Source: an optimization exercise on an open RTL-to-GDS flow (aim: a short achievable clock period and few clock cycles). Production flows keep margins and buffers that such runs may drop.
Only simulation tests tie the RTL to the original design; equivalence was not proved.
The series may have gaps, and a smaller design here may also do less where the tests do not look.
No driver is modelled on the clock port, so clocking that relies on it looks cheaper here than on a real chip.
Power is estimated from default activity; no workload was simulated.

==> run_1/placement_by_type.png <==
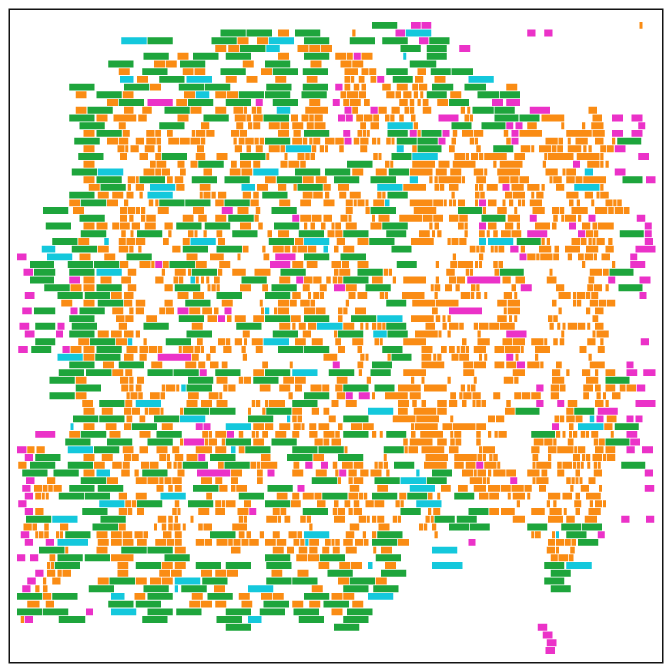
==> run_1/ir_drop.png <==
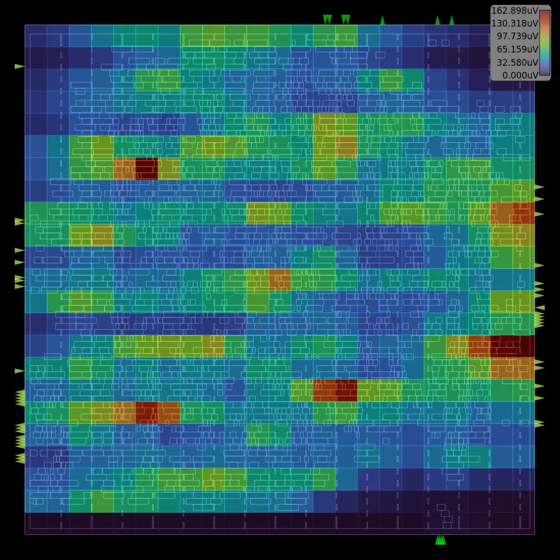
==> run_1/wires.png <==
The bar under the picture is 50 um long.
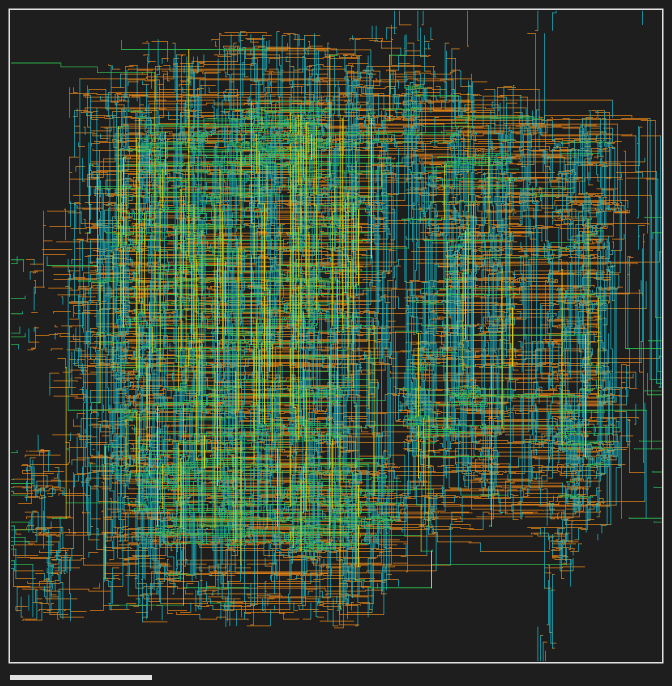
$ cat config.mk
export PLATFORM = sky130hd
export DESIGN_NAME = cpu16_core
export DESIGN_NICKNAME = cpu16_core
export VERILOG_FILES = /design/flow/design.v
export SDC_FILE = /design/flow/constraint.sdc
export NUM_CORES = 4
export LEC_CHECK = 0
export ABC_CLOCK_PERIOD_IN_PS = 2000
export CAP_MARGIN = 20
export CORE_MARGIN = 2
export CORE_UTILIZATION = 40
export PLACE_DENSITY = 0.6
export SETUP_SLACK_MARGIN = 5
export SLEW_MARGIN = 20
export TNS_END_PERCENT = 100
$ cat constraint.sdc
create_clock -name core_clock -period 8.0 [get_ports {clk}]
set_input_delay 1.6000 -clock core_clock [delete_from_list [all_inputs] [get_ports {clk}]]
set_output_delay 1.6000 -clock core_clock [all_outputs]
set_load 0.01 [all_outputs]
$ cat design.v
`timescale 1ns / 1ps
module PC(
    input  wire        clk,
    input  wire        rst,
    output reg  [15:0] addr,
    output reg         go
);
    always @(posedge clk or posedge rst) begin
        if (rst) begin
            addr <= 16'h0000;
            go   <= 1'b0;
        end else begin
            addr <= addr + 16'd2;
            go   <= 1'b1;
        end
    end
endmodule
`timescale 1ns / 1ps
module Decoder(
    input  wire [15:0] instr,
    output wire [3:0]  src1,
    output wire [3:0]  src2,
    output wire [3:0]  rd,
    output wire        itype,
    output wire [7:0]  imm,
    output wire        sel_add,
    output wire        sel_sub,
    output wire        sel_or,
    output wire        sel_and,
    output wire        sel_slt,
    output wire        sel_shl,
    output wire        sel_shr
);
    wire [3:0] op = instr[15:12];
    assign src1  = instr[11:8];
    assign src2  = instr[7:4];
    assign imm   = instr[7:0];
    assign itype = (op == 4'd5) || (op == 4'd7) || (op == 4'd8);
    assign rd    = itype ? instr[11:8] : instr[3:0];
    assign sel_add = (op == 4'd0) || (op == 4'd7);
    assign sel_sub = (op == 4'd1) || (op == 4'd8);
    assign sel_or  = (op == 4'd2);
    assign sel_and = (op == 4'd3);
    assign sel_slt = (op == 4'd4);
    assign sel_shl = (op == 4'd5) && !instr[7];
    assign sel_shr = (op == 4'd5) &&  instr[7];
endmodule
`timescale 1ns / 1ps
module Registers(
    input  wire        clk,
    input  wire        rst,
    input  wire [3:0]  RS1,
    input  wire [3:0]  RS2,
    input  wire [3:0]  RA,
    input  wire [15:0] write_data,
    input  wire        reg_write,
    output wire [15:0] SR1_OUT,
    output wire [15:0] SR2_OUT
);
    wire [15:0] r [0:15];
    assign r[0] = 16'd0;
    genvar g;
    generate
        for (g = 1; g < 16; g = g + 1) begin : gr
            reg [15:0] q;
            always @(posedge clk or posedge rst) begin
                if (rst)
                    q <= 16'd0;
                else if (reg_write && RA == g)
                    q <= write_data;
            end
            assign r[g] = q;
        end
    endgenerate
    assign SR1_OUT = r[RS1];
    assign SR2_OUT = r[RS2];
endmodule
`timescale 1ns / 1ps
module ALU(
    input  wire [15:0] a,
    input  wire [15:0] b,
    input  wire [3:0]  shamt,
    input  wire        sel_add,
    input  wire        sel_sub,
    input  wire        sel_or,
    input  wire        sel_and,
    input  wire        sel_slt,
    input  wire        sel_shl,
    input  wire        sel_shr,
    output wire [15:0] alu_result
);
    wire [15:0] sum  = a + b;
    wire [15:0] diff = a - b;
    wire        lt   = a < b;
    wire [15:0] shl  = a << shamt;
    wire [15:0] shr  = a >> shamt;
    assign alu_result = ({16{sel_add}} & sum)
                      | ({16{sel_sub}} & diff)
                      | ({16{sel_or }} & (a | b))
                      | ({16{sel_and}} & (a & b))
                      | {15'd0, sel_slt & lt}
                      | ({16{sel_shl}} & shl)
                      | ({16{sel_shr}} & shr);
endmodule
`timescale 1ns / 1ps
module Control_Unit (
    input  wire [3:0] src,
    input  wire       src_used,
    input  wire       ex_v,
    input  wire [3:0] ex_rd,
    input  wire       wb_v,
    input  wire [3:0] wb_rd,
    output wire       fwd,
    output wire       byp
);
    wire nz = (src != 4'd0);
    assign fwd = src_used && nz && ex_v && (ex_rd == src);
    assign byp = nz && wb_v && (wb_rd == src);
endmodule
`timescale 1ns / 1ps
module cpu16_core (
    input  wire        clk,
    input  wire        rst,
    output wire [15:0] imem_addr,
    input  wire [15:0] imem_data,
    output wire        retire_valid,
    output wire [3:0]  retire_rd,
    output wire [15:0] retire_data
);
    wire go;
    PC pc_inst (
        .clk(clk),
        .rst(rst),
        .addr(imem_addr),
        .go(go)
    );
    reg [15:0] ir;
    reg        ir_v;
    always @(posedge clk or posedge rst) begin
        if (rst) ir_v <= 1'b0;
        else     ir_v <= go;
    end
    always @(posedge clk) ir <= imem_data;
    wire [3:0] src1, src2, rd;
    wire       itype;
    wire [7:0] imm;
    wire       d_add, d_sub, d_or, d_and, d_slt, d_shl, d_shr;
    Decoder dec_inst (
        .instr(ir),
        .src1(src1),
        .src2(src2),
        .rd(rd),
        .itype(itype),
        .imm(imm),
        .sel_add(d_add),
        .sel_sub(d_sub),
        .sel_or(d_or),
        .sel_and(d_and),
        .sel_slt(d_slt),
        .sel_shl(d_shl),
        .sel_shr(d_shr)
    );
    reg        ex_v;
    reg [3:0]  ex_rd;
    reg        wb_v;
    reg [3:0]  wb_rd;
    reg [15:0] res;
    wire [15:0] rf1, rf2;
    Registers reg_inst (
        .clk(clk),
        .rst(rst),
        .RS1(src1),
        .RS2(src2),
        .RA(wb_rd),
        .write_data(res),
        .reg_write(wb_v),
        .SR1_OUT(rf1),
        .SR2_OUT(rf2)
    );
    wire fwd1, byp1, fwd2, byp2;
    Control_Unit hz1 (
        .src(src1), .src_used(1'b1),
        .ex_v(ex_v), .ex_rd(ex_rd), .wb_v(wb_v), .wb_rd(wb_rd),
        .fwd(fwd1), .byp(byp1)
    );
    Control_Unit hz2 (
        .src(src2), .src_used(!itype),
        .ex_v(ex_v), .ex_rd(ex_rd), .wb_v(wb_v), .wb_rd(wb_rd),
        .fwd(fwd2), .byp(byp2)
    );
    wire [15:0] opa = byp1 ? res : rf1;
    wire [15:0] opb = itype ? {8'd0, imm} : (byp2 ? res : rf2);
    reg [15:0] ex_a, ex_b;
    reg        ex_fa, ex_fb;
    reg [3:0]  ex_sh;
    reg        ex_add, ex_sub, ex_or, ex_and, ex_slt, ex_shl, ex_shr;
    always @(posedge clk or posedge rst) begin
        if (rst) ex_v <= 1'b0;
        else     ex_v <= ir_v;
    end
    always @(posedge clk) begin
        ex_rd  <= rd;
        ex_a   <= opa;
        ex_b   <= opb;
        ex_fa  <= fwd1;
        ex_fb  <= fwd2;
        ex_sh  <= imm[3:0];
        ex_add <= d_add;
        ex_sub <= d_sub;
        ex_or  <= d_or;
        ex_and <= d_and;
        ex_slt <= d_slt;
        ex_shl <= d_shl;
        ex_shr <= d_shr;
    end
    wire [15:0] x = ex_fa ? res : ex_a;
    wire [15:0] y = ex_fb ? res : ex_b;
    wire [15:0] alu_result;
    ALU alu_inst (
        .a(x),
        .b(y),
        .shamt(ex_sh),
        .sel_add(ex_add),
        .sel_sub(ex_sub),
        .sel_or(ex_or),
        .sel_and(ex_and),
        .sel_slt(ex_slt),
        .sel_shl(ex_shl),
        .sel_shr(ex_shr),
        .alu_result(alu_result)
    );
    always @(posedge clk or posedge rst) begin
        if (rst) wb_v <= 1'b0;
        else     wb_v <= ex_v;
    end
    always @(posedge clk) begin
        wb_rd <= ex_rd;
        res   <= alu_result;
    end
    assign retire_valid = wb_v;
    assign retire_rd    = wb_rd;
    assign retire_data  = res;
endmodule
$ cat run.sh
#!/bin/bash
# synth_recipe.tcl (not shown) runs the flow's synth.tcl, then flattens the netlist and writes it again
# the make line also repeats each setting of config.mk as NAME=value (left out here)
make -C /OpenROAD-flow-scripts/flow DESIGN_CONFIG=/design/flow/config.mk WORK_HOME=/design/flow/orfs CLKGATE_MAP_FILE= SYNTH_SCRIPT=/design/flow/synth_recipe.tcl finish
==> results.yml, run 1 <==
logic_synthesis:
  synthXorXnorAreaFrac_pct: 1.85
  async_reset_ff_share_pct: 75.3
  netlist_instances: 1982
  synth_fa_ha_area_share_pct: 3.20
  synth.distinct_cells: 79
  synth_seq_cells: 344
  synthMuxAreaShare_pct: 23.4
  synth_top_cell_by_area: "dfrtp_1"
  synth_top_area_share_pct: 31.8
  yosys_warnings: 3
  synth_flop_cell: "dfrtp_1"
  synth_area_leaders: "dfrtp_1 32%, mux2_2 15%, dfxtp_1 8.3%"
  synth_area_mm2: 0.0204
  synth_compound_area_share_pct: 16.6
  synth-simple-area-share_pct: 9.91
  synth_nets: 2051
  ys_seq_area_share_pct: 40.1
  synth_edf_count: 0
  syn_avg_cell_area_um2: 10.3
  synth_top_family_by_area: "multiplexers"
worst_setup_path:
  r2r_end: "res[14]$_DFF_P_"
  cp_top_family: "compound AO/OA/AOI/OAI gates"
  crit_chain: "buf_12, mux2i_4, inv_2, ha_4, fa_2, a211oi_2, o21bai_2, a211o_2, a221o_1, a21oi_2, xnor2_1, a211o_1"
  start_kind: "register"
  arrival_ns: 3.51
  end_kind: "register"
  critPathSlowestCell: "fa_2"
  reg2regPathDepth: 12
  path_max_fanout: 8
  cpPeakStageDelay_ns: 0.37
  worstPathRequired_ns: 8.46
  crit_end: "res[14]$_DFF_P_"
  critical_path.startpoint: "ex_fa$_DFF_P_"
  path_buf_inv: 2
  worstReg2RegStart: "ex_fa$_DFF_P_"
  critPathKind: "register to register"
  r2r_slack_ns: 4.95
  worstSetupPathDepth: 12
global_route:
  antenna_found_initial: 3
  grt_busiest_layer: "met2"
  grt_first_pass_wirelength_um: 123000
  grt_util_met1_pct: 39.5
  grt_max_degree: 181
  grt_use_met3_pct: 8.49
  grt-ovfl-total: 0
  grt_use_met2_pct: 48.9
  grtUsageTotal_pct: 31.4
  grt_pass1_vias: 17905
power:
  comb_power_share_pct: 34.4
  p_clk_mw: 1.92
  clkPwrFrac_pct: 27.7
  p_leak_nw: 10.3
  ir_worst_vdd_v: 0.000163
  power.group.top: "registers"
  power_switching_share_pct: 36.7
  p_seq_mw: 2.63
  pg_comb_mw: 2.39
  pwr-share-seq_pct: 37.9
routing:
  route.met3.wl_um: 9040
  wl_met2_um: 37500
  drt-total-wl_um: 84400
  met1_length_um: 32400
  post_drt_wl_per_cell_um: 31.0
  vias: 18142
  drtPass1Iterations: 8
  avgViaCountPerCell: 6.66
  antenna_left: 0
  drtIter0Drc: 2683
  top_layer: "met4"
  post-route-drc-count: 0
floorplanning:
  dieArea_mm2: 0.0528
  io_pins: 55
  num_rows: 82
  core_area_mm2: 0.0503
  die_w_um: 230
  die_height_um: 230
  start_util_pct: 40.6
min_path:
  hp-class: "register to register"
  min_from: "pc_inst.go$_DFF_PP0_"
  whs_path_depth: 0
  whs_endpoint: "ir_v$_DFF_PP0_"
cells_and_area:
  fin_area_mm2: 0.0240
  final_core_util_pct: 47.8
  instances_no_fill: 2722
  final_common_cell: "mux2_2"
  nets: 2082
  drive_gt1_share_pct: 29.9
  final_cell_mix: "278 x mux2_2, 257 x dfrtp_1, 109 x nor2_1"
  syn2layout_area_growth_pct: 17.7
sta:
  fin_crit_sh_pct: 38.1
  whs_ns: 0.350
  tightest_slew_ns: 1.32
  slew-limit-headroom_pct: 11.9
  drv_slew: 0
  fin_ws_ns: 4.95
  setup_viol: 0
  hold_viol: 0
  fin_crit_ns: 3.05
  tns_ns: 0
  fmax_ghz: 0.328
  skew_ns: 0.0211
  rsz0062_at_grt: "yes"
cts:
  clkSlewWorstSetupHoldPaths_ns: 0.06
  clockBufferDepth: 3
  cts_tree: "built"
  cts_hold_buf: 0
  cts.sinks: 344
  htreeDepth: 2
  cts-root-buf: "clkbuf_16"
  cts_buffers: 41
  clock_latency_ns: 0.59
placement:
  hpwl_um: 52600
  dp.cells: 2590
  gp_congestion: 0.954
  dp_slack_ns: 4.19
  place.port_buffers: 53
  placed_area_mm2: 0.0216
flow_run:
  drv_cap: 0
outcome:
  status: "complete, no violations"
Testbench counts for the RTL of run 1, summed over its fixed seeds: cycles 48,024.
## Picture notes: placement_by_type.png
clock drivers and dummy loads: marked cyan, cells 76, share of their area 6.0%. sequential cells: marked green, cells 344, share of their area 36%. combinational and other logic: marked orange, cells 1473, share of their area 52%. remaining buffers and delay cells: marked magenta, cells 153, share of their area 6.8%.

## Picture notes: ir_drop.png
switching pwr: 2.55 mW
Int Power: 4.39 mW
Total Power: 6.94 mW
Pwr Density: 289 mW/mm^2

## Picture notes: wires.png
metal 1: marked orange, wire length 32.4 mm. metal 2: marked cyan, wire length 37.5 mm. metal 3: marked green, wire length 9040 um. metal 4: marked yellow, wire length 5520 um.

==> run 1: registers in the layout (all words and copies together), names as in the netlist, 4 cells and up <==
signal         count
ex_rd              4
pc_inst.addr      15
wb_rd              4
ex_sh              4
ex_b              16
res               16
ir                16
reg_inst.gr.q    240
ex_a              16
==> run 1: cells in the mapped netlist (all sizes together) (23+ instances only) <==
| cell | n |
|---|---|
| mux2 | 278 |
| dfrtp | 259 |
| nor2 | 129 |
| nand2 | 108 |
| clkbuf | 105 |
| a22oi | 95 |
| dfxtp | 85 |
| a21oi | 82 |
| mux2i | 78 |
| o21ai | 77 |
| inv | 74 |
| buf | 60 |
| ha | 49 |
| nand3 | 47 |
| nor3 | 47 |
| mux4 | 38 |
| xnor2 | 34 |
| a221oi | 25 |
| a222oi | 23 |
==> run 1: timing repair <==
action | CTS | global route
cloned | 4 | 1
gates resized for setup | 138 | 45
pin swaps | 9 | 9
buffers inserted | 38 | 9
setup endpoints to repair | 67 | 36
==> run 1: final cells by class <==
class,count,area (um^2)
fillers,4632,26300
multi-input cells,1397,11600
well taps,672,841
diodes,4,10.0
clock buffers,60,1240
clock inverters,16,143
inverters,76,290
repair buffers,153,1580
flip-flops and latches,344,8270
==> run 2: a larger rewrite; changed files in full <==
==> design.v <==
`timescale 1ns / 1ps
module PC(
    input  wire        clk,
    input  wire        rst,
    output reg  [15:0] addr,
    output reg         go
);
    always @(posedge clk or posedge rst) begin
        if (rst) begin
            addr <= 16'h0000;
            go   <= 1'b0;
        end else begin
            addr <= addr + 16'd2;
            go   <= 1'b1;
        end
    end
endmodule
`timescale 1ns / 1ps
module Decoder(
    input  wire [15:0] instr,
    output wire [3:0]  src1,
    output wire [3:0]  src2,
    output wire [3:0]  rd,
    output wire        itype,
    output wire [7:0]  imm,
    output wire        is_add,    
    output wire        is_sub,    
    output wire        is_or,
    output wire        is_and,
    output wire        is_slt,
    output wire        is_shl,
    output wire        is_shr
);
    wire [3:0] op = instr[15:12];
    assign src1  = instr[11:8];
    assign src2  = instr[7:4];
    assign imm   = instr[7:0];
    assign itype = (op == 4'd5) || (op == 4'd7) || (op == 4'd8);
    assign rd    = itype ? instr[11:8] : instr[3:0];
    assign is_add = (op == 4'd0) || (op == 4'd7);
    assign is_sub = (op == 4'd1) || (op == 4'd8);
    assign is_or  = (op == 4'd2);
    assign is_and = (op == 4'd3);
    assign is_slt = (op == 4'd4);
    assign is_shl = (op == 4'd5) && !instr[7];
    assign is_shr = (op == 4'd5) &&  instr[7];
endmodule
`timescale 1ns / 1ps
module Registers(
    input  wire        clk,
    input  wire        rst,
    input  wire [3:0]  RS1,
    input  wire [3:0]  RS2,
    input  wire [3:0]  RA,
    input  wire [15:0] write_data,
    input  wire        reg_write,
    output wire [15:0] SR1_OUT,
    output wire [15:0] SR2_OUT
);
    wire [15:0] r [0:15];
    assign r[0] = 16'd0;
    genvar g;
    generate
        for (g = 1; g < 16; g = g + 1) begin : gr
            reg [15:0] q;
            always @(posedge clk or posedge rst) begin
                if (rst)
                    q <= 16'd0;
                else if (reg_write && RA == g)
                    q <= write_data;
            end
            assign r[g] = q;
        end
    endgenerate
    assign SR1_OUT = r[RS1];
    assign SR2_OUT = r[RS2];
endmodule
`timescale 1ns / 1ps
module ALU(
    input  wire [15:0] x,
    input  wire [15:0] k,
    input  wire [15:0] h,
    input  wire        ci,
    input  wire [3:0]  shamt,
    output wire [15:0] sum,
    output wire        co,
    output wire [15:0] or_r,
    output wire [15:0] and_r,
    output wire [15:0] shl,
    output wire [15:0] shr
);
    wire [16:0] s = {1'b0, x} + {1'b0, k} + {16'd0, ci};
    assign sum   = x ^ h ^ (s[15:0] ^ x ^ k);
    assign co    = s[16];
    assign or_r  = x | k;
    assign and_r = x & k;
    assign shl   = x << shamt;
    assign shr   = x >> shamt;
endmodule
`timescale 1ns / 1ps
module Control_Unit (
    input  wire [3:0] src,
    input  wire       src_used,
    input  wire       ex_v,
    input  wire [3:0] ex_rd,
    input  wire       wb_v,
    input  wire [3:0] wb_rd,
    output wire       fwd,
    output wire       byp
);
    wire nz = (src != 4'd0);
    assign fwd = src_used && nz && ex_v && (ex_rd == src);
    assign byp = nz && wb_v && (wb_rd == src);
endmodule
`timescale 1ns / 1ps
module cpu16_core (
    input  wire        clk,
    input  wire        rst,
    output wire [15:0] imem_addr,
    input  wire [15:0] imem_data,
    output wire        retire_valid,
    output wire [3:0]  retire_rd,
    output wire [15:0] retire_data
);
    wire go;
    PC pc_inst (
        .clk(clk),
        .rst(rst),
        .addr(imem_addr),
        .go(go)
    );
    reg [15:0] ir;
    reg        ir_v;
    always @(posedge clk or posedge rst) begin
        if (rst) ir_v <= 1'b0;
        else     ir_v <= go;
    end
    always @(posedge clk) ir <= imem_data;
    wire [3:0] src1, src2, rd;
    wire       itype;
    wire [7:0] imm;
    wire       d_add, d_sub, d_or, d_and, d_slt, d_shl, d_shr;
    Decoder dec_inst (
        .instr(ir),
        .src1(src1),
        .src2(src2),
        .rd(rd),
        .itype(itype),
        .imm(imm),
        .is_add(d_add),
        .is_sub(d_sub),
        .is_or(d_or),
        .is_and(d_and),
        .is_slt(d_slt),
        .is_shl(d_shl),
        .is_shr(d_shr)
    );
    reg        ex_v;
    reg [3:0]  ex_rd;
    reg        wb_v;
    reg [3:0]  wb_rd;
    reg [15:0] res;
    wire [15:0] rf1, rf2;
    Registers reg_inst (
        .clk(clk),
        .rst(rst),
        .RS1(src1),
        .RS2(src2),
        .RA(wb_rd),
        .write_data(res),
        .reg_write(wb_v),
        .SR1_OUT(rf1),
        .SR2_OUT(rf2)
    );
    wire fwd1, byp1, fwd2, byp2;
    Control_Unit hz1 (
        .src(src1), .src_used(1'b1),
        .ex_v(ex_v), .ex_rd(ex_rd), .wb_v(wb_v), .wb_rd(wb_rd),
        .fwd(fwd1), .byp(byp1)
    );
    Control_Unit hz2 (
        .src(src2), .src_used(!itype),
        .ex_v(ex_v), .ex_rd(ex_rd), .wb_v(wb_v), .wb_rd(wb_rd),
        .fwd(fwd2), .byp(byp2)
    );
    wire [15:0] opa = byp1 ? res : rf1;
    wire [15:0] opb = itype ? {8'd0, imm} : (byp2 ? res : rf2);
    wire        both  = fwd1 & fwd2;
    wire        fx    = fwd1 | fwd2;
    wire        swap  = fwd2 & !fwd1;
    wire [15:0] other = swap ? opa : opb;
    wire        subl  = d_sub | d_slt;
    wire [15:0] k     = subl ? ~other : other;
    wire [15:0] h     = (d_sub & swap) ? other : k;
    wire        ci    = subl & !swap;
    reg [15:0] ex_a, ex_k, ex_h;
    reg        ex_ci;
    reg [3:0]  ex_sh;
    reg        s_sum_r, s_sum_a, s_or_r, s_or_a, s_and_r, s_and_a;
    reg        s_shl_r, s_shl_a, s_shr_r, s_shr_a;
    reg        s_lt_r, s_lt_a, s_ltinv;
    reg        s_dbl, s_same;
    always @(posedge clk or posedge rst) begin
        if (rst) ex_v <= 1'b0;
        else     ex_v <= ir_v;
    end
    always @(posedge clk) begin
        ex_rd   <= rd;
        ex_a    <= opa;
        ex_k    <= k;
        ex_h    <= h;
        ex_ci   <= ci;
        ex_sh   <= imm[3:0];
        s_sum_r <= (d_add | d_sub) & fx & !both;
        s_sum_a <= (d_add | d_sub) & !fx;
        s_or_r  <= d_or  & fx & !both;
        s_or_a  <= d_or  & !fx;
        s_and_r <= d_and & fx & !both;
        s_and_a <= d_and & !fx;
        s_shl_r <= d_shl & fx;
        s_shl_a <= d_shl & !fx;
        s_shr_r <= d_shr & fx;
        s_shr_a <= d_shr & !fx;
        s_lt_r  <= d_slt & fx & !both;
        s_lt_a  <= d_slt & !fx;
        s_ltinv <= !swap;
        s_dbl   <= d_add & both;
        s_same  <= (d_or | d_and) & both;
    end
    wire [15:0] sum_r, or_r, and_r, shl_r, shr_r;
    wire [15:0] sum_a, or_a, and_a, shl_a, shr_a;
    wire        co_r, co_a;
    ALU alu_r (
        .x(res), .k(ex_k), .h(ex_h), .ci(ex_ci), .shamt(ex_sh),
        .sum(sum_r), .co(co_r), .or_r(or_r), .and_r(and_r),
        .shl(shl_r), .shr(shr_r)
    );
    ALU alu_a (
        .x(ex_a), .k(ex_k), .h(ex_h), .ci(ex_ci), .shamt(ex_sh),
        .sum(sum_a), .co(co_a), .or_r(or_a), .and_r(and_a),
        .shl(shl_a), .shr(shr_a)
    );
    wire lt_r = co_r ^ s_ltinv;
    wire lt_a = co_a ^ s_ltinv;
    wire [15:0] alu_result =
          ({16{s_sum_r}} & sum_r) | ({16{s_sum_a}} & sum_a)
        | ({16{s_or_r }} & or_r ) | ({16{s_or_a }} & or_a )
        | ({16{s_and_r}} & and_r) | ({16{s_and_a}} & and_a)
        | ({16{s_shl_r}} & shl_r) | ({16{s_shl_a}} & shl_a)
        | ({16{s_shr_r}} & shr_r) | ({16{s_shr_a}} & shr_a)
        | {15'd0, (s_lt_r & lt_r) | (s_lt_a & lt_a)}
        | ({16{s_dbl}} & {res[14:0], 1'b0})
        | ({16{s_same}} & res);
    always @(posedge clk or posedge rst) begin
        if (rst) wb_v <= 1'b0;
        else     wb_v <= ex_v;
    end
    always @(posedge clk) begin
        wb_rd <= ex_rd;
        res   <= alu_result;
    end
    assign retire_valid = wb_v;
    assign retire_rd    = wb_rd;
    assign retire_data  = res;
endmodule
==> run_2/ir_drop.png <==
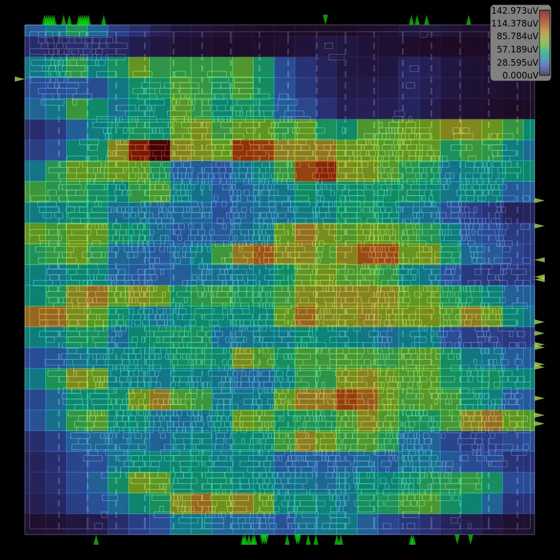
Total Power: 8.86 mW
Pwr Density: 332 mW/mm^2

==> run_2/wires.png <==
The bar under the picture is 50 um long.
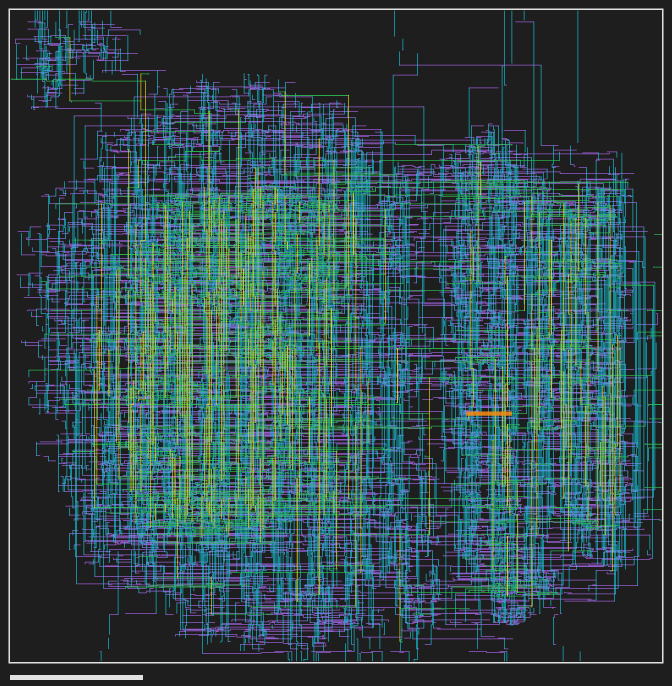
metal 3: marked green, wire length 11800 um. metal 1: marked purple, wire length 37.2 mm. metal 4: marked yellow, wire length 7520 um. metal 2: marked cyan, wire length 43.0 mm. metal 5: marked orange, wire length 15.6 um.

==> run_2/io_placement.png <==
Pins as bars across the die edge, other pins in grey.
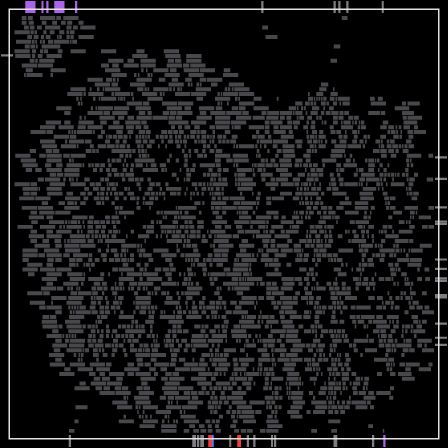
imem_addr: marked purple, pins 16, direction output, edge 15 top, 1 bottom. retire_valid: marked blue, pins 1, direction output, edge bottom. retire_rd: marked red, pins 4, direction output, edge bottom.

==> run 2 against run 1 <==
Net effect: still clean; synthesized cell count grew 22%; clock skew grew 0.0074 ns; maximum frequency shrank 0.97%; core utilization shrank 1.5 points; count of clock-buffer cells in the layout grew 3; sequential share of layout area shrank 1.7 points; non-clock buffer count shrank 9; hold slack lost 0.0033 ns; combinational power grew 51%; global-route usage grew 0.81 points; clock power grew 5%; die area grew 14%; critical endpoint is now ex_k[6]$_DFF_P_; largest power group is now combinational logic; highest routed layer is now met5.
==> results.yml, run 2 <==
cts:
  cts.sinks: 367
  cts_hold_buf: 0
  clkSlewWorstSetupHoldPaths_ns: 0.06
  clockBufferDepth: 3
  cts_buffers: 42
  htreeDepth: 2
  cts-root-buf: "clkbuf_16"
  cts_tree: "built"
  clock_latency_ns: 0.59
placement:
  dp.cells: 3097
  gp_congestion: 1.06
  place.port_buffers: 53
  hpwl_um: 66900
routing:
  post_drt_wl_per_cell_um: 31.0
  avgViaCountPerCell: 6.73
  drtPass1Iterations: 7
  post-route-drc-count: 0
  wl_met2_um: 43000
  drtIter0Drc: 3036
  top_layer: "met5"
  drt-total-wl_um: 99600
  route.met3.wl_um: 11800
  vias: 21626
  met1_length_um: 37200
  antenna_left: 0
sta:
  setup_viol: 0
  rsz0062_at_grt: "yes"
  fin_crit_ns: 3.08
  tightest_slew_ns: 1.22
  fmax_ghz: 0.325
  whs_ns: 0.347
  tns_ns: 0
  drv_slew: 0
  fin_crit_sh_pct: 38.5
  hold_viol: 0
  slew-limit-headroom_pct: 18.7
  skew_ns: 0.0284
worst_setup_path:
  worstPathRequired_ns: 8.45
  critical_path.startpoint: "ir[6]$_DFF_P_"
  reg2regPathDepth: 6
  r2r_slack_ns: 4.92
  path_max_fanout: 57
  worstReg2RegStart: "ir[6]$_DFF_P_"
  critPathKind: "register to register"
  end_kind: "register"
  crit_end: "ex_k[6]$_DFF_P_"
  start_kind: "register"
  arrival_ns: 3.52
  r2r_end: "ex_k[6]$_DFF_P_"
min_path:
  whs_endpoint: "ex_v$_DFF_PP0_"
  min_from: "ir_v$_DFF_PP0_"
  hp-class: "register to register"
  whs_path_depth: 0
power:
  p_clk_mw: 2.02
  p_leak_nw: 11.0
  p_int_mw: 5.27
  comb_power_share_pct: 40.6
  power_switching_share_pct: 40.6
  power.group.top: "combinational logic"
  pg_comb_mw: 3.60
  p_sw_mw: 3.59
  ir_worst_vdd_v: 0.000188
  pwr-share-seq_pct: 36.6
  clkPwrFrac_pct: 22.8
  p_seq_mw: 3.24
global_route:
  grt-ovfl-total: 0
  antenna_found_initial: 2
  grt_busiest_layer: "met2"
  grt_first_pass_wirelength_um: 143000
  grt_max_degree: 142
  grtUsageTotal_pct: 32.2
  grt_pass1_vias: 20796
  grt_use_met3_pct: 8.47
  grt_use_met2_pct: 49.3
  grt_util_met1_pct: 40.7
logic_synthesis:
  yosys_warnings: 3
  synth_fa_ha_area_share_pct: 3.83
  synthMuxAreaShare_pct: 16.4
  synth_nets: 2509
  synth-simple-area-share_pct: 12.6
  synth_edf_count: 0
  synth_common_cells: "259 x dfrtp_1, 210 x nand2_1, 188 x mux2_2"
  synth_compound_area_share_pct: 19.6
  synth_most_common_cell: "dfrtp_1"
  ys_seq_area_share_pct: 37.1
  syn_avg_cell_area_um2: 9.62
  synth_seq_cells: 367
  synth_top_cell_by_area: "dfrtp_1"
  synth.distinct_cells: 95
  synthXorXnorAreaFrac_pct: 4.96
  netlist_instances: 2422
  synth_area_mm2: 0.0233
  synth_top_family_by_area: "compound AO/OA/AOI/OAI gates"
  synth_flop_cell: "dfrtp_1"
  synth_area_leaders: "dfrtp_1 28%, dfxtp_1 9.3%, mux2_2 9.1%"
  async_reset_ff_share_pct: 70.6
  synth_top_area_share_pct: 27.8
cells_and_area:
  nFillCells: 5426
  final_common_cell: "dfrtp_1"
  syn2layout_area_growth_pct: 14.5
  nets: 2497
  largest_reg_flops: 240
  final_core_util_pct: 46.2
  drive_gt1_share_pct: 20.5
  final_cell_mix: "257 x dfrtp_1, 210 x nand2_1, 188 x mux2_2"
  instances_no_fill: 3211
  top_register: "reg_inst.gr.q"
floorplanning:
  die_height_um: 245
  num_rows: 88
  start_util_pct: 40.4
  core_area_mm2: 0.0577
  dieArea_mm2: 0.0602
  io_pins: 55
  die_w_um: 245
flow_run:
  drv_cap: 0
outcome:
  status: "complete, no violations"
Testbench counts for the RTL of run 2, summed over its fixed seeds: cycles 48,024.
-- run 2: cell count changes after synthesis, moves of 31 or more --
cell	delta
xor2_1	+34
xnor2_1	+55
nand2_1	+102
o21ai_0	+75
o22ai_1	+31
mux2_2	-90
-- run 2: repair_timing --
action                                  CTS  global route
gates cloned                              6             3
gates resized for setup                 149            41
endpoints found under the setup margin   87            45
buffers inserted                         12            13
pin swaps                                 1             0
-- run 2: cell type report --
class / instances / area (um^2) / area share, %
Sequential cell: 367 / 8740 / 32.8
Clock inverter: 14 / 143 / 0.535
Timing Repair Buffer: 144 / 1640 / 6.15
Tap cell: 765 / 957 / 3.59
Antenna cell: 3 / 7.51 / 0.0281
Inverter: 74 / 297 / 1.11
Clock buffer: 63 / 1280 / 4.81
Multi-Input combinational cell: 1781 / 13600 / 51.0
-- run 2: through the flow --
stage,instance area [um^2],worst slack [ns]
after detailed placement,24300,4.17
after CTS,26300,4.97
after global routing,26700,4.88
after floorplan,23300,2.99
final,26700,4.92
after global placement,24300,4.25
-- run 2: worst max-delay path, cell delays in order, from the launching register on --
cell,delay (ns)
dfxtp_2,0.47
buf_8,0.39
nor2b_1,0.88
a32oi_1,0.21
a31oi_1,0.57
o22ai_2,0.20
xnor2_1,0.16
==> run 3: a larger rewrite; changed files in full <==
removed: run.sh
==> design.v <==
`timescale 1ns / 1ps
module PC(
    input  wire        clk,
    input  wire        rst,
    output reg  [15:0] addr,
    output reg         go
);
    always @(posedge clk or posedge rst) begin
        if (rst) begin
            addr <= 16'h0000;
            go   <= 1'b0;
        end else begin
            addr <= addr + 16'd2;
            go   <= 1'b1;
        end
    end
endmodule
`timescale 1ns / 1ps
module Decoder(
    input  wire [15:0] instr,
    output wire [3:0]  src1,
    output wire [3:0]  src2,
    output wire [3:0]  rd,
    output wire        itype,
    output wire [7:0]  imm,
    output wire        is_add,    
    output wire        is_sub,    
    output wire        is_or,
    output wire        is_and,
    output wire        is_slt,
    output wire        is_shl,
    output wire        is_shr
);
    wire [3:0] op = instr[15:12];
    assign src1  = instr[11:8];
    assign src2  = instr[7:4];
    assign imm   = instr[7:0];
    assign itype = (op == 4'd5) || (op == 4'd7) || (op == 4'd8);
    assign rd    = itype ? instr[11:8] : instr[3:0];
    assign is_add = (op == 4'd0) || (op == 4'd7);
    assign is_sub = (op == 4'd1) || (op == 4'd8);
    assign is_or  = (op == 4'd2);
    assign is_and = (op == 4'd3);
    assign is_slt = (op == 4'd4);
    assign is_shl = (op == 4'd5) && !instr[7];
    assign is_shr = (op == 4'd5) &&  instr[7];
endmodule
`timescale 1ns / 1ps
module Registers(
    input  wire        clk,
    input  wire        rst,
    input  wire [15:1] sel1,
    input  wire [15:1] sel2,
    input  wire [3:0]  RA,
    input  wire [15:0] write_data,
    input  wire        reg_write,
    output wire [15:0] SR1_OUT,
    output wire [15:0] SR2_OUT
);
    wire [15:0] t1 [0:15];
    wire [15:0] t2 [0:15];
    assign t1[0] = 16'd0;
    assign t2[0] = 16'd0;
    genvar g;
    generate
        for (g = 1; g < 16; g = g + 1) begin : gr
            reg [15:0] q;
            always @(posedge clk or posedge rst) begin
                if (rst)
                    q <= 16'd0;
                else if (reg_write && RA == g)
                    q <= write_data;
            end
            assign t1[g] = t1[g-1] | ({16{sel1[g]}} & q);
            assign t2[g] = t2[g-1] | ({16{sel2[g]}} & q);
        end
    endgenerate
    assign SR1_OUT = t1[15];
    assign SR2_OUT = t2[15];
endmodule
`timescale 1ns / 1ps
module ALU(
    input  wire [15:0] x,
    input  wire [15:0] k,
    input  wire [15:0] h,
    input  wire        ci,
    input  wire [3:0]  shamt,
    output wire [15:0] sum,
    output wire        co,
    output wire [15:0] or_r,
    output wire [15:0] and_r,
    output wire [15:0] shl,
    output wire [15:0] shr
);
    wire [16:0] s = {1'b0, x} + {1'b0, k} + {16'd0, ci};
    assign sum   = x ^ h ^ (s[15:0] ^ x ^ k);
    assign co    = s[16];
    assign or_r  = x | k;
    assign and_r = x & k;
    assign shl   = x << shamt;
    assign shr   = x >> shamt;
endmodule
`timescale 1ns / 1ps
module Control_Unit (
    input  wire [3:0]  src,
    input  wire        src_used,
    input  wire        v1,
    input  wire [3:0]  rd1,
    input  wire        v2,
    input  wire [3:0]  rd2,
    output wire        fwd,
    output wire        byp,
    output wire [15:1] sel
);
    wire nz = src_used && (src != 4'd0);
    assign fwd = nz && v1 && (rd1 == src);
    assign byp = nz && v2 && (rd2 == src);
    genvar j;
    generate
        for (j = 1; j < 16; j = j + 1) begin : s
            assign sel[j] = src_used && (src == j);
        end
    endgenerate
endmodule
`timescale 1ns / 1ps
module cpu16_core (
    input  wire        clk,
    input  wire        rst,
    output wire [15:0] imem_addr,
    input  wire [15:0] imem_data,
    output wire        retire_valid,
    output wire [3:0]  retire_rd,
    output wire [15:0] retire_data
);
    wire go;
    PC pc_inst (
        .clk(clk),
        .rst(rst),
        .addr(imem_addr),
        .go(go)
    );
    wire [3:0] src1, src2, rd;
    wire       itype;
    wire [7:0] imm;
    wire       d_add, d_sub, d_or, d_and, d_slt, d_shl, d_shr;
    Decoder dec_inst (
        .instr(imem_data),
        .src1(src1),
        .src2(src2),
        .rd(rd),
        .itype(itype),
        .imm(imm),
        .is_add(d_add),
        .is_sub(d_sub),
        .is_or(d_or),
        .is_and(d_and),
        .is_slt(d_slt),
        .is_shl(d_shl),
        .is_shr(d_shr)
    );
    reg         ir_v;
    reg  [3:0]  ir_rd;
    reg         ex_v;
    reg  [3:0]  ex_rd;
    reg         wb_v;
    reg  [3:0]  wb_rd;
    reg  [15:0] res;
    wire        fwd1, byp1, fwd2, byp2;
    wire [15:1] sel1, sel2;
    Control_Unit hz1 (
        .src(src1), .src_used(1'b1),
        .v1(ir_v), .rd1(ir_rd), .v2(ex_v), .rd2(ex_rd),
        .fwd(fwd1), .byp(byp1), .sel(sel1)
    );
    Control_Unit hz2 (
        .src(src2), .src_used(!itype),
        .v1(ir_v), .rd1(ir_rd), .v2(ex_v), .rd2(ex_rd),
        .fwd(fwd2), .byp(byp2), .sel(sel2)
    );
    wire swap = fwd2 & !fwd1;
    reg  [15:1] ir_s1, ir_s2;      
    reg         ir_b1, ir_b2;      
    reg         ir_it;             
    reg  [7:0]  ir_imm;
    reg         ir_f1, ir_f2, ir_swap;
    reg         ir_add, ir_sub, ir_or, ir_and, ir_slt, ir_shl, ir_shr;
    always @(posedge clk or posedge rst) begin
        if (rst) ir_v <= 1'b0;
        else     ir_v <= go;
    end
    always @(posedge clk) begin
        ir_rd   <= rd;
        ir_s1   <= sel1;
        ir_s2   <= sel2;
        ir_b1   <= byp1;
        ir_b2   <= byp2;
        ir_it   <= itype;
        ir_imm  <= imm;
        ir_f1   <= fwd1;
        ir_f2   <= fwd2;
        ir_swap <= swap;
        ir_add  <= d_add;
        ir_sub  <= d_sub;
        ir_or   <= d_or;
        ir_and  <= d_and;
        ir_slt  <= d_slt;
        ir_shl  <= d_shl;
        ir_shr  <= d_shr;
    end
    wire [15:0] rf1, rf2;
    Registers reg_inst (
        .clk(clk),
        .rst(rst),
        .sel1(ir_s1),
        .sel2(ir_s2),
        .RA(wb_rd),
        .write_data(res),
        .reg_write(wb_v),
        .SR1_OUT(rf1),
        .SR2_OUT(rf2)
    );
    wire [15:0] opa   = ir_b1 ? res : rf1;
    wire [15:0] opb   = ir_it ? {8'd0, ir_imm} : (ir_b2 ? res : rf2);
    wire [15:0] other = ir_swap ? opa : opb;
    wire        subl  = ir_sub | ir_slt;
    wire        both  = ir_f1 & ir_f2;
    wire        fx    = ir_f1 | ir_f2;
    wire [15:0] k     = other ^ {16{subl}};
    wire [15:0] h     = other ^ {16{subl & !(ir_sub & ir_swap)}};
    wire        ci    = subl & !ir_swap;
    reg [15:0] ex_a, ex_k, ex_h;
    reg        ex_ci;
    reg [3:0]  ex_sh;
    reg        s_sum_r, s_sum_a, s_or_r, s_or_a, s_and_r, s_and_a;
    reg        s_shl_r, s_shl_a, s_shr_r, s_shr_a;
    reg        s_lt_r, s_lt_a, s_ltinv;
    reg        s_dbl, s_same;
    always @(posedge clk or posedge rst) begin
        if (rst) ex_v <= 1'b0;
        else     ex_v <= ir_v;
    end
    always @(posedge clk) begin
        ex_rd   <= ir_rd;
        ex_a    <= opa;
        ex_k    <= k;
        ex_h    <= h;
        ex_ci   <= ci;
        ex_sh   <= ir_imm[3:0];
        s_sum_r <= (ir_add | ir_sub) & fx & !both;
        s_sum_a <= (ir_add | ir_sub) & !fx;
        s_or_r  <= ir_or  & fx & !both;
        s_or_a  <= ir_or  & !fx;
        s_and_r <= ir_and & fx & !both;
        s_and_a <= ir_and & !fx;
        s_shl_r <= ir_shl & fx;
        s_shl_a <= ir_shl & !fx;
        s_shr_r <= ir_shr & fx;
        s_shr_a <= ir_shr & !fx;
        s_lt_r  <= ir_slt & fx & !both;
        s_lt_a  <= ir_slt & !fx;
        s_ltinv <= !ir_swap;
        s_dbl   <= ir_add & both;
        s_same  <= (ir_or | ir_and) & both;
    end
    wire [15:0] sum_r, or_r, and_r, shl_r, shr_r;
    wire [15:0] sum_a, or_a, and_a, shl_a, shr_a;
    wire        co_r, co_a;
    ALU alu_r (
        .x(res), .k(ex_k), .h(ex_h), .ci(ex_ci), .shamt(ex_sh),
        .sum(sum_r), .co(co_r), .or_r(or_r), .and_r(and_r),
        .shl(shl_r), .shr(shr_r)
    );
    ALU alu_a (
        .x(ex_a), .k(ex_k), .h(ex_h), .ci(ex_ci), .shamt(ex_sh),
        .sum(sum_a), .co(co_a), .or_r(or_a), .and_r(and_a),
        .shl(shl_a), .shr(shr_a)
    );
    wire lt_r = co_r ^ s_ltinv;
    wire lt_a = co_a ^ s_ltinv;
    wire [15:0] alu_result =
          ({16{s_sum_r}} & sum_r) | ({16{s_sum_a}} & sum_a)
        | ({16{s_or_r }} & or_r ) | ({16{s_or_a }} & or_a )
        | ({16{s_and_r}} & and_r) | ({16{s_and_a}} & and_a)
        | ({16{s_shl_r}} & shl_r) | ({16{s_shl_a}} & shl_a)
        | ({16{s_shr_r}} & shr_r) | ({16{s_shr_a}} & shr_a)
        | {15'd0, (s_lt_r & lt_r) | (s_lt_a & lt_a)}
        | ({16{s_dbl}} & {res[14:0], 1'b0})
        | ({16{s_same}} & res);
    always @(posedge clk or posedge rst) begin
        if (rst) wb_v <= 1'b0;
        else     wb_v <= ex_v;
    end
    always @(posedge clk) begin
        wb_rd <= ex_rd;
        res   <= alu_result;
    end
    assign retire_valid = wb_v;
    assign retire_rd    = wb_rd;
    assign retire_data  = res;
endmodule
==> flow/run.sh <==
#!/bin/bash
set -euo pipefail
here=$(pwd)
bash standard.sh \
  SETUP_SLACK_MARGIN=5.7 \
  SYNTH_SCRIPT="$here/flow/synth.tcl" \
  ADDER_MAP_FILE= \
  PRE_CTS_TCL="$here/flow/cts_root.tcl" \
  finish > standard_flow.log 2>&1
==> flow/abc_delay.script <==
strash
dch -f
map -D 100
buffer -c
upsize -c
dnsize -c
==> flow/cts_root.tcl <==
rename clock_tree_synthesis my_orig_clock_tree_synthesis
proc clock_tree_synthesis {args} {
  my_orig_clock_tree_synthesis {*}$args
  remove_clock_root_buffer
}

proc crb_out_net {inst} {
  foreach it [$inst getITerms] {
    if {[$it isOutputSignal] && [$it getNet] ne "NULL"} { return [$it getNet] }
  }
  return "NULL"
}
proc crb_in_iterm {inst} {
  foreach it [$inst getITerms] {
    if {[$it isInputSignal] && [$it getNet] ne "NULL"} { return $it }
  }
  return "NULL"
}
proc crb_is_buf {inst} {
  return [string match "sky130_fd_sc_hd__clkbuf_*" [[$inst getMaster] getName]]
}

proc remove_clock_root_buffer {} {
  set block [ord::get_db_block]
  set port_net [$block findNet clk]
  if {$port_net eq "NULL"} { puts "remove_clock_root_buffer: no clock net"; return }
  set sinks [$port_net getITerms]
  if {[llength $sinks] != 1} { puts "remove_clock_root_buffer: clock port has [llength $sinks] sinks, skip"; return }
  set root [[lindex $sinks 0] getInst]
  if {![crb_is_buf $root]} { puts "remove_clock_root_buffer: root is not a buffer, skip"; return }
  set root_net [crb_out_net $root]
  set loads {}
  set dummies {}
  foreach it [$root_net getITerms] {
    if {[$it isOutputSignal]} continue
    set inst [$it getInst]
    if {[crb_out_net $inst] eq "NULL" && [string match "clkload*" [$inst getName]]} { lappend dummies $inst; continue }
    if {![crb_is_buf $inst]} { puts "remove_clock_root_buffer: root drives [$inst getName], skip"; return }
    lappend loads $it
  }
  if {[llength $loads] < 1 || [llength $loads] > 4} { puts "remove_clock_root_buffer: root drives [llength $loads] buffers, skip"; return }
  foreach d $dummies { odb::dbInst_destroy $d }
  foreach it $loads {
    $it disconnect
    $it connect $port_net
  }
  odb::dbInst_destroy $root
  odb::dbNet_destroy $root_net
  puts "remove_clock_root_buffer: clock port now drives [llength $loads] clock buffers directly; removed the root buffer and [llength $dummies] dummy loads"
}
==> flow/synth.tcl <==
# The standard flow's synthesis (synth_recipe.tcl: ORFS synth.tcl without the fsm and
# share passes, flattened, function nets renamed), with one change: the
# final technology mapping runs ABC with a delay-driven script
# (abc_delay.script) in place of ORFS's abc_speed.script. Registers are
# untouched: ABC maps only the logic between them.
set ::own_abc_script [file join [file dirname [file normalize [info script]]] abc_delay.script]
proc synth {args} { yosys synth -nofsm -noshare {*}$args }
proc abc {args} {
  set i [lsearch -exact $args -script]
  if {$i >= 0} { lset args [expr {$i + 1}] $::own_abc_script }
  yosys abc {*}$args
}
source $::env(SCRIPTS_DIR)/synth.tcl
# left out here: clear keep_hierarchy, flatten, clean up, hide names made inside functions, write 1_2_yosys.v
==> standard.sh <==
#!/bin/bash
# synth_recipe.tcl (not shown) runs the flow's synth.tcl, then flattens the netlist and writes it again
# the make line also repeats each setting of config.mk as NAME=value (left out here)
make -C /OpenROAD-flow-scripts/flow DESIGN_CONFIG=/design/flow/config.mk WORK_HOME=/design/flow/orfs CLKGATE_MAP_FILE= SYNTH_SCRIPT=/design/flow/synth_recipe.tcl "${@:-finish}"
==> config.mk <==
export PLATFORM = sky130hd
export DESIGN_NAME = cpu16_core
export DESIGN_NICKNAME = cpu16_core
export VERILOG_FILES = /design/flow/design.v
export SDC_FILE = /design/flow/constraint.sdc
export NUM_CORES = 4
export LEC_CHECK = 0
export CAP_MARGIN = 20
export CORE_MARGIN = 2
export CORE_UTILIZATION = 40
export PLACE_DENSITY = 0.6
export SETUP_SLACK_MARGIN = 5
export SLEW_MARGIN = 20
export TNS_END_PERCENT = 100
==> run_3/placement_by_type.png <==
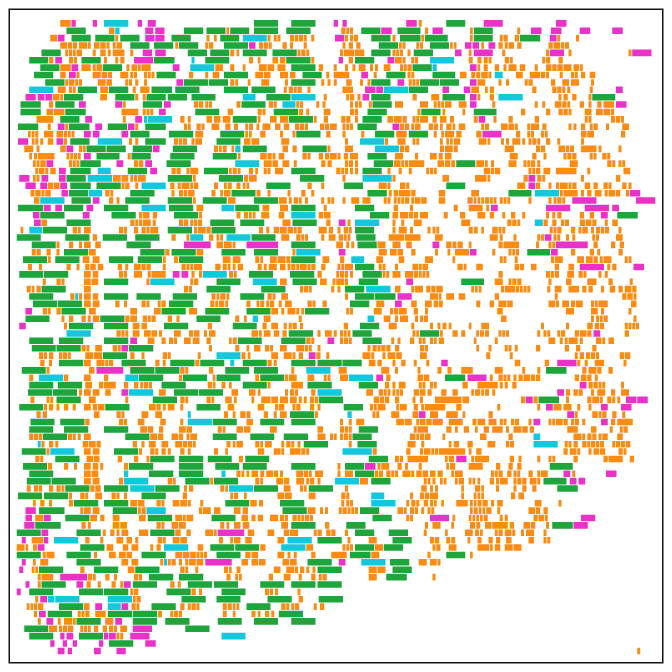
clock drivers and dummy loads: marked cyan, cells 82, share of their area 6.1%. sequential cells: marked green, cells 406, share of their area 37%. combinational and other logic: marked orange, cells 2342, share of their area 49%. remaining buffers and delay cells: marked magenta, cells 194, share of their area 7.5%.

==> run_3/io_placement.png <==
Pins as bars across the die edge, other pins in grey.
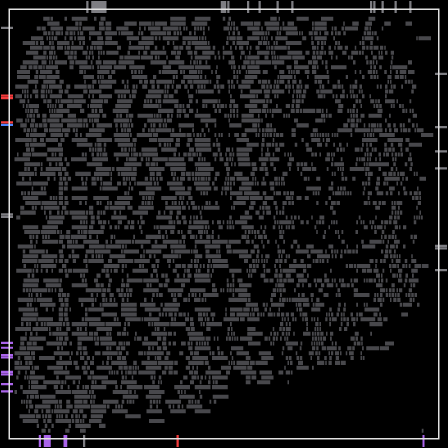
retire_rd: marked red, pins 4, direction output, edge 3 left, 1 bottom. imem_addr: marked purple, pins 16, direction output, edge 8 bottom, 8 left. retire_valid: marked blue, pins 1, direction output, edge left.
All pins by edge: 23 top, 15 left, 10 bottom, 7 right.

==> run_3/wires.png <==
The bar under the picture is 50 um long.
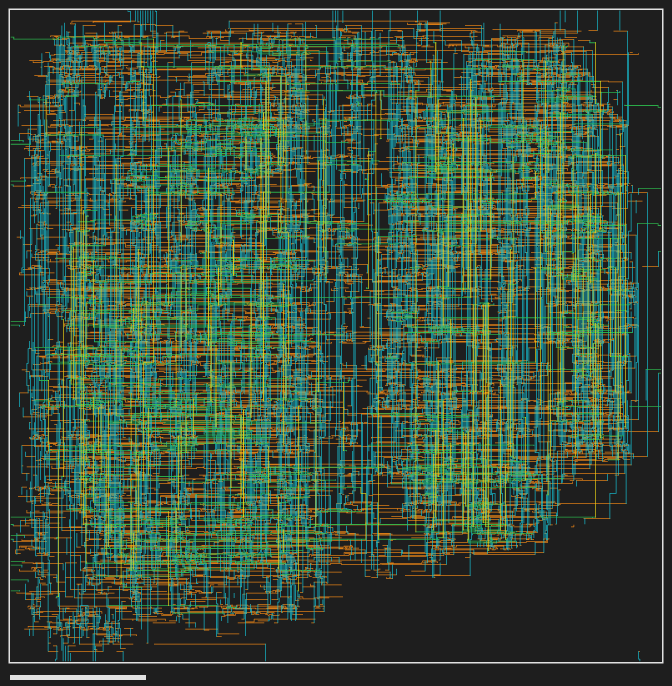
metal 1: marked orange, wire length 38.3 mm. metal 2: marked cyan, wire length 45.4 mm. metal 4: marked yellow, wire length 7240 um. metal 3: marked green, wire length 9800 um.

==> run 3 against run 2 <==
Net effect: critical path type is now register to output pin; clock power increased by 5%; synthesized cell count increased by 21%; clock skew increased by 0.010 ns; still clean; non-clock buffer count increased by 50; largest cell class unchanged; wire length increased by 1.2%; design area decreased by 1.0%; via count increased by 7.7%.
==> results.yml, run 3 <==
routing:
  drt-total-wl_um: 101000
  top_layer: "met4"
  drtPass1Iterations: 9
  wl_met2_um: 45400
  post-route-drc-count: 0
  post_drt_wl_per_cell_um: 26.7
  vias: 23281
  route.met3.wl_um: 9800
  antenna_left: 0
  avgViaCountPerCell: 6.17
  met1_length_um: 38300
  drtIter0Drc: 2846
logic_synthesis:
  synth_area_mm2: 0.0223
  synthXorXnorAreaFrac_pct: 2.43
  synth_edf_count: 0
  synth_fa_ha_area_share_pct: 0
  synthMuxAreaShare_pct: 0.179
  synth_top_area_share_pct: 29.0
  synth-simple-area-share_pct: 21.2
  syn_avg_cell_area_um2: 7.59
  synth_seq_cells: 406
  synth_nets: 2959
  synth_flop_cell: "dfrtp_1"
  synth_area_leaders: "dfrtp_1 29%, dfxtp_1 13%, nand2_1 8.7%"
  yosys_warnings: 3
  synth_common_cells: "519 x nand2_1, 356 x nor2_1, 259 x dfrtp_1"
  async_reset_ff_share_pct: 63.8
  synth_top_cell_by_area: "dfrtp_1"
  synth_compound_area_share_pct: 25.8
  synth_top_family_by_area: "compound AO/OA/AOI/OAI gates"
  synth_most_common_cell: "nand2_1"
  ys_seq_area_share_pct: 42.2
  netlist_instances: 2941
  synth.distinct_cells: 75
placement:
  dp.cells: 3605
  hpwl_um: 68200
  place.port_buffers: 53
  gp_congestion: 0.996
  dp_slack_ns: 4.01
  placed_area_mm2: 0.0234
min_path:
  whs_endpoint: "ir_v$_DFF_PP0_"
  whs_path_depth: 0
  min_from: "pc_inst.go$_DFF_PP0_"
  hp-class: "register to register"
sta:
  fin_ws_ns: 5.43
  drv_slew: 0
  tightest_slew_ns: 1.07
  whs_ns: 0.362
  fmax_ghz: 0.389
  rsz0062_at_grt: "yes"
  tns_ns: 0
  fin_crit_sh_pct: 32.1
  fin_crit_ns: 2.57
  slew-limit-headroom_pct: 28.3
  setup_viol: 0
  skew_ns: 0.0386
  hold_viol: 0
floorplanning:
  die_height_um: 240
  die_w_um: 240
  io_pins: 55
  num_rows: 86
  start_util_pct: 40.5
  core_area_mm2: 0.0551
  dieArea_mm2: 0.0577
worst_setup_path:
  reg2regPathDepth: 8
  critPathKind: "register to output pin"
  start_kind: "register"
  worstSetupPathDepth: 2
  path_buf_inv: 2
  arrival_ns: 0.97
  crit_chain: "buf_12, buf_6"
  worstReg2RegStart: "res[11]$_DFF_P_"
  critical_path.startpoint: "res[11]$_DFF_P_"
  r2r_end: "res[12]$_DFF_P_"
  cpPeakStageDelay_ns: 0.33
  end_kind: "output pin"
  critPathSlowestCell: "dfxtp_2"
  cp_top_family: "flip-flops"
  worstPathRequired_ns: 6.40
  crit_end: "retire_data[11]"
  path_max_fanout: 3
  r2r_slack_ns: 5.49
power:
  comb_power_share_pct: 32.0
  ir_worst_vdd_v: 0.000204
  pwr-share-seq_pct: 40.6
  p_leak_nw: 11.1
  p_sw_mw: 3.09
  total_power_mw: 7.78
  p_int_mw: 4.68
  powerDensity_mw_per_mm2: 295
  power_switching_share_pct: 39.8
  clkPwrFrac_pct: 27.4
global_route:
  grt_use_met2_pct: 55.0
  grt_first_pass_wirelength_um: 145000
  grt_max_degree: 94
  grt_use_met3_pct: 6.75
  grtUsageTotal_pct: 34.2
  antenna_found_initial: 0
  grt-ovfl-total: 0
  grt_util_met1_pct: 42.7
  grt_busiest_layer: "met2"
  grt_pass1_vias: 22103
cells_and_area:
  final_common_cell: "nand2_1"
  drive_gt1_share_pct: 15.1
  nets: 3007
  final_core_util_pct: 47.9
  syn2layout_area_growth_pct: 18.3
  nFillCells: 5544
  largest_reg_flops: 240
  instances_no_fill: 3773
  fin_area_mm2: 0.0264
  top_register: "reg_inst.gr.q"
  final_cell_mix: "511 x nand2_1, 338 x nor2_1, 256 x dfrtp_1"
cts:
  cts_tree: "built"
  cts.sinks: 406
  ctsResizeCount: 320
  clock_latency_ns: 0.43
  clkSlewWorstSetupHoldPaths_ns: 0.06
  cts_setup_buffers: 52
  cts_buffers: 46
  cts_hold_buf: 0
outcome:
  status: "complete, no violations"
flow_run:
  drv_cap: 0
Testbench counts for the RTL of run 3, summed over its fixed seeds: cycles 48,024.
-- run 3: cell types whose count changed in the layout (fill, tap and decap cells not counted), moves of 78 or more --
cell     before  now
inv_1        66  189
nor2_1      111  338
mux2_2      188    0
mux2i_1     102    4
a21oi_1      67  229
a22oi_1      88  166
nand2_1     210  511
o21ai_0     149  237
-- run 3: kinds of logic after synthesis --
group | after synthesis
xor+xnor | 62
buf+inv | 427
flops | 406
compound gates | 921
mux | 4
other cells | 2
simple gates | 1119
-- run 3: power groups by stage --
stage	registers, mW	clock network (mW)	logic [mW]
3_5_place_dp	3.19	0	2.16
5_1_grt	3.21	2.23	2.71
3_3_place_gp	3.18	0	2.12
4_1_cts	3.12	2.14	2.34
2_1_floorplan	2.96	0	1.54
6_report	3.16	2.13	2.49
-- run 3: area by class of cell --
class,instances,area [um^2],area share (%)
multi-input combinational,2108,11500,43.5
sequential,406,9500,36.0
timing repair inverter,1,7.51,0.0284
clock inverter,16,163,0.616
antenna,1,2.50,0.00948
timing repair buffer,194,1910,7.24
tap,748,936,3.54
inverter,233,985,3.73
clock buffer,66,1400,5.30
==> run 3 -> run 4 <==
--- a/design.v
+++ b/design.v
@@ -3,15 +3,16 @@
     input  wire        clk,
     input  wire        rst,
-    output reg  [15:0] addr,
+    output wire [15:0] addr,
     output reg         go
 );
+    reg [15:1] a;
+    always @(posedge clk) begin
+        if (rst) a <= 15'd0;
+        else     a <= a + 15'd1;
+    end
+    assign addr = {a, 1'b0};
     always @(posedge clk or posedge rst) begin
-        if (rst) begin
-            addr <= 16'h0000;
-            go   <= 1'b0;
-        end else begin
-            addr <= addr + 16'd2;
-            go   <= 1'b1;
-        end
+        if (rst) go <= 1'b0;
+        else     go <= 1'b1;
     end
 endmodule
@@ -52,7 +53,6 @@
     input  wire [15:1] sel1,
     input  wire [15:1] sel2,
-    input  wire [3:0]  RA,
+    input  wire [15:1] we,
     input  wire [15:0] write_data,
-    input  wire        reg_write,
     output wire [15:0] SR1_OUT,
     output wire [15:0] SR2_OUT
@@ -69,5 +69,5 @@
                 if (rst)
                     q <= 16'd0;
-                else if (reg_write && RA == g)
+                else if (we[g])
                     q <= write_data;
             end
@@ -165,5 +165,8 @@
     reg         wb_v;
     reg  [3:0]  wb_rd;
-    reg  [15:0] res;
+    reg  [15:0] res;        
+    reg  [15:0] wb_data;    
+    reg  [15:0] out_data;   
+    reg  [15:1] wb_we;      
     wire        fwd1, byp1, fwd2, byp2;
     wire [15:1] sel1, sel2;
@@ -214,12 +217,11 @@
         .sel1(ir_s1),
         .sel2(ir_s2),
-        .RA(wb_rd),
-        .write_data(res),
-        .reg_write(wb_v),
+        .we(wb_we),
+        .write_data(wb_data),
         .SR1_OUT(rf1),
         .SR2_OUT(rf2)
     );
-    wire [15:0] opa   = ir_b1 ? res : rf1;
-    wire [15:0] opb   = ir_it ? {8'd0, ir_imm} : (ir_b2 ? res : rf2);
+    wire [15:0] opa   = ir_b1 ? wb_data : rf1;
+    wire [15:0] opb   = ir_it ? {8'd0, ir_imm} : (ir_b2 ? wb_data : rf2);
     wire [15:0] other = ir_swap ? opa : opb;
     wire        subl  = ir_sub | ir_slt;
@@ -287,4 +289,11 @@
         | ({16{s_dbl}} & {res[14:0], 1'b0})
         | ({16{s_same}} & res);
+    wire [15:1] we_n;
+    genvar j;
+    generate
+        for (j = 1; j < 16; j = j + 1) begin : wdec
+            assign we_n[j] = ex_v && (ex_rd == j);
+        end
+    endgenerate
     always @(posedge clk or posedge rst) begin
         if (rst) wb_v <= 1'b0;
@@ -293,8 +302,11 @@
     always @(posedge clk) begin
         wb_rd <= ex_rd;
+        wb_we <= we_n;
         res   <= alu_result;
+        wb_data  <= alu_result & {16{|we_n}};
+        out_data <= alu_result & {16{ex_v}};
     end
     assign retire_valid = wb_v;
     assign retire_rd    = wb_rd;
-    assign retire_data  = res;
+    assign retire_data  = out_data;
 endmodule
==> run_4/wires.png <==
The bar under the picture is 50 um long.
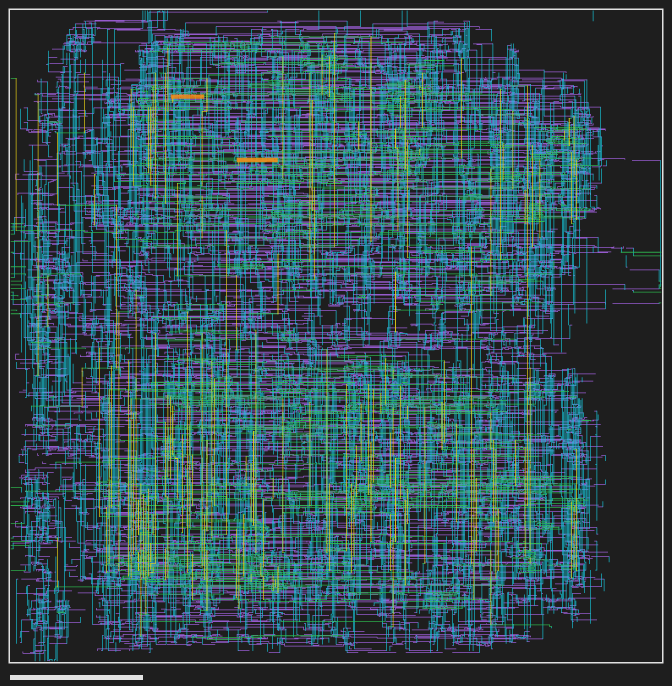
metal 4: marked yellow, wire length 5210 um. metal 2: marked cyan, wire length 43.5 mm. metal 3: marked green, wire length 13500 um. metal 5: marked orange, wire length 24.8 um. metal 1: marked purple, wire length 44.4 mm.

==> run_4/placement_by_type.png <==
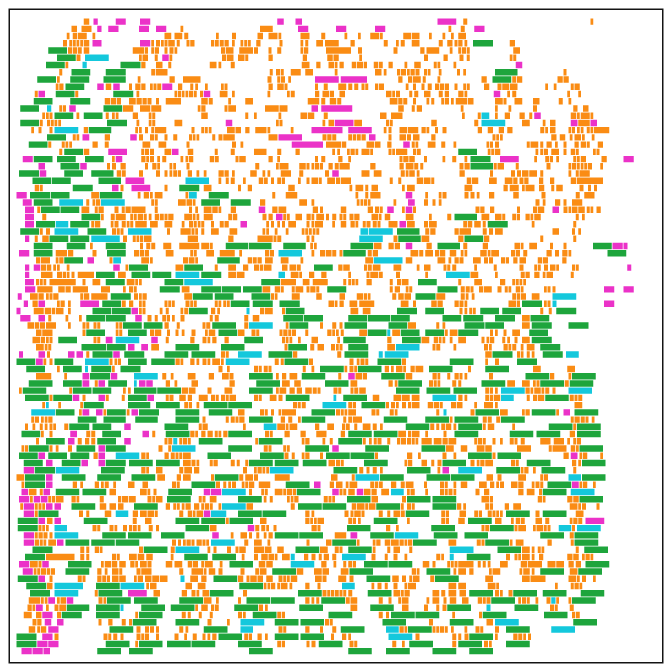
remaining buffers and delay cells: marked magenta, cells 178, share of their area 6.4%. sequential cells: marked green, cells 453, share of their area 39%. combinational and other logic: marked orange, cells 2428, share of their area 48%. clock drivers and dummy loads: marked cyan, cells 90, share of their area 6.2%.

==> run_4/ir_drop.png <==
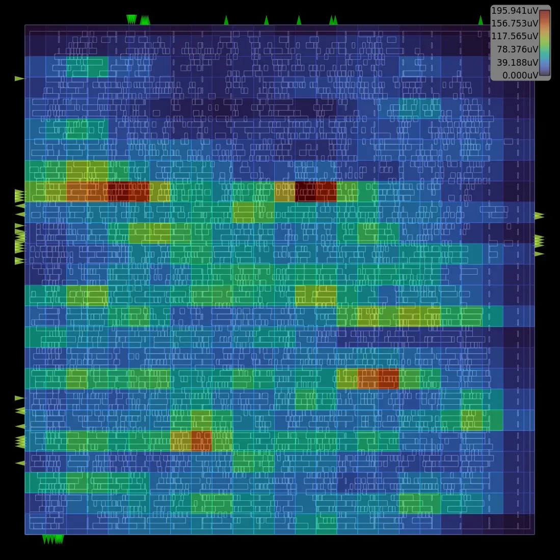
switching pwr: 3.31 mW
Pwr Density: 302 mW/mm^2
Int Power: 5.11 mW

==> run 4 against run 3 <==
Net effect: still clean on timing, DRC and antenna; setup slack got worse by 0.026 ns; clock power rose by 9%; register-to-register slack improved by 0.15 ns; area after synthesis rose by 4.2%; first-iteration DRC count rose by 37%; synthesized cell count rose by 3.6%; die area rose by 4.1%; largest cell class unchanged.
==> results.yml, run 4 <==
outcome:
  status: "complete, no violations"
flow_run:
  drv_cap: 0
sta:
  fmax_ghz: 0.385
  tns_ns: 0
  setup_viol: 0
  fin_crit_sh_pct: 32.5
  fin_ws_ns: 5.40
  slew-limit-headroom_pct: 37.1
  drv_slew: 0
  hold_viol: 0
  skew_ns: 0.0577
  fin_crit_ns: 2.60
placement:
  place.port_buffers: 53
  placed_area_mm2: 0.0246
  dp.cells: 3745
  gp_congestion: 1.01
  dp_slack_ns: 4.30
  hpwl_um: 73100
logic_synthesis:
  syn_avg_cell_area_um2: 7.63
  synthXorXnorAreaFrac_pct: 2.22
  netlist_instances: 3047
  synth.distinct_cells: 67
  synth_compound_area_share_pct: 25.7
  synthMuxAreaShare_pct: 0.490
  synth_top_cell_by_area: "dfrtp_1"
  synth_fa_ha_area_share_pct: 0
  yosys_warnings: 3
  synth_area_mm2: 0.0232
  ys_seq_area_share_pct: 44.3
  synth_top_area_share_pct: 26.3
  synth_top_family_by_area: "compound AO/OA/AOI/OAI gates"
  synth_area_leaders: "dfrtp_1 26%, dfxtp_1 18%, nand2_1 8.3%"
  synth_common_cells: "515 x nand2_1, 366 x nor2_1, 286 x o21ai_0"
  synth_flop_cell: "dfrtp_1"
  synth_nets: 3065
  synth_most_common_cell: "nand2_1"
  synth-simple-area-share_pct: 19.3
  synth_seq_cells: 453
  async_reset_ff_share_pct: 53.9
power:
  comb_power_share_pct: 29.5
  p_leak_nw: 11.6
  p_clk_mw: 2.32
  clkPwrFrac_pct: 27.6
  power_switching_share_pct: 39.3
  total_power_mw: 8.41
  p_seq_mw: 3.61
  pwr-share-seq_pct: 42.9
  ir_worst_vdd_v: 0.000209
  pg_comb_mw: 2.48
  power.group.top: "registers"
worst_setup_path:
  cp_top_family: "flip-flops"
  path_max_fanout: 1
  critPathKind: "register to output pin"
  path_buf_inv: 1
  worstPathRequired_ns: 6.40
  crit_chain: "buf_6"
  arrival_ns: 1.00
  cpPeakStageDelay_ns: 0.45
  critPathSlowestCell: "dfrtp_2"
  end_kind: "output pin"
cells_and_area:
  largest_reg_flops: 240
  final_cell_mix: "497 x nand2_1, 340 x nor2_1, 252 x inv_1"
  inverters_excl_clock: 301
  nets: 3127
  clkbuf_count: 70
  multi_input_area_share_pct: 42.2
  seq_share_pct: 37.6
  top_register: "reg_inst.gr.q"
  instances_no_fill: 3915
  n_sequential_cell: 453
  bufAreaShareNonClock_pct: 6.19
  multi_input_gates: 2127
  fin_area_mm2: 0.0279
  clock_cell_area_share_pct: 6.01
  final_common_cell: "nand2_1"
  multi_input_area_mm2: 0.0118
  nFillCells: 5571
  num-nonclk-buffers: 178
  antenna_cells: 1
  regArea_mm2: 0.0105
  largestClassByArea: "multi-input gates"
  final_core_util_pct: 48.4
  syn2layout_area_growth_pct: 19.8
cts:
  clkSlewWorstSetupHoldPaths_ns: 0.06
  ctsResizeCount: 387
  clock_latency_ns: 0.44
  cts_setup_buffers: 29
  cts.sinks: 453
  cts_hold_buf: 0
  cts_buffers: 49
  cts_tree: "built"
global_route:
  grt_use_met3_pct: 9.05
  grt_pass1_vias: 22766
  grt_use_met2_pct: 49.7
  grt_busiest_layer: "met2"
  grt_util_met1_pct: 49.0
  grt_max_degree: 67
  grt-ovfl-total: 0
  grt_first_pass_wirelength_um: 153000
routing:
  avgViaCountPerCell: 6.22
  top_layer: "met5"
  drt-total-wl_um: 107000
  drtPass1Iterations: 6
  post_drt_wl_per_cell_um: 27.2
  route.met3.wl_um: 13500
  vias: 24357
  wl_met2_um: 43500
  post-route-drc-count: 0
  antenna_left: 0
  met1_length_um: 44400
  drtIter0Drc: 3908
floorplanning:
  io_pins: 55
  core_area_mm2: 0.0576
  tapCellCount: 765
  dieArea_mm2: 0.0601
  start_util_pct: 40.4
  die_height_um: 245
  num_rows: 88
  die_w_um: 245
min_path:
  hp-class: "register to register"
Testbench counts for the RTL of run 4, summed over its fixed seeds: cycles 48,024.
-- run 4: cell types whose count changed after synthesis, moves of 12 or more --
cell / before / now
clkbuf_1: 87 / 107
a22oi_1: 167 / 104
buf_2: 80 / 43
a21oi_1: 233 / 245
nand3_1: 108 / 94
a221oi_1: 24 / 54
a31oi_1: 13 / 39
o21ai_0: 252 / 286
dfrtp_1: 259 / 244
inv_1: 220 / 276
dfxtp_1: 147 / 209
-- run 4: worst paths after layout --
check                                                       end                 start  slack (ns)  cells past startpoint
worst min register to register                   ir_v$_DFF_PP0_  pc_inst.go$_DFF_PP0_        0.36                      0
max in group asynchronous       reg_inst.gr[1].q[1]$_DFFE_PP0P_                   rst        6.10                      3
worst max register to register               wb_data[6]$_DFF_P_        s_or_a$_DFF_P_        5.64                      9
worst min-delay path                             ir_v$_DFF_PP0_  pc_inst.go$_DFF_PP0_        0.36                      0
min in group asynchronous       reg_inst.gr[7].q[3]$_DFFE_PP0P_                   rst        1.26                      2
worst max-delay path                               retire_valid        wb_v$_DFF_PP0_        5.40                      1
==> run 4 -> run 5 <==
--- a/design.v
+++ b/design.v
@@ -82,4 +82,5 @@
 module ALU(
     input  wire [15:0] x,
+    input  wire [15:0] xs,
     input  wire [15:0] k,
     input  wire [15:0] h,
@@ -98,6 +99,6 @@
     assign or_r  = x | k;
     assign and_r = x & k;
-    assign shl   = x << shamt;
-    assign shr   = x >> shamt;
+    assign shl   = xs << shamt;
+    assign shr   = xs >> shamt;
 endmodule
 `timescale 1ns / 1ps
@@ -166,4 +167,5 @@
     reg  [3:0]  wb_rd;
     reg  [15:0] res;        
+    reg  [15:0] res_sh;     
     reg  [15:0] wb_data;    
     reg  [15:0] out_data;   
@@ -269,10 +271,10 @@
     wire        co_r, co_a;
     ALU alu_r (
-        .x(res), .k(ex_k), .h(ex_h), .ci(ex_ci), .shamt(ex_sh),
+        .x(res), .xs(res_sh), .k(ex_k), .h(ex_h), .ci(ex_ci), .shamt(ex_sh),
         .sum(sum_r), .co(co_r), .or_r(or_r), .and_r(and_r),
         .shl(shl_r), .shr(shr_r)
     );
     ALU alu_a (
-        .x(ex_a), .k(ex_k), .h(ex_h), .ci(ex_ci), .shamt(ex_sh),
+        .x(ex_a), .xs(ex_a), .k(ex_k), .h(ex_h), .ci(ex_ci), .shamt(ex_sh),
         .sum(sum_a), .co(co_a), .or_r(or_a), .and_r(and_a),
         .shl(shl_a), .shr(shr_a)
@@ -304,4 +306,5 @@
         wb_we <= we_n;
         res   <= alu_result;
+        res_sh   <= alu_result & {16{(ir_shl | ir_shr) & (ir_f1 | ir_f2)}};
         wb_data  <= alu_result & {16{|we_n}};
         out_data <= alu_result & {16{ex_v}};
--- a/flow/run.sh
+++ b/flow/run.sh
@@ -3,5 +3,5 @@
 here=$(pwd)
 bash standard.sh \
-  SETUP_SLACK_MARGIN=5.7 \
+  SETUP_SLACK_MARGIN=6.0 \
   SYNTH_SCRIPT="$here/flow/synth.tcl" \
   ADDER_MAP_FILE= \
==> run_5/wires.png <==
The bar under the picture is 50 um long.
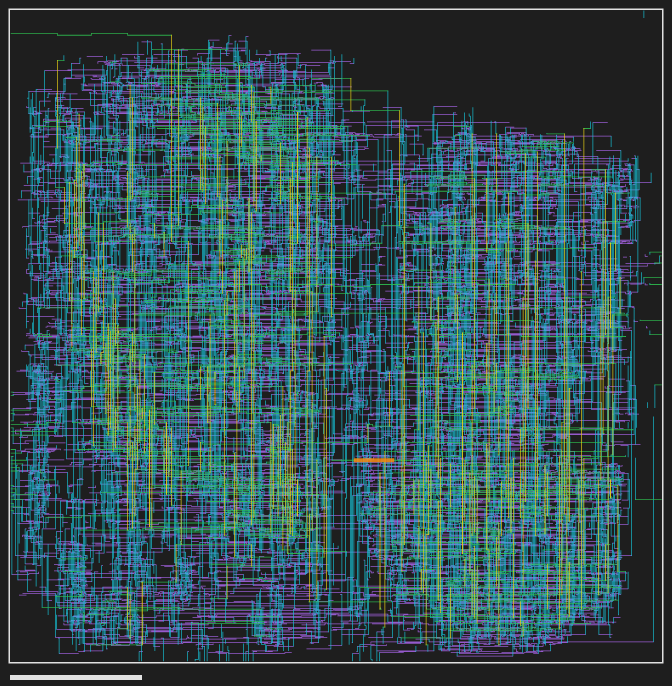
metal 2: marked cyan, wire length 49.0 mm. metal 3: marked green, wire length 12000 um. metal 1: marked purple, wire length 41.5 mm. metal 4: marked yellow, wire length 8430 um. metal 5: marked orange, wire length 13.8 um.

==> run_5/clk_routes.png <==
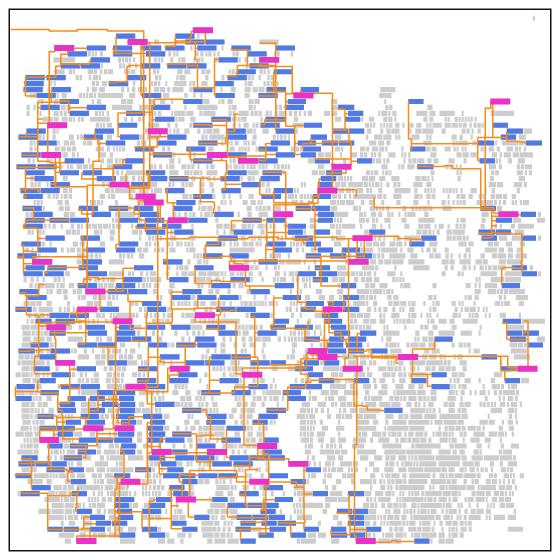
clock drivers: marked magenta, count 50. flip-flops: marked blue, count 469. clock wires: marked orange, length 6240 um.
There are 51 routed clock nets.

==> run_5/ir_drop.png <==
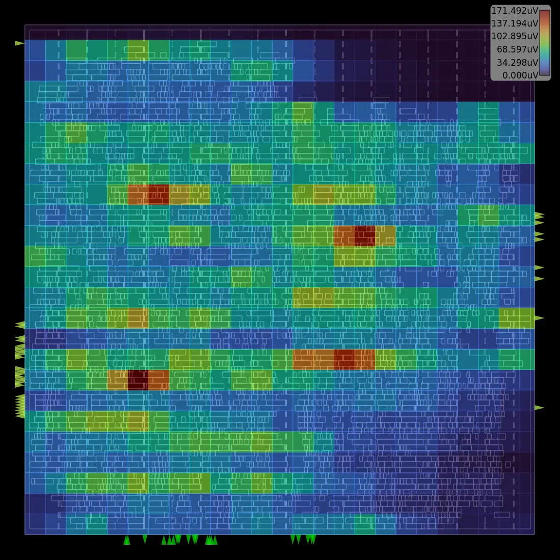
Int Power: 5.48 mW
Pwr Density: 278 mW/mm^2
switching pwr: 3.45 mW

==> run 5 against run 4 <==
Net effect: first-iteration DRC count is 13% lower; die area grew 1.8%; flip-flop and latch count up 16; design area increased by 15%; register-to-register slack improved by 0.06 ns; wire length grew 4.0%; core utilization up 6.1 points; clock power rose by 5%; global-route usage rose by 0.75 points; hold slack lost 0.0097 ns; largest cell class unchanged.
==> results.yml, run 5 <==
logic_synthesis:
  synth_top_area_share_pct: 25.8
  synth.distinct_cells: 75
  netlist_instances: 3059
  synth_common_cells: "469 x nand2_1, 373 x nor2_1, 273 x a21oi_1"
  synth_flop_cell: "dfrtp_1"
  synth_top_family_by_area: "compound AO/OA/AOI/OAI gates"
  synth_compound_area_share_pct: 26.2
  synth_fa_ha_area_share_pct: 0
  synth-simple-area-share_pct: 18.8
  synthMuxAreaShare_pct: 0.127
  synth_area_mm2: 0.0237
  synth_nets: 3077
  synth_top_cell_by_area: "dfrtp_1"
  synth_seq_cells: 469
  syn_avg_cell_area_um2: 7.74
  synth_most_common_cell: "nand2_1"
  async_reset_ff_share_pct: 52.0
  yosys_warnings: 3
sta:
  skew_ns: 0.0247
  fin_ws_ns: 5.46
  slew-limit-headroom_pct: 39.7
  fin_crit_sh_pct: 31.7
  drv_slew: 0
  fin_crit_ns: 2.54
  fmax_ghz: 0.394
  setup_viol: 0
  hold_viol: 0
worst_setup_path:
  r2r_end: "wb_data[10]$_DFF_P_"
  path_buf_inv: 1
  path_max_fanout: 1
  crit_chain: "buf_6"
  critPathSlowestCell: "dfxtp_4"
  worstPathRequired_ns: 6.40
  reg2regPathDepth: 11
  cp_top_family: "flip-flops"
  critPathKind: "register to output pin"
  cpPeakStageDelay_ns: 0.40
  worstReg2RegStart: "ex_sh[0]$_DFF_P_"
  crit_end: "retire_data[15]"
  worstSetupPathDepth: 1
  r2r_slack_ns: 5.70
  critical_path.startpoint: "out_data[15]$_DFF_P_"
  end_kind: "output pin"
placement:
  dp.cells: 3759
  placed_area_mm2: 0.0250
  hpwl_um: 69300
  gp_congestion: 1.02
  dp_slack_ns: 4.08
  place.port_buffers: 53
routing:
  post-route-drc-count: 0
  drt-total-wl_um: 111000
  top_layer: "met5"
  post_drt_wl_per_cell_um: 27.2
  wl_met2_um: 49000
  drtPass1Iterations: 7
  avgViaCountPerCell: 6.25
  antenna_left: 0
  met1_length_um: 41500
  route.met3.wl_um: 12000
  drtIter0Drc: 3393
cells_and_area:
  final_cell_mix: "398 x nand2_1, 312 x nor2_1, 245 x a21oi_1"
  top_register: "reg_inst.gr.q"
  largest_reg_flops: 240
  syn2layout_area_growth_pct: 35.5
  final_common_cell: "nand2_1"
  fin_area_mm2: 0.0321
  final_core_util_pct: 54.5
  instances_no_fill: 4076
  nets: 3276
global_route:
  grt_max_degree: 67
  grt_use_met2_pct: 55.0
  grt_busiest_layer: "met2"
  grt_pass1_vias: 24238
  grt-ovfl-total: 0
  antenna_found_initial: 2
  grt_util_met1_pct: 44.2
  grt_first_pass_wirelength_um: 160000
  grt_use_met3_pct: 7.22
floorplanning:
  core_area_mm2: 0.0588
  die_w_um: 247
  num_rows: 89
  io_pins: 55
  die_height_um: 247
  start_util_pct: 40.2
power:
  ir_worst_vdd_v: 0.000180
  total_power_mw: 8.92
  p_leak_nw: 13.3
cts:
  cts_hold_buf: 0
  clkSlewWorstSetupHoldPaths_ns: 0.06
  clock_latency_ns: 0.43
  cts_buffers: 51
  cts_tree: "built"
  cts.sinks: 469
outcome:
  status: "complete, no violations"
min_path:
  min_from: "ir_imm[3]$_DFF_P_"
  whs_path_depth: 0
  hp-class: "register to register"
  whs_endpoint: "ex_sh[3]$_DFF_P_"
flow_run:
  drv_cap: 0
Testbench counts for the RTL of run 5, summed over its fixed seeds: cycles 48,024.
run 5: changes by cell type after synthesis, moves of 13 or more:
cell,change
clkbuf_1,+13
o21ai_0,-38
nand2_1,-46
a21oi_1,+28
dfxtp_1,+16
a22oi_1,+37
run 5: cell type report:
| class | instances | area [um^2] |
|---|---|---|
| multi-input combinational | 2134 | 13700 |
| sequential | 469 | 10900 |
| clock inverter | 14 | 188 |
| timing repair buffer | 316 | 3420 |
| clock buffer | 81 | 1550 |
| tap | 773 | 967 |
| antenna | 2 | 5.00 |
| timing repair inverter | 7 | 78.8 |
| fill | 5323 | 26700 |
| inverter | 280 | 1260 |
run 5: power by group:
| part | internal (mW) | switching [mW] | leakage, nW |
|---|---|---|---|
| combinational | 1.04 | 1.72 | 7.56 |
| clock | 1.43 | 0.997 | 0.853 |
| sequential | 3.01 | 0.726 | 4.88 |
run 5: timing repair:
| item | in CTS | in global routing |
|---|---|---|
| gates cloned | 21 | 4 |
| gates resized for setup | 826 | 290 |
| setup buffers | 128 | 67 |
| endpoints found under the setup margin | 453 | 162 |
| pin swaps | 130 | 132 |
==> run 5 -> run 6 <==
--- a/flow/cts_root.tcl
+++ b/flow/cts_root.tcl
@@ -48,3 +48,31 @@
   odb::dbNet_destroy $root_net
   puts "remove_clock_root_buffer: clock port now drives [llength $loads] clock buffers directly; removed the root buffer and [llength $dummies] dummy loads"
+  swap_clock_tree_buffers $port_net
 }
+
+# The buffers the clock port drives become buf_16, which switch faster
+# than clkbuf_16 at these loads.
+proc swap_clock_tree_buffers {port_net} {
+  set db [ord::get_db]
+  set master [$db findMaster sky130_fd_sc_hd__buf_16]
+  if {$master eq "NULL"} { puts "swap_clock_tree_buffers: no buf_16"; return }
+  set n 0
+  set todo [list $port_net]
+  while {[llength $todo]} {
+    set net [lindex $todo 0]
+    set todo [lrange $todo 1 end]
+    foreach it [$net getITerms] {
+      if {[$it isOutputSignal]} continue
+      set inst [$it getInst]
+      if {![crb_is_buf $inst]} continue
+      set out [crb_out_net $inst]
+      if {$out eq "NULL"} continue
+      # only the first level, the buffers the port drives
+      if {$net eq $port_net} {
+        $inst swapMaster $master
+        incr n
+      }
+    }
+  }
+  puts "swap_clock_tree_buffers: $n clock buffers now buf_16"
+}
==> run_6/placement_by_type.png <==
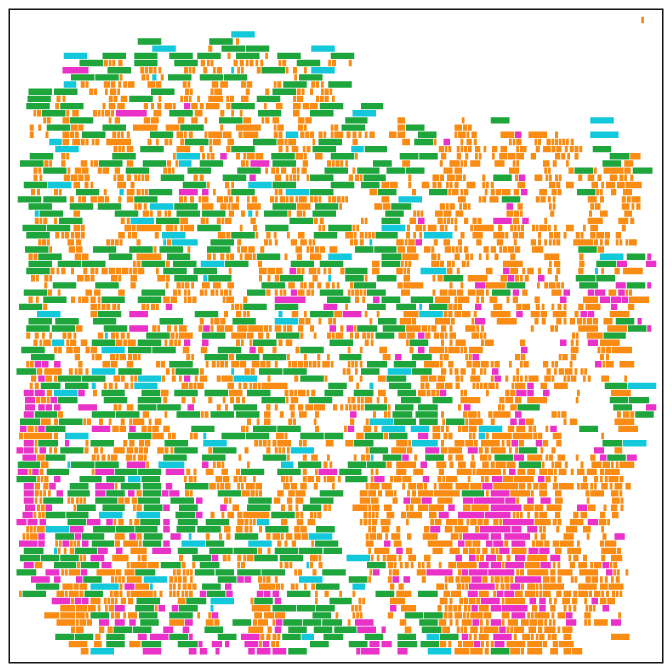
remaining buffers and delay cells: marked magenta, cells 308, share of their area 11%. combinational and other logic: marked orange, cells 2420, share of their area 49%. sequential cells: marked green, cells 469, share of their area 35%. clock drivers and dummy loads: marked cyan, cells 95, share of their area 5.6%.

==> run_6/io_placement.png <==
Pins as bars across the die edge, other pins in grey.
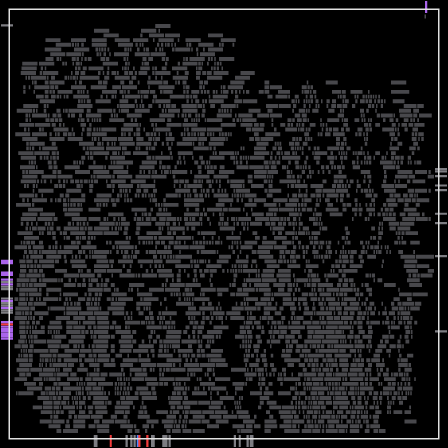
retire_valid: marked blue, pins 1, direction output, edge bottom. imem_addr: marked purple, pins 16, direction output, edge 15 left, 1 top. retire_rd: marked red, pins 4, direction output, edge 3 bottom, 1 left.

==> run_6/clk_routes.png <==
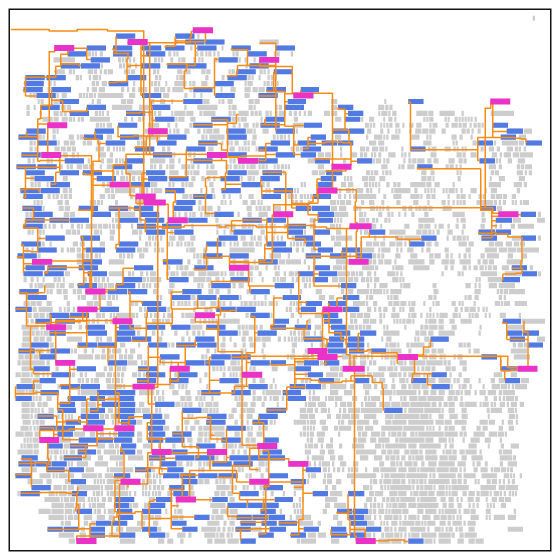
clock drivers: marked magenta, count 50. flip-flops: marked blue, count 469. clock wires: marked orange, length 6170 um.
There are 51 routed clock nets.

==> run 6 against run 5 <==
Net effect: still clean; clock skew barely moved; largest cell class unchanged; setup slack gained 0.027 ns; sequential power hardly changed.
==> results.yml, run 6 <==
worst_setup_path:
  path_max_fanout: 1
  crit_chain: "buf_6"
  cpPeakStageDelay_ns: 0.40
  cp_top_family: "flip-flops"
  path_buf_inv: 1
sta:
  hold_viol: 0
  slew-limit-headroom_pct: 39.7
  fin_crit_ns: 2.51
  setup_viol: 0
  skew_ns: 0.0243
routing:
  post-route-drc-count: 0
  drtPass1Iterations: 9
  avgViaCountPerCell: 6.30
  met1_length_um: 41400
  wl_met2_um: 49500
floorplanning:
  tapCellCount: 773
  num_rows: 89
  io_pins: 55
  core_area_mm2: 0.0588
  start_util_pct: 40.2
  die_w_um: 247
cts:
  cts_tree: "built"
  clock_latency_ns: 0.41
  cts.sinks: 469
  cts_buffers: 51
  ctsResizeCount: 830
logic_synthesis:
  synth_fa_ha_area_share_pct: 0
  netlist_instances: 3059
  synth.distinct_cells: 75
  synth_top_area_share_pct: 25.8
  synth_top_family_by_area: "compound AO/OA/AOI/OAI gates"
  synth-simple-area-share_pct: 18.8
  syn_avg_cell_area_um2: 7.74
  synth_top_cell_by_area: "dfrtp_1"
  synth_seq_cells: 469
  synthMuxAreaShare_pct: 0.127
  yosys_warnings: 3
power:
  power.group.top: "registers"
  pg_comb_mw: 2.71
  pwr-share-seq_pct: 42.2
  ir_worst_vdd_v: 0.000183
  p_clk_mw: 2.44
  power_switching_share_pct: 38.6
  clkPwrFrac_pct: 27.4
  comb_power_share_pct: 30.4
  p_sw_mw: 3.44
  p_int_mw: 5.47
cells_and_area:
  multi_input_area_share_pct: 43.1
  final_core_util_pct: 54.6
  multi_input_area_mm2: 0.0138
  seq_share_pct: 33.8
  n_sequential_cell: 469
  syn2layout_area_growth_pct: 35.6
  nets: 3267
  top_register: "reg_inst.gr.q"
  clkbuf_count: 81
  bufAreaShareNonClock_pct: 10.5
global_route:
  grt_use_met2_pct: 55.7
  antenna_found_initial: 3
  grt_max_degree: 46
  grt_use_met3_pct: 7.78
  grt_busiest_layer: "met2"
min_path:
  hp-class: "register to register"
flow_run:
  drv_cap: 0
outcome:
  status: "complete, no violations"
==> run 6: per-stage QoR <==
step	setup slack, ns	cell area [um^2]	power (mW)
floorplan	5.46	23900	4.92
global placement	4.16	25000	5.70
detailed placement	4.08	25000	5.75
CTS	5.47	30200	8.62
global route	5.44	32100	9.32
finish	5.49	32100	8.91
==> run 6: final timing paths <==
kind / end / slack [ns] / depth (start not counted) / startpoint
worst max-delay path: retire_data[15] / 5.49 / 1 / out_data[15]$_DFF_P_
worst min-delay path: ir_v$_DFF_PP0_ / 0.35 / 0 / pc_inst.go$_DFF_PP0_
worst max register to register: wb_data[10]$_DFF_P_ / 5.49 / 12 / ex_sh[0]$_DFF_P_
worst min register to register: ir_v$_DFF_PP0_ / 0.35 / 0 / pc_inst.go$_DFF_PP0_
max in group asynchronous: reg_inst.gr[4].q[8]$_DFFE_PP0P_ / 6.17 / 3 / rst
min in group asynchronous: reg_inst.gr[9].q[6]$_DFFE_PP0P_ / 1.19 / 2 / rst
==> run 6: kinds of logic after synthesis <==
group	Yosys count
compound gates	998
buf+inv	456
flops	469
mux	3
xor+xnor	63
simple gates	1068
other cells	2
==> run 6 -> run 7 <==
--- a/design.v
+++ b/design.v
@@ -86,5 +86,6 @@
     input  wire [15:0] h,
     input  wire        ci,
-    input  wire [3:0]  shamt,
+    input  wire [3:0]  shl_amt,
+    input  wire [3:0]  shr_amt,
     output wire [15:0] sum,
     output wire        co,
@@ -99,6 +100,6 @@
     assign or_r  = x | k;
     assign and_r = x & k;
-    assign shl   = xs << shamt;
-    assign shr   = xs >> shamt;
+    assign shl   = xs << shl_amt;
+    assign shr   = xs >> shr_amt;
 endmodule
 `timescale 1ns / 1ps
@@ -235,5 +236,5 @@
     reg [15:0] ex_a, ex_k, ex_h;
     reg        ex_ci;
-    reg [3:0]  ex_sh;
+    reg [3:0]  ex_shl_r, ex_shr_r, ex_shl_a, ex_shr_a;    
     reg        s_sum_r, s_sum_a, s_or_r, s_or_a, s_and_r, s_and_a;
     reg        s_shl_r, s_shl_a, s_shr_r, s_shr_a;
@@ -250,5 +251,8 @@
         ex_h    <= h;
         ex_ci   <= ci;
-        ex_sh   <= ir_imm[3:0];
+        ex_shl_r <= ir_imm[3:0] & {4{ir_shl & fx}};
+        ex_shr_r <= ir_imm[3:0] & {4{ir_shr & fx}};
+        ex_shl_a <= ir_imm[3:0] & {4{ir_shl & !fx}};
+        ex_shr_a <= ir_imm[3:0] & {4{ir_shr & !fx}};
         s_sum_r <= (ir_add | ir_sub) & fx & !both;
         s_sum_a <= (ir_add | ir_sub) & !fx;
@@ -271,10 +275,10 @@
     wire        co_r, co_a;
     ALU alu_r (
-        .x(res), .xs(res_sh), .k(ex_k), .h(ex_h), .ci(ex_ci), .shamt(ex_sh),
+        .x(res), .xs(res_sh), .k(ex_k), .h(ex_h), .ci(ex_ci), .shl_amt(ex_shl_r), .shr_amt(ex_shr_r),
         .sum(sum_r), .co(co_r), .or_r(or_r), .and_r(and_r),
         .shl(shl_r), .shr(shr_r)
     );
     ALU alu_a (
-        .x(ex_a), .xs(ex_a), .k(ex_k), .h(ex_h), .ci(ex_ci), .shamt(ex_sh),
+        .x(ex_a), .xs(ex_a), .k(ex_k), .h(ex_h), .ci(ex_ci), .shl_amt(ex_shl_a), .shr_amt(ex_shr_a),
         .sum(sum_a), .co(co_a), .or_r(or_a), .and_r(and_a),
         .shl(shl_a), .shr(shr_a)
@@ -310,6 +314,17 @@
         out_data <= alu_result & {16{ex_v}};
     end
-    assign retire_valid = wb_v;
-    assign retire_rd    = wb_rd;
-    assign retire_data  = out_data;
+    reg        rt_v;
+    reg [3:0]  rt_rd;
+    reg [15:0] rt_data;
+    always @(posedge clk or posedge rst) begin
+        if (rst) rt_v <= 1'b0;
+        else     rt_v <= wb_v;
+    end
+    always @(posedge clk) begin
+        rt_rd   <= wb_rd;
+        rt_data <= out_data;
+    end
+    assign retire_valid = rt_v;
+    assign retire_rd    = rt_rd;
+    assign retire_data  = rt_data;
 endmodule
==> run_7/wires.png <==
The bar under the picture is 100 um long.
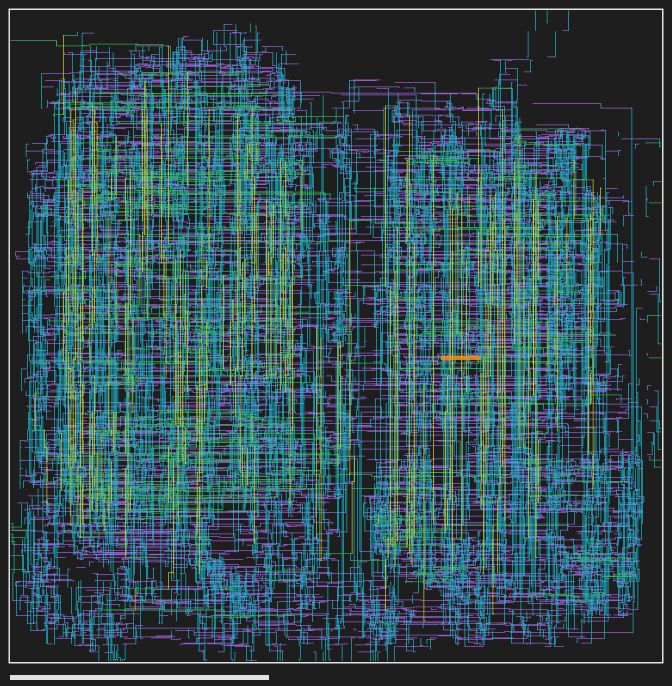
metal 4: marked yellow, wire length 8220 um. metal 1: marked purple, wire length 40.8 mm. metal 3: marked green, wire length 9070 um. metal 5: marked orange, wire length 13.8 um. metal 2: marked cyan, wire length 48.9 mm.

==> run_7/io_placement.png <==
Pins as bars across the die edge, other pins in grey.
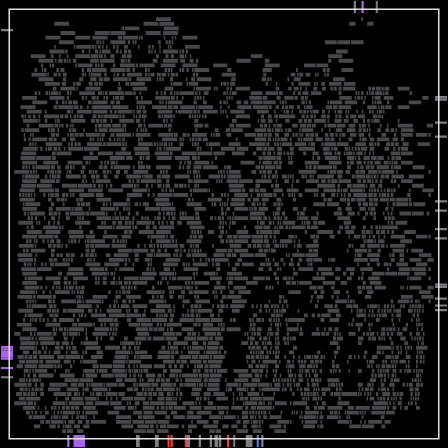
retire_valid: marked blue, pins 1, direction output, edge bottom. retire_rd: marked red, pins 4, direction output, edge bottom. imem_addr: marked purple, pins 16, direction output, edge 8 bottom, 7 left, 1 top.

==> run_7/placement_by_type.png <==
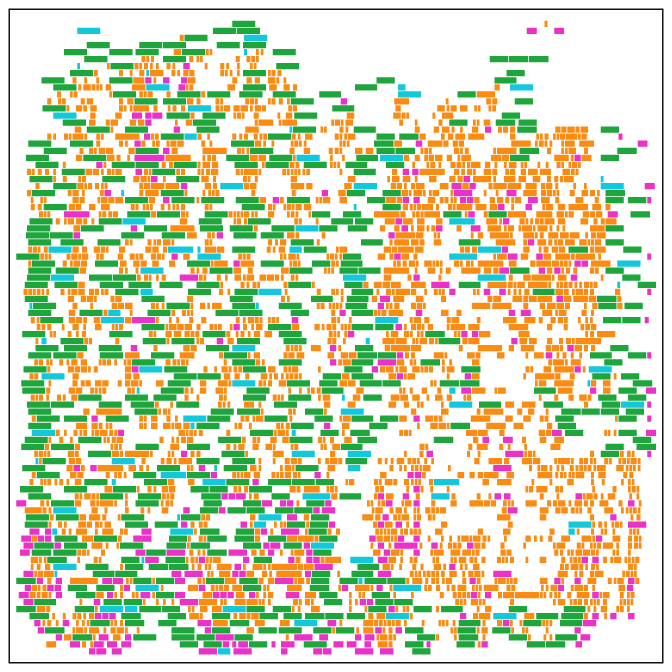
clock drivers and dummy loads: marked cyan, cells 97, share of their area 5.7%. sequential cells: marked green, cells 502, share of their area 37%. remaining buffers and delay cells: marked magenta, cells 307, share of their area 9.3%. combinational and other logic: marked orange, cells 2451, share of their area 48%.

==> run 7 against run 6 <==
Net effect: critical path type unchanged; sequential power is 6.4% higher; non-clock buffer count down 1; die area increased by 3.5%; highest routed layer unchanged; clock power is 3% higher.
==> results.yml, run 7 <==
logic_synthesis:
  yosys_warnings: 3
  synth_top_area_share_pct: 25.0
  synth_nets: 3140
  synth_common_cells: "487 x nand2_1, 403 x nor2_1, 293 x a21oi_1"
  synth_top_cell_by_area: "dfrtp_1"
  syn_avg_cell_area_um2: 7.85
  synth_seq_cells: 502
  netlist_instances: 3122
  synth_area_leaders: "dfrtp_1 25%, dfxtp_1 21%, nand2_1 7.5%"
  ys_seq_area_share_pct: 46.0
  synth.distinct_cells: 73
  synth_most_common_cell: "nand2_1"
  synth_edf_count: 0
  synth_flop_cell: "dfxtp_1"
cells_and_area:
  multi_input_area_mm2: 0.0137
  regArea_mm2: 0.0115
  largest_reg_flops: 240
  final_cell_mix: "433 x nand2_1, 340 x nor2_1, 265 x a21oi_1"
  final_core_util_pct: 53.1
  instances_no_fill: 4139
  drive_gt1_share_pct: 28.2
  nets: 3334
  top_register: "reg_inst.gr.q"
  nFillCells: 5514
  fin_area_mm2: 0.0321
  syn2layout_area_growth_pct: 31.1
routing:
  wl_met2_um: 48900
  drtPass1Iterations: 9
  top_layer: "met5"
  antenna_left: 0
  avgViaCountPerCell: 6.08
  post-route-drc-count: 0
  vias: 25182
  post_drt_wl_per_cell_um: 25.8
  met1_length_um: 40800
  route.met3.wl_um: 9070
  drtIter0Drc: 2975
min_path:
  min_from: "out_data[6]$_DFF_P_"
  hp-class: "register to register"
  whs_path_depth: 0
  whs_endpoint: "rt_data[6]$_DFF_P_"
floorplanning:
  core_area_mm2: 0.0605
  io_pins: 55
  die_height_um: 252
  start_util_pct: 40.5
  die_w_um: 252
  num_rows: 90
worst_setup_path:
  r2r_end: "wb_data[14]$_DFF_P_"
  path_max_fanout: 1
  worstReg2RegStart: "ex_shl_a[0]$_DFF_P_"
  reg2regPathDepth: 8
  path_buf_inv: 1
  crit_chain: "buf_6"
  critical_path.startpoint: "rt_v$_DFF_PP0_"
  worstPathRequired_ns: 6.40
  cp_top_family: "flip-flops"
  end_kind: "output pin"
  r2r_slack_ns: 5.92
  worstSetupPathDepth: 1
  cpPeakStageDelay_ns: 0.37
  crit_end: "retire_valid"
  critPathKind: "register to output pin"
sta:
  hold_viol: 0
  setup_viol: 0
  drv_slew: 0
  slew-limit-headroom_pct: 36.2
  fin_crit_ns: 2.51
  skew_ns: 0.0443
  tightest_slew_ns: 0.956
  fin_crit_sh_pct: 31.4
  fin_ws_ns: 5.49
  whs_ns: 0.325
  fmax_ghz: 0.398
power:
  p_leak_nw: 13.0
  powerDensity_mw_per_mm2: 292
  ir_worst_vdd_v: 0.000209
  total_power_mw: 9.39
placement:
  hpwl_um: 70500
  gp_congestion: 1.04
  dp.cells: 3826
  placed_area_mm2: 0.0258
  dp_slack_ns: 4.02
global_route:
  grt_max_degree: 45
  antenna_found_initial: 2
  grt_use_met3_pct: 5.35
  grt_use_met2_pct: 52.1
  grt_first_pass_wirelength_um: 153000
  grt_busiest_layer: "met2"
cts:
  cts.sinks: 502
  cts_tree: "built"
  clkSlewWorstSetupHoldPaths_ns: 0.06
  clock_latency_ns: 0.42
  cts_buffers: 55
outcome:
  status: "complete, no violations"
flow_run:
  drv_cap: 0
Testbench counts for the RTL of run 7, summed over its fixed seeds: cycles 48,032.
## run 7: kinds of logic after synthesis
kind of cell | count (synthesis) | synth area share (%)
multiplexers | 10 | 0.408
XOR/XNOR | 66 | 2.42
AND/OR/NAND/NOR | 1118 | 19.0
AO/OA/AOI/OAI | 985 | 25.0
buffers and inverters | 439 | 7.16
other | 2 | 0.0306
flip-flops | 502 | 46.0
## run 7: repair_timing
action / 4_1_cts / 5_1_grt
hold buffers: 0 / 0
buffers inserted: 108 / 99
pin swaps: 64 / 137
endpoints found under the setup margin: 445 / 148
gates cloned: 6 / 3
gates resized for setup: 633 / 425
## run 7: area by class of cell
cell class,count,area share [%]
clock inverters,15,0.627
inverters,264,3.77
clock buffers,82,4.88
flip-flops and latches,502,35.9
repair buffers,307,9.00
multi-input cells,2181,42.6
repair inverters,6,0.195
well taps,782,3.05
## run 7: power breakdown
| part | total, mW | internal, mW | switching, mW |
|---|---|---|---|
| combinational | 2.89 | 1.08 | 1.80 |
| clock | 2.52 | 1.46 | 1.05 |
| sequential | 3.99 | 3.21 | 0.780 |
==> run 7 -> run 8 <==
--- a/flow/cts_root.tcl
+++ b/flow/cts_root.tcl
@@ -51,10 +51,14 @@
 }
 
-# The buffers the clock port drives become buf_16, which switch faster
-# than clkbuf_16 at these loads.
+# The buffers the clock port drives become buf_16, and the buffers below
+# them (the leaves, which drive the registers) become buf_8, or buf_12 for
+# a leaf with more than 16 loads: at these loads they switch faster than
+# clkbuf_16, and buf_8 loads the level above less.
 proc swap_clock_tree_buffers {port_net} {
   set db [ord::get_db]
-  set master [$db findMaster sky130_fd_sc_hd__buf_16]
-  if {$master eq "NULL"} { puts "swap_clock_tree_buffers: no buf_16"; return }
+  set b16 [$db findMaster sky130_fd_sc_hd__buf_16]
+  set b12 [$db findMaster sky130_fd_sc_hd__buf_12]
+  set b8 [$db findMaster sky130_fd_sc_hd__buf_8]
+  if {$b16 eq "NULL" || $b12 eq "NULL" || $b8 eq "NULL"} { puts "swap_clock_tree_buffers: missing buffer"; return }
   set n 0
   set todo [list $port_net]
@@ -68,11 +72,14 @@
       set out [crb_out_net $inst]
       if {$out eq "NULL"} continue
-      # only the first level, the buffers the port drives
       if {$net eq $port_net} {
-        $inst swapMaster $master
-        incr n
+        lappend todo $out
+        $inst swapMaster $b16
+      } else {
+        set loads [expr {[llength [$out getITerms]] - 1}]
+        if {$loads > 16} { $inst swapMaster $b12 } else { $inst swapMaster $b8 }
       }
+      incr n
     }
   }
-  puts "swap_clock_tree_buffers: $n clock buffers now buf_16"
+  puts "swap_clock_tree_buffers: $n clock buffers swapped"
 }
==> run_8/io_placement.png <==
Pins as bars across the die edge, other pins in grey.
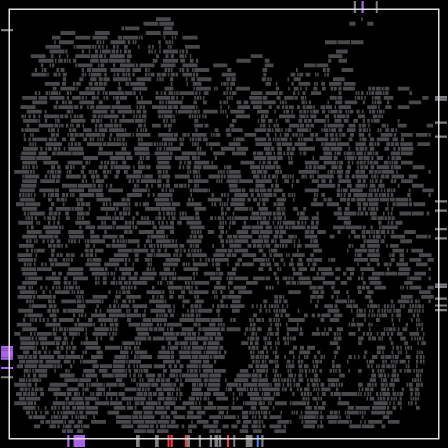
retire_valid: marked blue, pins 1, direction output, edge bottom. imem_addr: marked purple, pins 16, direction output, edge 8 bottom, 7 left, 1 top. retire_rd: marked red, pins 4, direction output, edge bottom.
All pins by edge: 30 bottom, 13 right, 9 left, 3 top.

==> run_8/placement_by_type.png <==
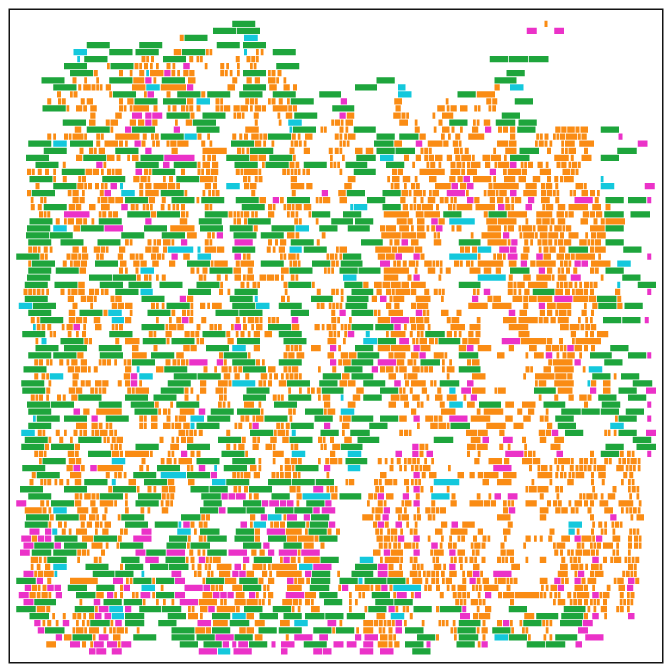
remaining buffers and delay cells: marked magenta, cells 305, share of their area 9.4%. clock drivers and dummy loads: marked cyan, cells 97, share of their area 4.1%. sequential cells: marked green, cells 502, share of their area 37%. combinational and other logic: marked orange, cells 2452, share of their area 49%.

==> run_8/wires.png <==
The bar under the picture is 100 um long.
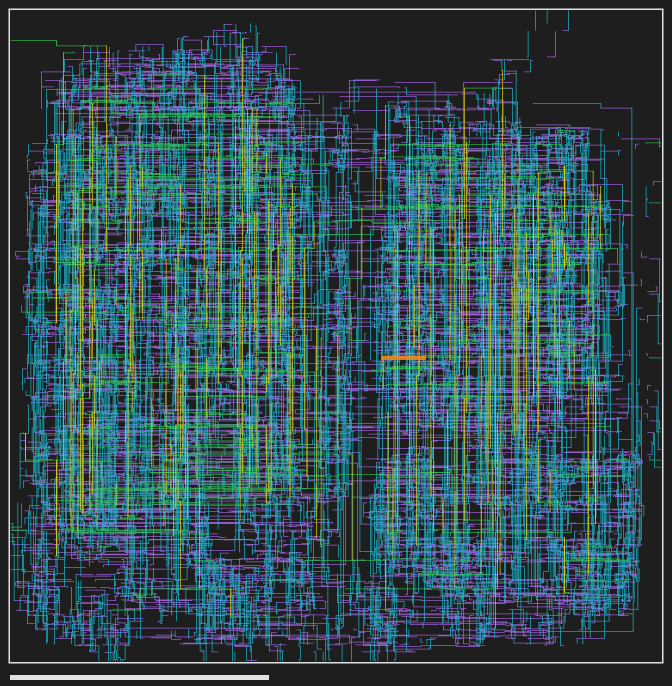
metal 2: marked cyan, wire length 48.5 mm. metal 1: marked purple, wire length 40.8 mm. metal 5: marked orange, wire length 15.6 um. metal 4: marked yellow, wire length 8400 um. metal 3: marked green, wire length 9250 um.

==> run 8 against run 7 <==
Net effect: still clean on timing, DRC and antenna; area after synthesis unchanged; flip-flop and latch count unchanged; maximum frequency up 1.3%; combinational power increased by 2%; global-route usage grew 0.071 points; sequential share of layout area grew 0.28 points; synthesized cell count stayed put; register-to-register slack about the same; critical endpoint unchanged; highest routed layer unchanged.
==> results.yml, run 8 <==
logic_synthesis:
  synth_fa_ha_area_share_pct: 0
  synth_nets: 3140
  synth_common_cells: "487 x nand2_1, 403 x nor2_1, 293 x a21oi_1"
  synth-simple-area-share_pct: 19.0
  synthMuxAreaShare_pct: 0.408
  synth_compound_area_share_pct: 25.0
  synth_flop_cell: "dfxtp_1"
  synth_seq_cells: 502
  synth_area_leaders: "dfrtp_1 25%, dfxtp_1 21%, nand2_1 7.5%"
  synth.distinct_cells: 73
  netlist_instances: 3122
  synth_top_cell_by_area: "dfrtp_1"
  synth_most_common_cell: "nand2_1"
  synth_top_family_by_area: "compound AO/OA/AOI/OAI gates"
  ys_seq_area_share_pct: 46.0
  synthXorXnorAreaFrac_pct: 2.42
  synth_top_area_share_pct: 25.0
  syn_avg_cell_area_um2: 7.85
power:
  p_seq_mw: 3.99
  p_leak_nw: 12.8
  pwr-share-seq_pct: 44.3
  p_clk_mw: 2.08
  power.group.top: "registers"
  total_power_mw: 9.01
  clkPwrFrac_pct: 23.1
  power_switching_share_pct: 40.5
  comb_power_share_pct: 32.6
  p_sw_mw: 3.65
  powerDensity_mw_per_mm2: 283
  p_int_mw: 5.36
sta:
  fin_crit_ns: 2.48
  setup_viol: 0
  skew_ns: 0.0504
  fin_crit_sh_pct: 31.0
  hold_viol: 0
  drv_slew: 0
  slew-limit-headroom_pct: 35.1
  fmax_ghz: 0.403
  fin_ws_ns: 5.52
  tightest_slew_ns: 0.974
cells_and_area:
  final_cell_mix: "426 x nand2_1, 341 x nor2_1, 262 x a21oi_1"
  clock_cell_area_share_pct: 3.98
  seq_share_pct: 36.2
  inverters_excl_clock: 271
  fin_area_mm2: 0.0319
  nets: 3333
  final_core_util_pct: 52.7
  multi_input_area_share_pct: 43.6
  bufAreaShareNonClock_pct: 9.14
  drive_gt1_share_pct: 28.9
  largest_reg_flops: 240
  largestClassByArea: "multi-input gates"
  regArea_mm2: 0.0115
  syn2layout_area_growth_pct: 30.1
  top_register: "reg_inst.gr.q"
  multi_input_area_mm2: 0.0139
  clkbuf_count: 82
  num-nonclk-buffers: 305
  multi_input_gates: 2181
cts:
  ctsResizeCount: 652
  cts.sinks: 502
  clkSlewWorstSetupHoldPaths_ns: 0.08
  cts_tree: "built"
  cts_setup_buffers: 104
  clock_latency_ns: 0.39
routing:
  route.met3.wl_um: 9250
  drtIter0Drc: 2880
  avgViaCountPerCell: 6.08
  post_drt_wl_per_cell_um: 25.8
  wl_met2_um: 48500
  drtPass1Iterations: 7
  antenna_left: 0
  met1_length_um: 40800
  post-route-drc-count: 0
worst_setup_path:
  end_kind: "output pin"
  cp_top_family: "flip-flops"
  path_max_fanout: 1
  worstPathRequired_ns: 6.40
  reg2regPathDepth: 9
  crit_chain: "buf_6"
  worstReg2RegStart: "ex_a[5]$_DFF_P_"
  r2r_slack_ns: 5.92
  r2r_end: "wb_data[10]$_DFF_P_"
floorplanning:
  core_area_mm2: 0.0605
  die_w_um: 252
  num_rows: 90
  die_height_um: 252
  io_pins: 55
  start_util_pct: 40.5
  tapCellCount: 782
global_route:
  grt_use_met2_pct: 52.3
  grt_use_met3_pct: 5.55
  grt_max_degree: 45
  grt_first_pass_wirelength_um: 153000
  antenna_found_initial: 3
  grt_busiest_layer: "met2"
min_path:
  hp-class: "register to register"
  min_from: "out_data[1]$_DFF_P_"
  whs_path_depth: 0
  whs_endpoint: "rt_data[1]$_DFF_P_"
placement:
  gp_congestion: 1.04
  placed_area_mm2: 0.0258
  hpwl_um: 70500
outcome:
  status: "complete, no violations"
## run 8: logic make-up (layout without fill, tap and decap cells)
logic type | after synthesis | after routing
xor gates and xnor gates | 66 | 66
and+or+nand+nor | 1118 | 1118
DFF | 502 | 502
other | 2 | 2
buffers and inverters | 439 | 673
muxes | 10 | 10
AOI/OAI and AO/OA | 985 | 985
## run 8: per-stage QoR
| stage | hold slack, ns | instances |
|---|---|---|
| 5_1_grt | 0.331 | 4138 |
| 4_1_cts | 0.328 | 4034 |
| 3_3_place_gp | 0.310 | 3826 |
| 3_5_place_dp | 0.312 | 3826 |
| 2_1_floorplan | 0.310 | 3122 |
| 6_report | 0.322 | 4138 |
## run 8: how the worst max path moves through the flow
stage                         startpoint                                to  depth (start not counted)
after detailed placement             rst  reg_inst.gr[7].q[11]$_DFFE_PP0P_                          3
after CTS                 rt_v$_DFF_PP0_                      retire_valid                          1
after global routing      rt_v$_DFF_PP0_                      retire_valid                          1
after global placement               rst  reg_inst.gr[6].q[11]$_DFFE_PP0P_                          3
final                     rt_v$_DFF_PP0_                      retire_valid                          1
after floorplan                      rst          pc_inst.a[11]$_SDFF_PP0_                          4
==> run 8 -> run 9 <==
--- a/config.mk
+++ b/config.mk
@@ -9,4 +9,6 @@
 export CORE_MARGIN = 2
 export CORE_UTILIZATION = 40
+export CTS_CLUSTER_DIAMETER = 80
+export CTS_CLUSTER_SIZE = 24
 export PLACE_DENSITY = 0.6
 export SETUP_SLACK_MARGIN = 5
==> run_9/io_placement.png <==
Pins as bars across the die edge, other pins in grey.
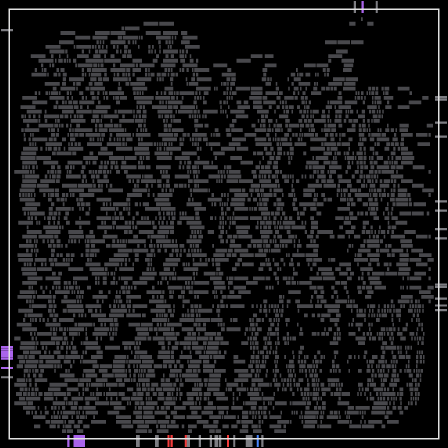
retire_rd: marked red, pins 4, direction output, edge bottom. retire_valid: marked blue, pins 1, direction output, edge bottom. imem_addr: marked purple, pins 16, direction output, edge 8 bottom, 7 left, 1 top.
All pins by edge: 30 bottom, 13 right, 9 left, 3 top.

==> run_9/clk_routes.png <==
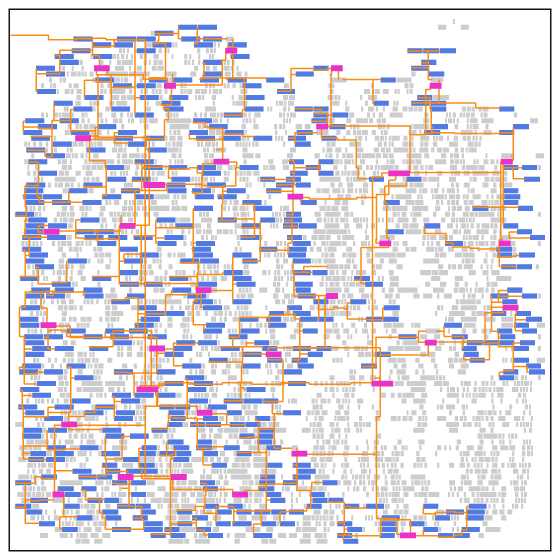
flip-flops: marked blue, count 502. clock wires: marked orange, length 6110 um. clock drivers: marked magenta, count 33.
There are 34 routed clock nets.

==> run_9/wires.png <==
The bar under the picture is 100 um long.
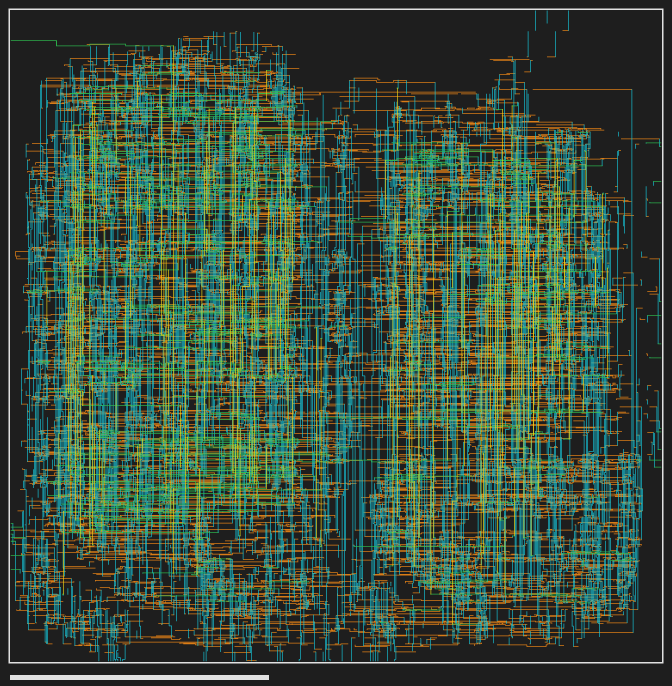
metal 3: marked green, wire length 8640 um. metal 4: marked yellow, wire length 7760 um. metal 2: marked cyan, wire length 48.4 mm. metal 1: marked orange, wire length 40.4 mm.

==> run 9 against run 8 <==
Net effect: critical endpoint unchanged; setup slack better by 0.031 ns; highest routed layer is now met4; synthesized cell count unchanged; largest power group unchanged; count of clock-buffer cells in the layout down 43; area after synthesis unchanged; die area unchanged; first-iteration DRC count down 4.0%; flip-flop and latch count unchanged; non-clock buffer count down 38; sequential power about the same; critical path depth unchanged; wire length down 1.6%.
==> results.yml, run 9 <==
outcome:
  status: "complete, no violations"
placement:
  placed_area_mm2: 0.0258
  dp.cells: 3826
  gp_congestion: 1.04
  dp_slack_ns: 4.02
  place.port_buffers: 53
  hpwl_um: 70500
logic_synthesis:
  synth_edf_count: 0
  synth_nets: 3140
  synth_most_common_cell: "nand2_1"
  synth_flop_cell: "dfxtp_1"
  ys_seq_area_share_pct: 46.0
  synth.distinct_cells: 73
  syn_avg_cell_area_um2: 7.85
  netlist_instances: 3122
  synth_top_cell_by_area: "dfrtp_1"
  synth_seq_cells: 502
  synth_area_leaders: "dfrtp_1 25%, dfxtp_1 21%, nand2_1 7.5%"
  synth_top_area_share_pct: 25.0
  async_reset_ff_share_pct: 48.8
  synth_area_mm2: 0.0245
  synth_common_cells: "487 x nand2_1, 403 x nor2_1, 293 x a21oi_1"
  yosys_warnings: 3
sta:
  slew-limit-headroom_pct: 37.8
  fmax_ghz: 0.408
  drv_slew: 0
  setup_viol: 0
  rsz0062_at_grt: "yes"
  tns_ns: 0
  fin_crit_sh_pct: 30.6
  skew_ns: 0.0285
  fin_ws_ns: 5.55
  whs_ns: 0.328
  tightest_slew_ns: 0.934
  fin_crit_ns: 2.45
  hold_viol: 0
worst_setup_path:
  end_kind: "output pin"
  crit_chain: "buf_6"
  arrival_ns: 0.85
  path_buf_inv: 1
  critPathKind: "register to output pin"
  path_max_fanout: 1
  r2r_end: "wb_data[0]$_DFF_P_"
  r2r_slack_ns: 5.93
  cp_top_family: "flip-flops"
  cpPeakStageDelay_ns: 0.39
  reg2regPathDepth: 9
  worstReg2RegStart: "ex_shl_a[0]$_DFF_P_"
  worstPathRequired_ns: 6.40
  critical_path.startpoint: "rt_v$_DFF_PP0_"
  worstSetupPathDepth: 1
  critPathSlowestCell: "dfrtp_1"
  start_kind: "register"
  crit_end: "retire_valid"
global_route:
  grt_pass1_vias: 23390
  antenna_found_initial: 0
  grt_max_degree: 46
  grt_first_pass_wirelength_um: 152000
  grt-ovfl-total: 0
  grtUsageTotal_pct: 32.1
floorplanning:
  die_height_um: 252
  core_area_mm2: 0.0605
  io_pins: 55
  dieArea_mm2: 0.0633
  num_rows: 90
  start_util_pct: 40.5
  die_w_um: 252
min_path:
  whs_endpoint: "rt_rd[1]$_DFF_P_"
  min_from: "wb_rd[1]$_DFF_P_"
  hp-class: "register to register"
  whs_path_depth: 0
cts:
  cts_tree: "built"
  ctsResizeCount: 645
  cts_setup_buffers: 102
  clkSlewWorstSetupHoldPaths_ns: 0.10
  cts_hold_buf: 0
  cts.sinks: 502
  clock_latency_ns: 0.35
  cts_buffers: 34
cells_and_area:
  instances_no_fill: 4062
  final_common_cell: "nand2_1"
  final_cell_mix: "435 x nand2_1, 342 x nor2_1, 263 x a21oi_1"
  fin_area_mm2: 0.0309
  nets: 3272
  final_core_util_pct: 51.1
  nFillCells: 5714
  largest_reg_flops: 240
  drive_gt1_share_pct: 26.6
  top_register: "reg_inst.gr.q"
  syn2layout_area_growth_pct: 26.0
power:
  power_switching_share_pct: 41.3
  comb_power_share_pct: 32.7
  total_power_mw: 8.56
  powerDensity_mw_per_mm2: 277
  p_leak_nw: 12.3
  p_int_mw: 5.02
  ir_worst_vdd_v: 0.000228
  clkPwrFrac_pct: 21.0
  p_sw_mw: 3.54
  pwr-share-seq_pct: 46.3
routing:
  drtIter0Drc: 2764
  avgViaCountPerCell: 6.06
  antenna_left: 0
  vias: 24601
  drt-total-wl_um: 105000
  post_drt_wl_per_cell_um: 25.9
  post-route-drc-count: 0
  drtPass1Iterations: 7
flow_run:
  drv_cap: 0
run 9: layout make-up:
cell class / instances / area [um^2] / area share, %
diodes: 1 / 2.50 / 0.00810
clock buffers: 39 / 689 / 2.23
clock inverters: 21 / 297 / 0.960
inverters: 264 / 1220 / 3.94
multi-input cells: 2181 / 13600 / 44.0
flip-flops and latches: 502 / 11500 / 37.3
well taps: 782 / 978 / 3.17
repair buffers: 267 / 2520 / 8.16
repair inverters: 5 / 78.8 / 0.255
run 9: cell families after synthesis:
logic type,share of synthesized area (%)
DFF,46.0
AOI/OAI and AO/OA,25.0
muxes,0.408
buffers and inverters,7.16
and+or+nand+nor,19.0
xor gates and xnor gates,2.42
other,0.0306
run 9: power by group through the flow:
stage	Sequential [mW]	Combinational, mW	Clock [mW]
2_1_floorplan	3.59	1.61	0
4_1_cts	3.88	2.44	1.82
3_5_place_dp	3.89	2.15	0
3_3_place_gp	3.88	2.10	0
6_report	3.96	2.80	1.80
5_1_grt	4.02	3.05	1.92
run 9: metal layers:
metal / track usage (%) / wire (um) / up-vias
met5: 0 / 0 / -
met4: 20.2 / 7760 / 0
met3: 5.00 / 8640 / 403
met2: 52.5 / 48400 / 1360
met1: 39.7 / 40400 / 11735
li1: - / - / 11103
==> run 9 -> run 10 <==
--- a/design.v
+++ b/design.v
@@ -314,17 +314,6 @@
         out_data <= alu_result & {16{ex_v}};
     end
-    reg        rt_v;
-    reg [3:0]  rt_rd;
-    reg [15:0] rt_data;
-    always @(posedge clk or posedge rst) begin
-        if (rst) rt_v <= 1'b0;
-        else     rt_v <= wb_v;
-    end
-    always @(posedge clk) begin
-        rt_rd   <= wb_rd;
-        rt_data <= out_data;
-    end
-    assign retire_valid = rt_v;
-    assign retire_rd    = rt_rd;
-    assign retire_data  = rt_data;
+    assign retire_valid = wb_v;
+    assign retire_rd    = wb_rd;
+    assign retire_data  = out_data;
 endmodule
--- a/config.mk
+++ b/config.mk
@@ -9,6 +9,4 @@
 export CORE_MARGIN = 2
 export CORE_UTILIZATION = 40
-export CTS_CLUSTER_DIAMETER = 80
-export CTS_CLUSTER_SIZE = 24
 export PLACE_DENSITY = 0.6
 export SETUP_SLACK_MARGIN = 5
==> run_10/clk_routes.png <==
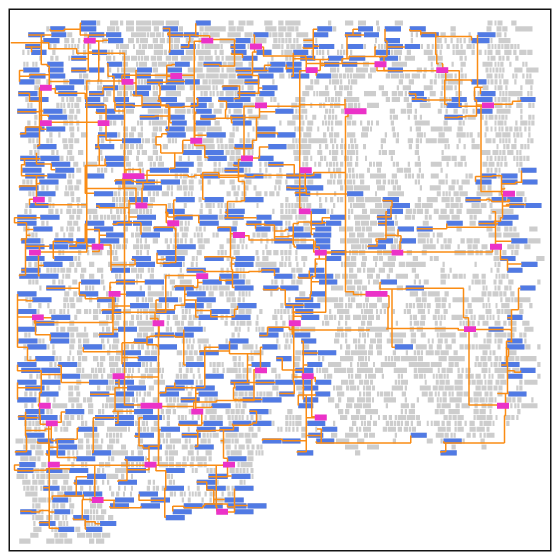
clock wires: marked orange, length 6240 um. clock drivers: marked magenta, count 50. flip-flops: marked blue, count 481.
There are 51 routed clock nets.

==> run_10/ir_drop.png <==
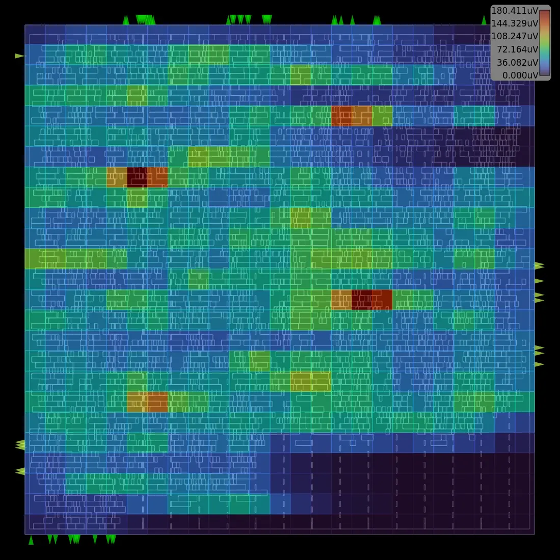
switching pwr: 3.65 mW
Pwr Density: 279 mW/mm^2
Int Power: 5.21 mW
Total Power: 8.86 mW

==> run_10/placement_by_type.png <==
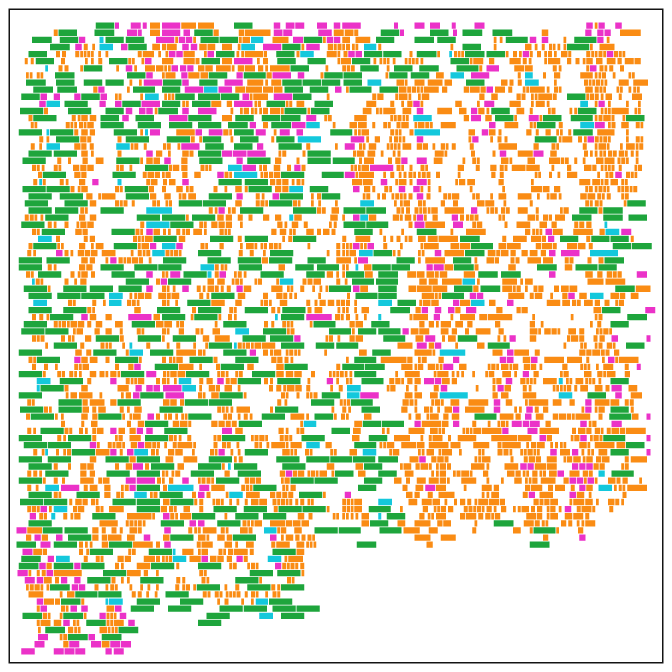
sequential cells: marked green, cells 481, share of their area 36%. remaining buffers and delay cells: marked magenta, cells 339, share of their area 10%. combinational and other logic: marked orange, cells 2488, share of their area 50%. clock drivers and dummy loads: marked cyan, cells 95, share of their area 4.0%.

==> run 10 against run 9 <==
Net effect: combinational power is 7.9% higher; sequential share of layout area is 2.3 points lower; critical endpoint unchanged; flip-flop and latch count is 21 lower; cell count is 2.9% higher; die area is 1.7% lower; wire length is 2.2% higher; highest routed layer is now met5; global-route usage is 0.64 points higher; core utilization is 2.5 points higher; still clean; critical path depth stayed put.
==> results.yml, run 10 <==
routing:
  drtIter0Drc: 3200
  antenna_left: 0
  wl_met2_um: 49800
  vias: 25501
  drtPass1Iterations: 6
  met1_length_um: 41500
  drt-total-wl_um: 107000
  top_layer: "met5"
  post_drt_wl_per_cell_um: 25.7
  post-route-drc-count: 0
  route.met3.wl_um: 9710
global_route:
  grt-ovfl-total: 0
  grt_util_met1_pct: 41.7
  grt_pass1_vias: 23518
  grt_max_degree: 67
  grt_use_met3_pct: 6.17
  antenna_found_initial: 2
  grt_first_pass_wirelength_um: 153000
  grt_busiest_layer: "met2"
  grt_use_met2_pct: 53.0
  grtUsageTotal_pct: 32.8
power:
  p_seq_mw: 3.84
  pg_comb_mw: 3.02
  power.group.top: "registers"
  p_clk_mw: 2.00
  clkPwrFrac_pct: 22.6
  comb_power_share_pct: 34.1
  power_switching_share_pct: 41.2
  p_leak_nw: 13.0
  ir_worst_vdd_v: 0.000194
sta:
  slew-limit-headroom_pct: 35.0
  fmax_ghz: 0.402
  setup_viol: 0
  tns_ns: 0
  fin_crit_ns: 2.49
  whs_ns: 0.357
  rsz0062_at_grt: "yes"
  tightest_slew_ns: 0.975
  hold_viol: 0
  skew_ns: 0.0239
  drv_slew: 0
  fin_crit_sh_pct: 31.1
cells_and_area:
  final_core_util_pct: 53.6
  inverters_excl_clock: 294
  top_register: "reg_inst.gr.q"
  nFillCells: 5502
  bufAreaShareNonClock_pct: 10.0
  n_sequential_cell: 481
  multi_input_gates: 2194
  largestClassByArea: "multi-input gates"
  seq_share_pct: 35.0
  drive_gt1_share_pct: 29.6
  clkbuf_count: 82
  final_cell_mix: "465 x nand2_1, 334 x nor2_1, 244 x dfrtp_1"
  regArea_mm2: 0.0111
  num-nonclk-buffers: 339
  antenna_cells: 2
  largest_reg_flops: 240
  syn2layout_area_growth_pct: 31.8
  multi_input_area_mm2: 0.0139
  nets: 3378
  final_common_cell: "nand2_1"
floorplanning:
  core_area_mm2: 0.0592
  start_util_pct: 40.7
  die_height_um: 249
  io_pins: 55
  num_rows: 89
  tapCellCount: 773
  die_w_um: 249
  dieArea_mm2: 0.0622
cts:
  clkSlewWorstSetupHoldPaths_ns: 0.08
  clock_latency_ns: 0.38
  cts_buffers: 51
  cts.sinks: 481
  cts_hold_buf: 0
  cts_setup_buffers: 131
  cts_tree: "built"
  ctsResizeCount: 745
worst_setup_path:
  critPathKind: "register to output pin"
  arrival_ns: 0.89
  path_buf_inv: 1
  end_kind: "output pin"
  cp_top_family: "flip-flops"
  critPathSlowestCell: "dfrtp_1"
  r2r_slack_ns: 5.84
  cpPeakStageDelay_ns: 0.40
  start_kind: "register"
  crit_chain: "buf_6"
  path_max_fanout: 1
  worstPathRequired_ns: 6.40
logic_synthesis:
  synth_area_mm2: 0.0241
  synth_flop_cell: "dfrtp_1"
  synth_area_leaders: "dfrtp_1 25%, dfxtp_1 20%, nand2_1 8.1%"
  yosys_warnings: 3
  synth_common_cells: "520 x nand2_1, 406 x nor2_1, 274 x inv_1"
  syn_avg_cell_area_um2: 7.69
  synth_most_common_cell: "nand2_1"
  synth.distinct_cells: 68
  ys_seq_area_share_pct: 45.0
  synth_top_cell_by_area: "dfrtp_1"
  synth_top_area_share_pct: 25.3
  synth_edf_count: 0
  synth_nets: 3151
  synth_seq_cells: 481
  async_reset_ff_share_pct: 50.7
placement:
  place.port_buffers: 53
  hpwl_um: 72100
min_path:
  hp-class: "register to register"
outcome:
  status: "complete, no violations"
Testbench counts for the RTL of run 10, summed over its fixed seeds: cycles 48,024.
==> run 10: per-stage QoR <==
stage	worst slack (ns)	area, um^2	std cells	power (mW)
finish	5.51	31800	4178	8.86
global route	5.49	31800	4176	9.26
CTS	5.49	29300	4069	8.33
detailed placement	4.26	25500	3839	5.92
global placement	4.31	25500	3839	5.87
floorplan	5.46	24400	3133	5.02
==> run 10: path summary, 6_finish.rpt <==
check	to	startpoint	cells after the start
worst min register to register	ir_v$_DFF_PP0_	pc_inst.go$_DFF_PP0_	0
worst max register to register	out_data[0]$_DFF_P_	ex_k[9]$_DFF_P_	9
max in group asynchronous	reg_inst.gr[1].q[8]$_DFFE_PP0P_	rst	3
worst max-delay path	retire_valid	wb_v$_DFF_PP0_	1
min in group asynchronous	reg_inst.gr[9].q[2]$_DFFE_PP0P_	rst	2
worst min-delay path	ir_v$_DFF_PP0_	pc_inst.go$_DFF_PP0_	0
==> run 10: cells by family after synthesis <==
family                    count (synthesis)  share of synthesized area [%]
and+or+nand+nor                        1150                           19.8
DFF                                     481                           45.0
other                                     2                         0.0312
muxes                                    14                          0.582
xor gates and xnor gates                 65                           2.39
AOI/OAI and AO/OA                       963                           24.7
buffers and inverters                   458                           7.47

-- separate check: timing with driven ports --
How much do the figures lean on ideal ports? The routed layouts below were timed once more, with nothing changed but the port constraints.
Step 1 assumes that a clkbuf_16 drives the clock port and a buf_2 every other input.
Step 2 times the ports against the registers' clock, not the clock port: input delays grow and output delays shrink by t, the midpoint of the rising clock arrivals with the driver on.
Three values: no drivers, after step 1, after step 2; two values: the first two.
run	t (ns)	setup WS [ns]	latest minus earliest clock arrival (ns)	slew at the worst register clock pin (ns)	pins driven straight from the clock port
run 1	0.635	4.951 / 4.951 / 4.599	0.021 / 0.021	0.07 / 0.07	1
run 2	0.633	4.921 / 4.921 / 4.804	0.031 / 0.030	0.07 / 0.07	1
run 3	0.528	5.429 / 5.313 / 5.289	0.039 / 0.040	0.06 / 0.06	4
run 4	0.532	5.403 / 5.282 / 5.319	0.058 / 0.058	0.07 / 0.07	4
run 5	0.540	5.461 / 5.343 / 5.394	0.025 / 0.025	0.07 / 0.07	4
run 6	0.528	5.488 / 5.352 / 5.399	0.028 / 0.027	0.07 / 0.07	4
run 7	0.548	5.486 / 5.338 / 5.486	0.049 / 0.048	0.07 / 0.07	4
run 8	0.514	5.517 / 5.369 / 5.399	0.051 / 0.051	0.08 / 0.08	4
run 9	0.483	5.548 / 5.405 / 5.480	0.030 / 0.031	0.11 / 0.11	4
run 10	0.511	5.510 / 5.362 / 5.348	0.024 / 0.024	0.08 / 0.08	4
After both steps setup and hold are still met in every run listed. For run 1, which loses most, drivers alone change the setup slack by 0.000 ns; drivers and shift together by -0.352 ns. Setup slack includes reset recovery checks.
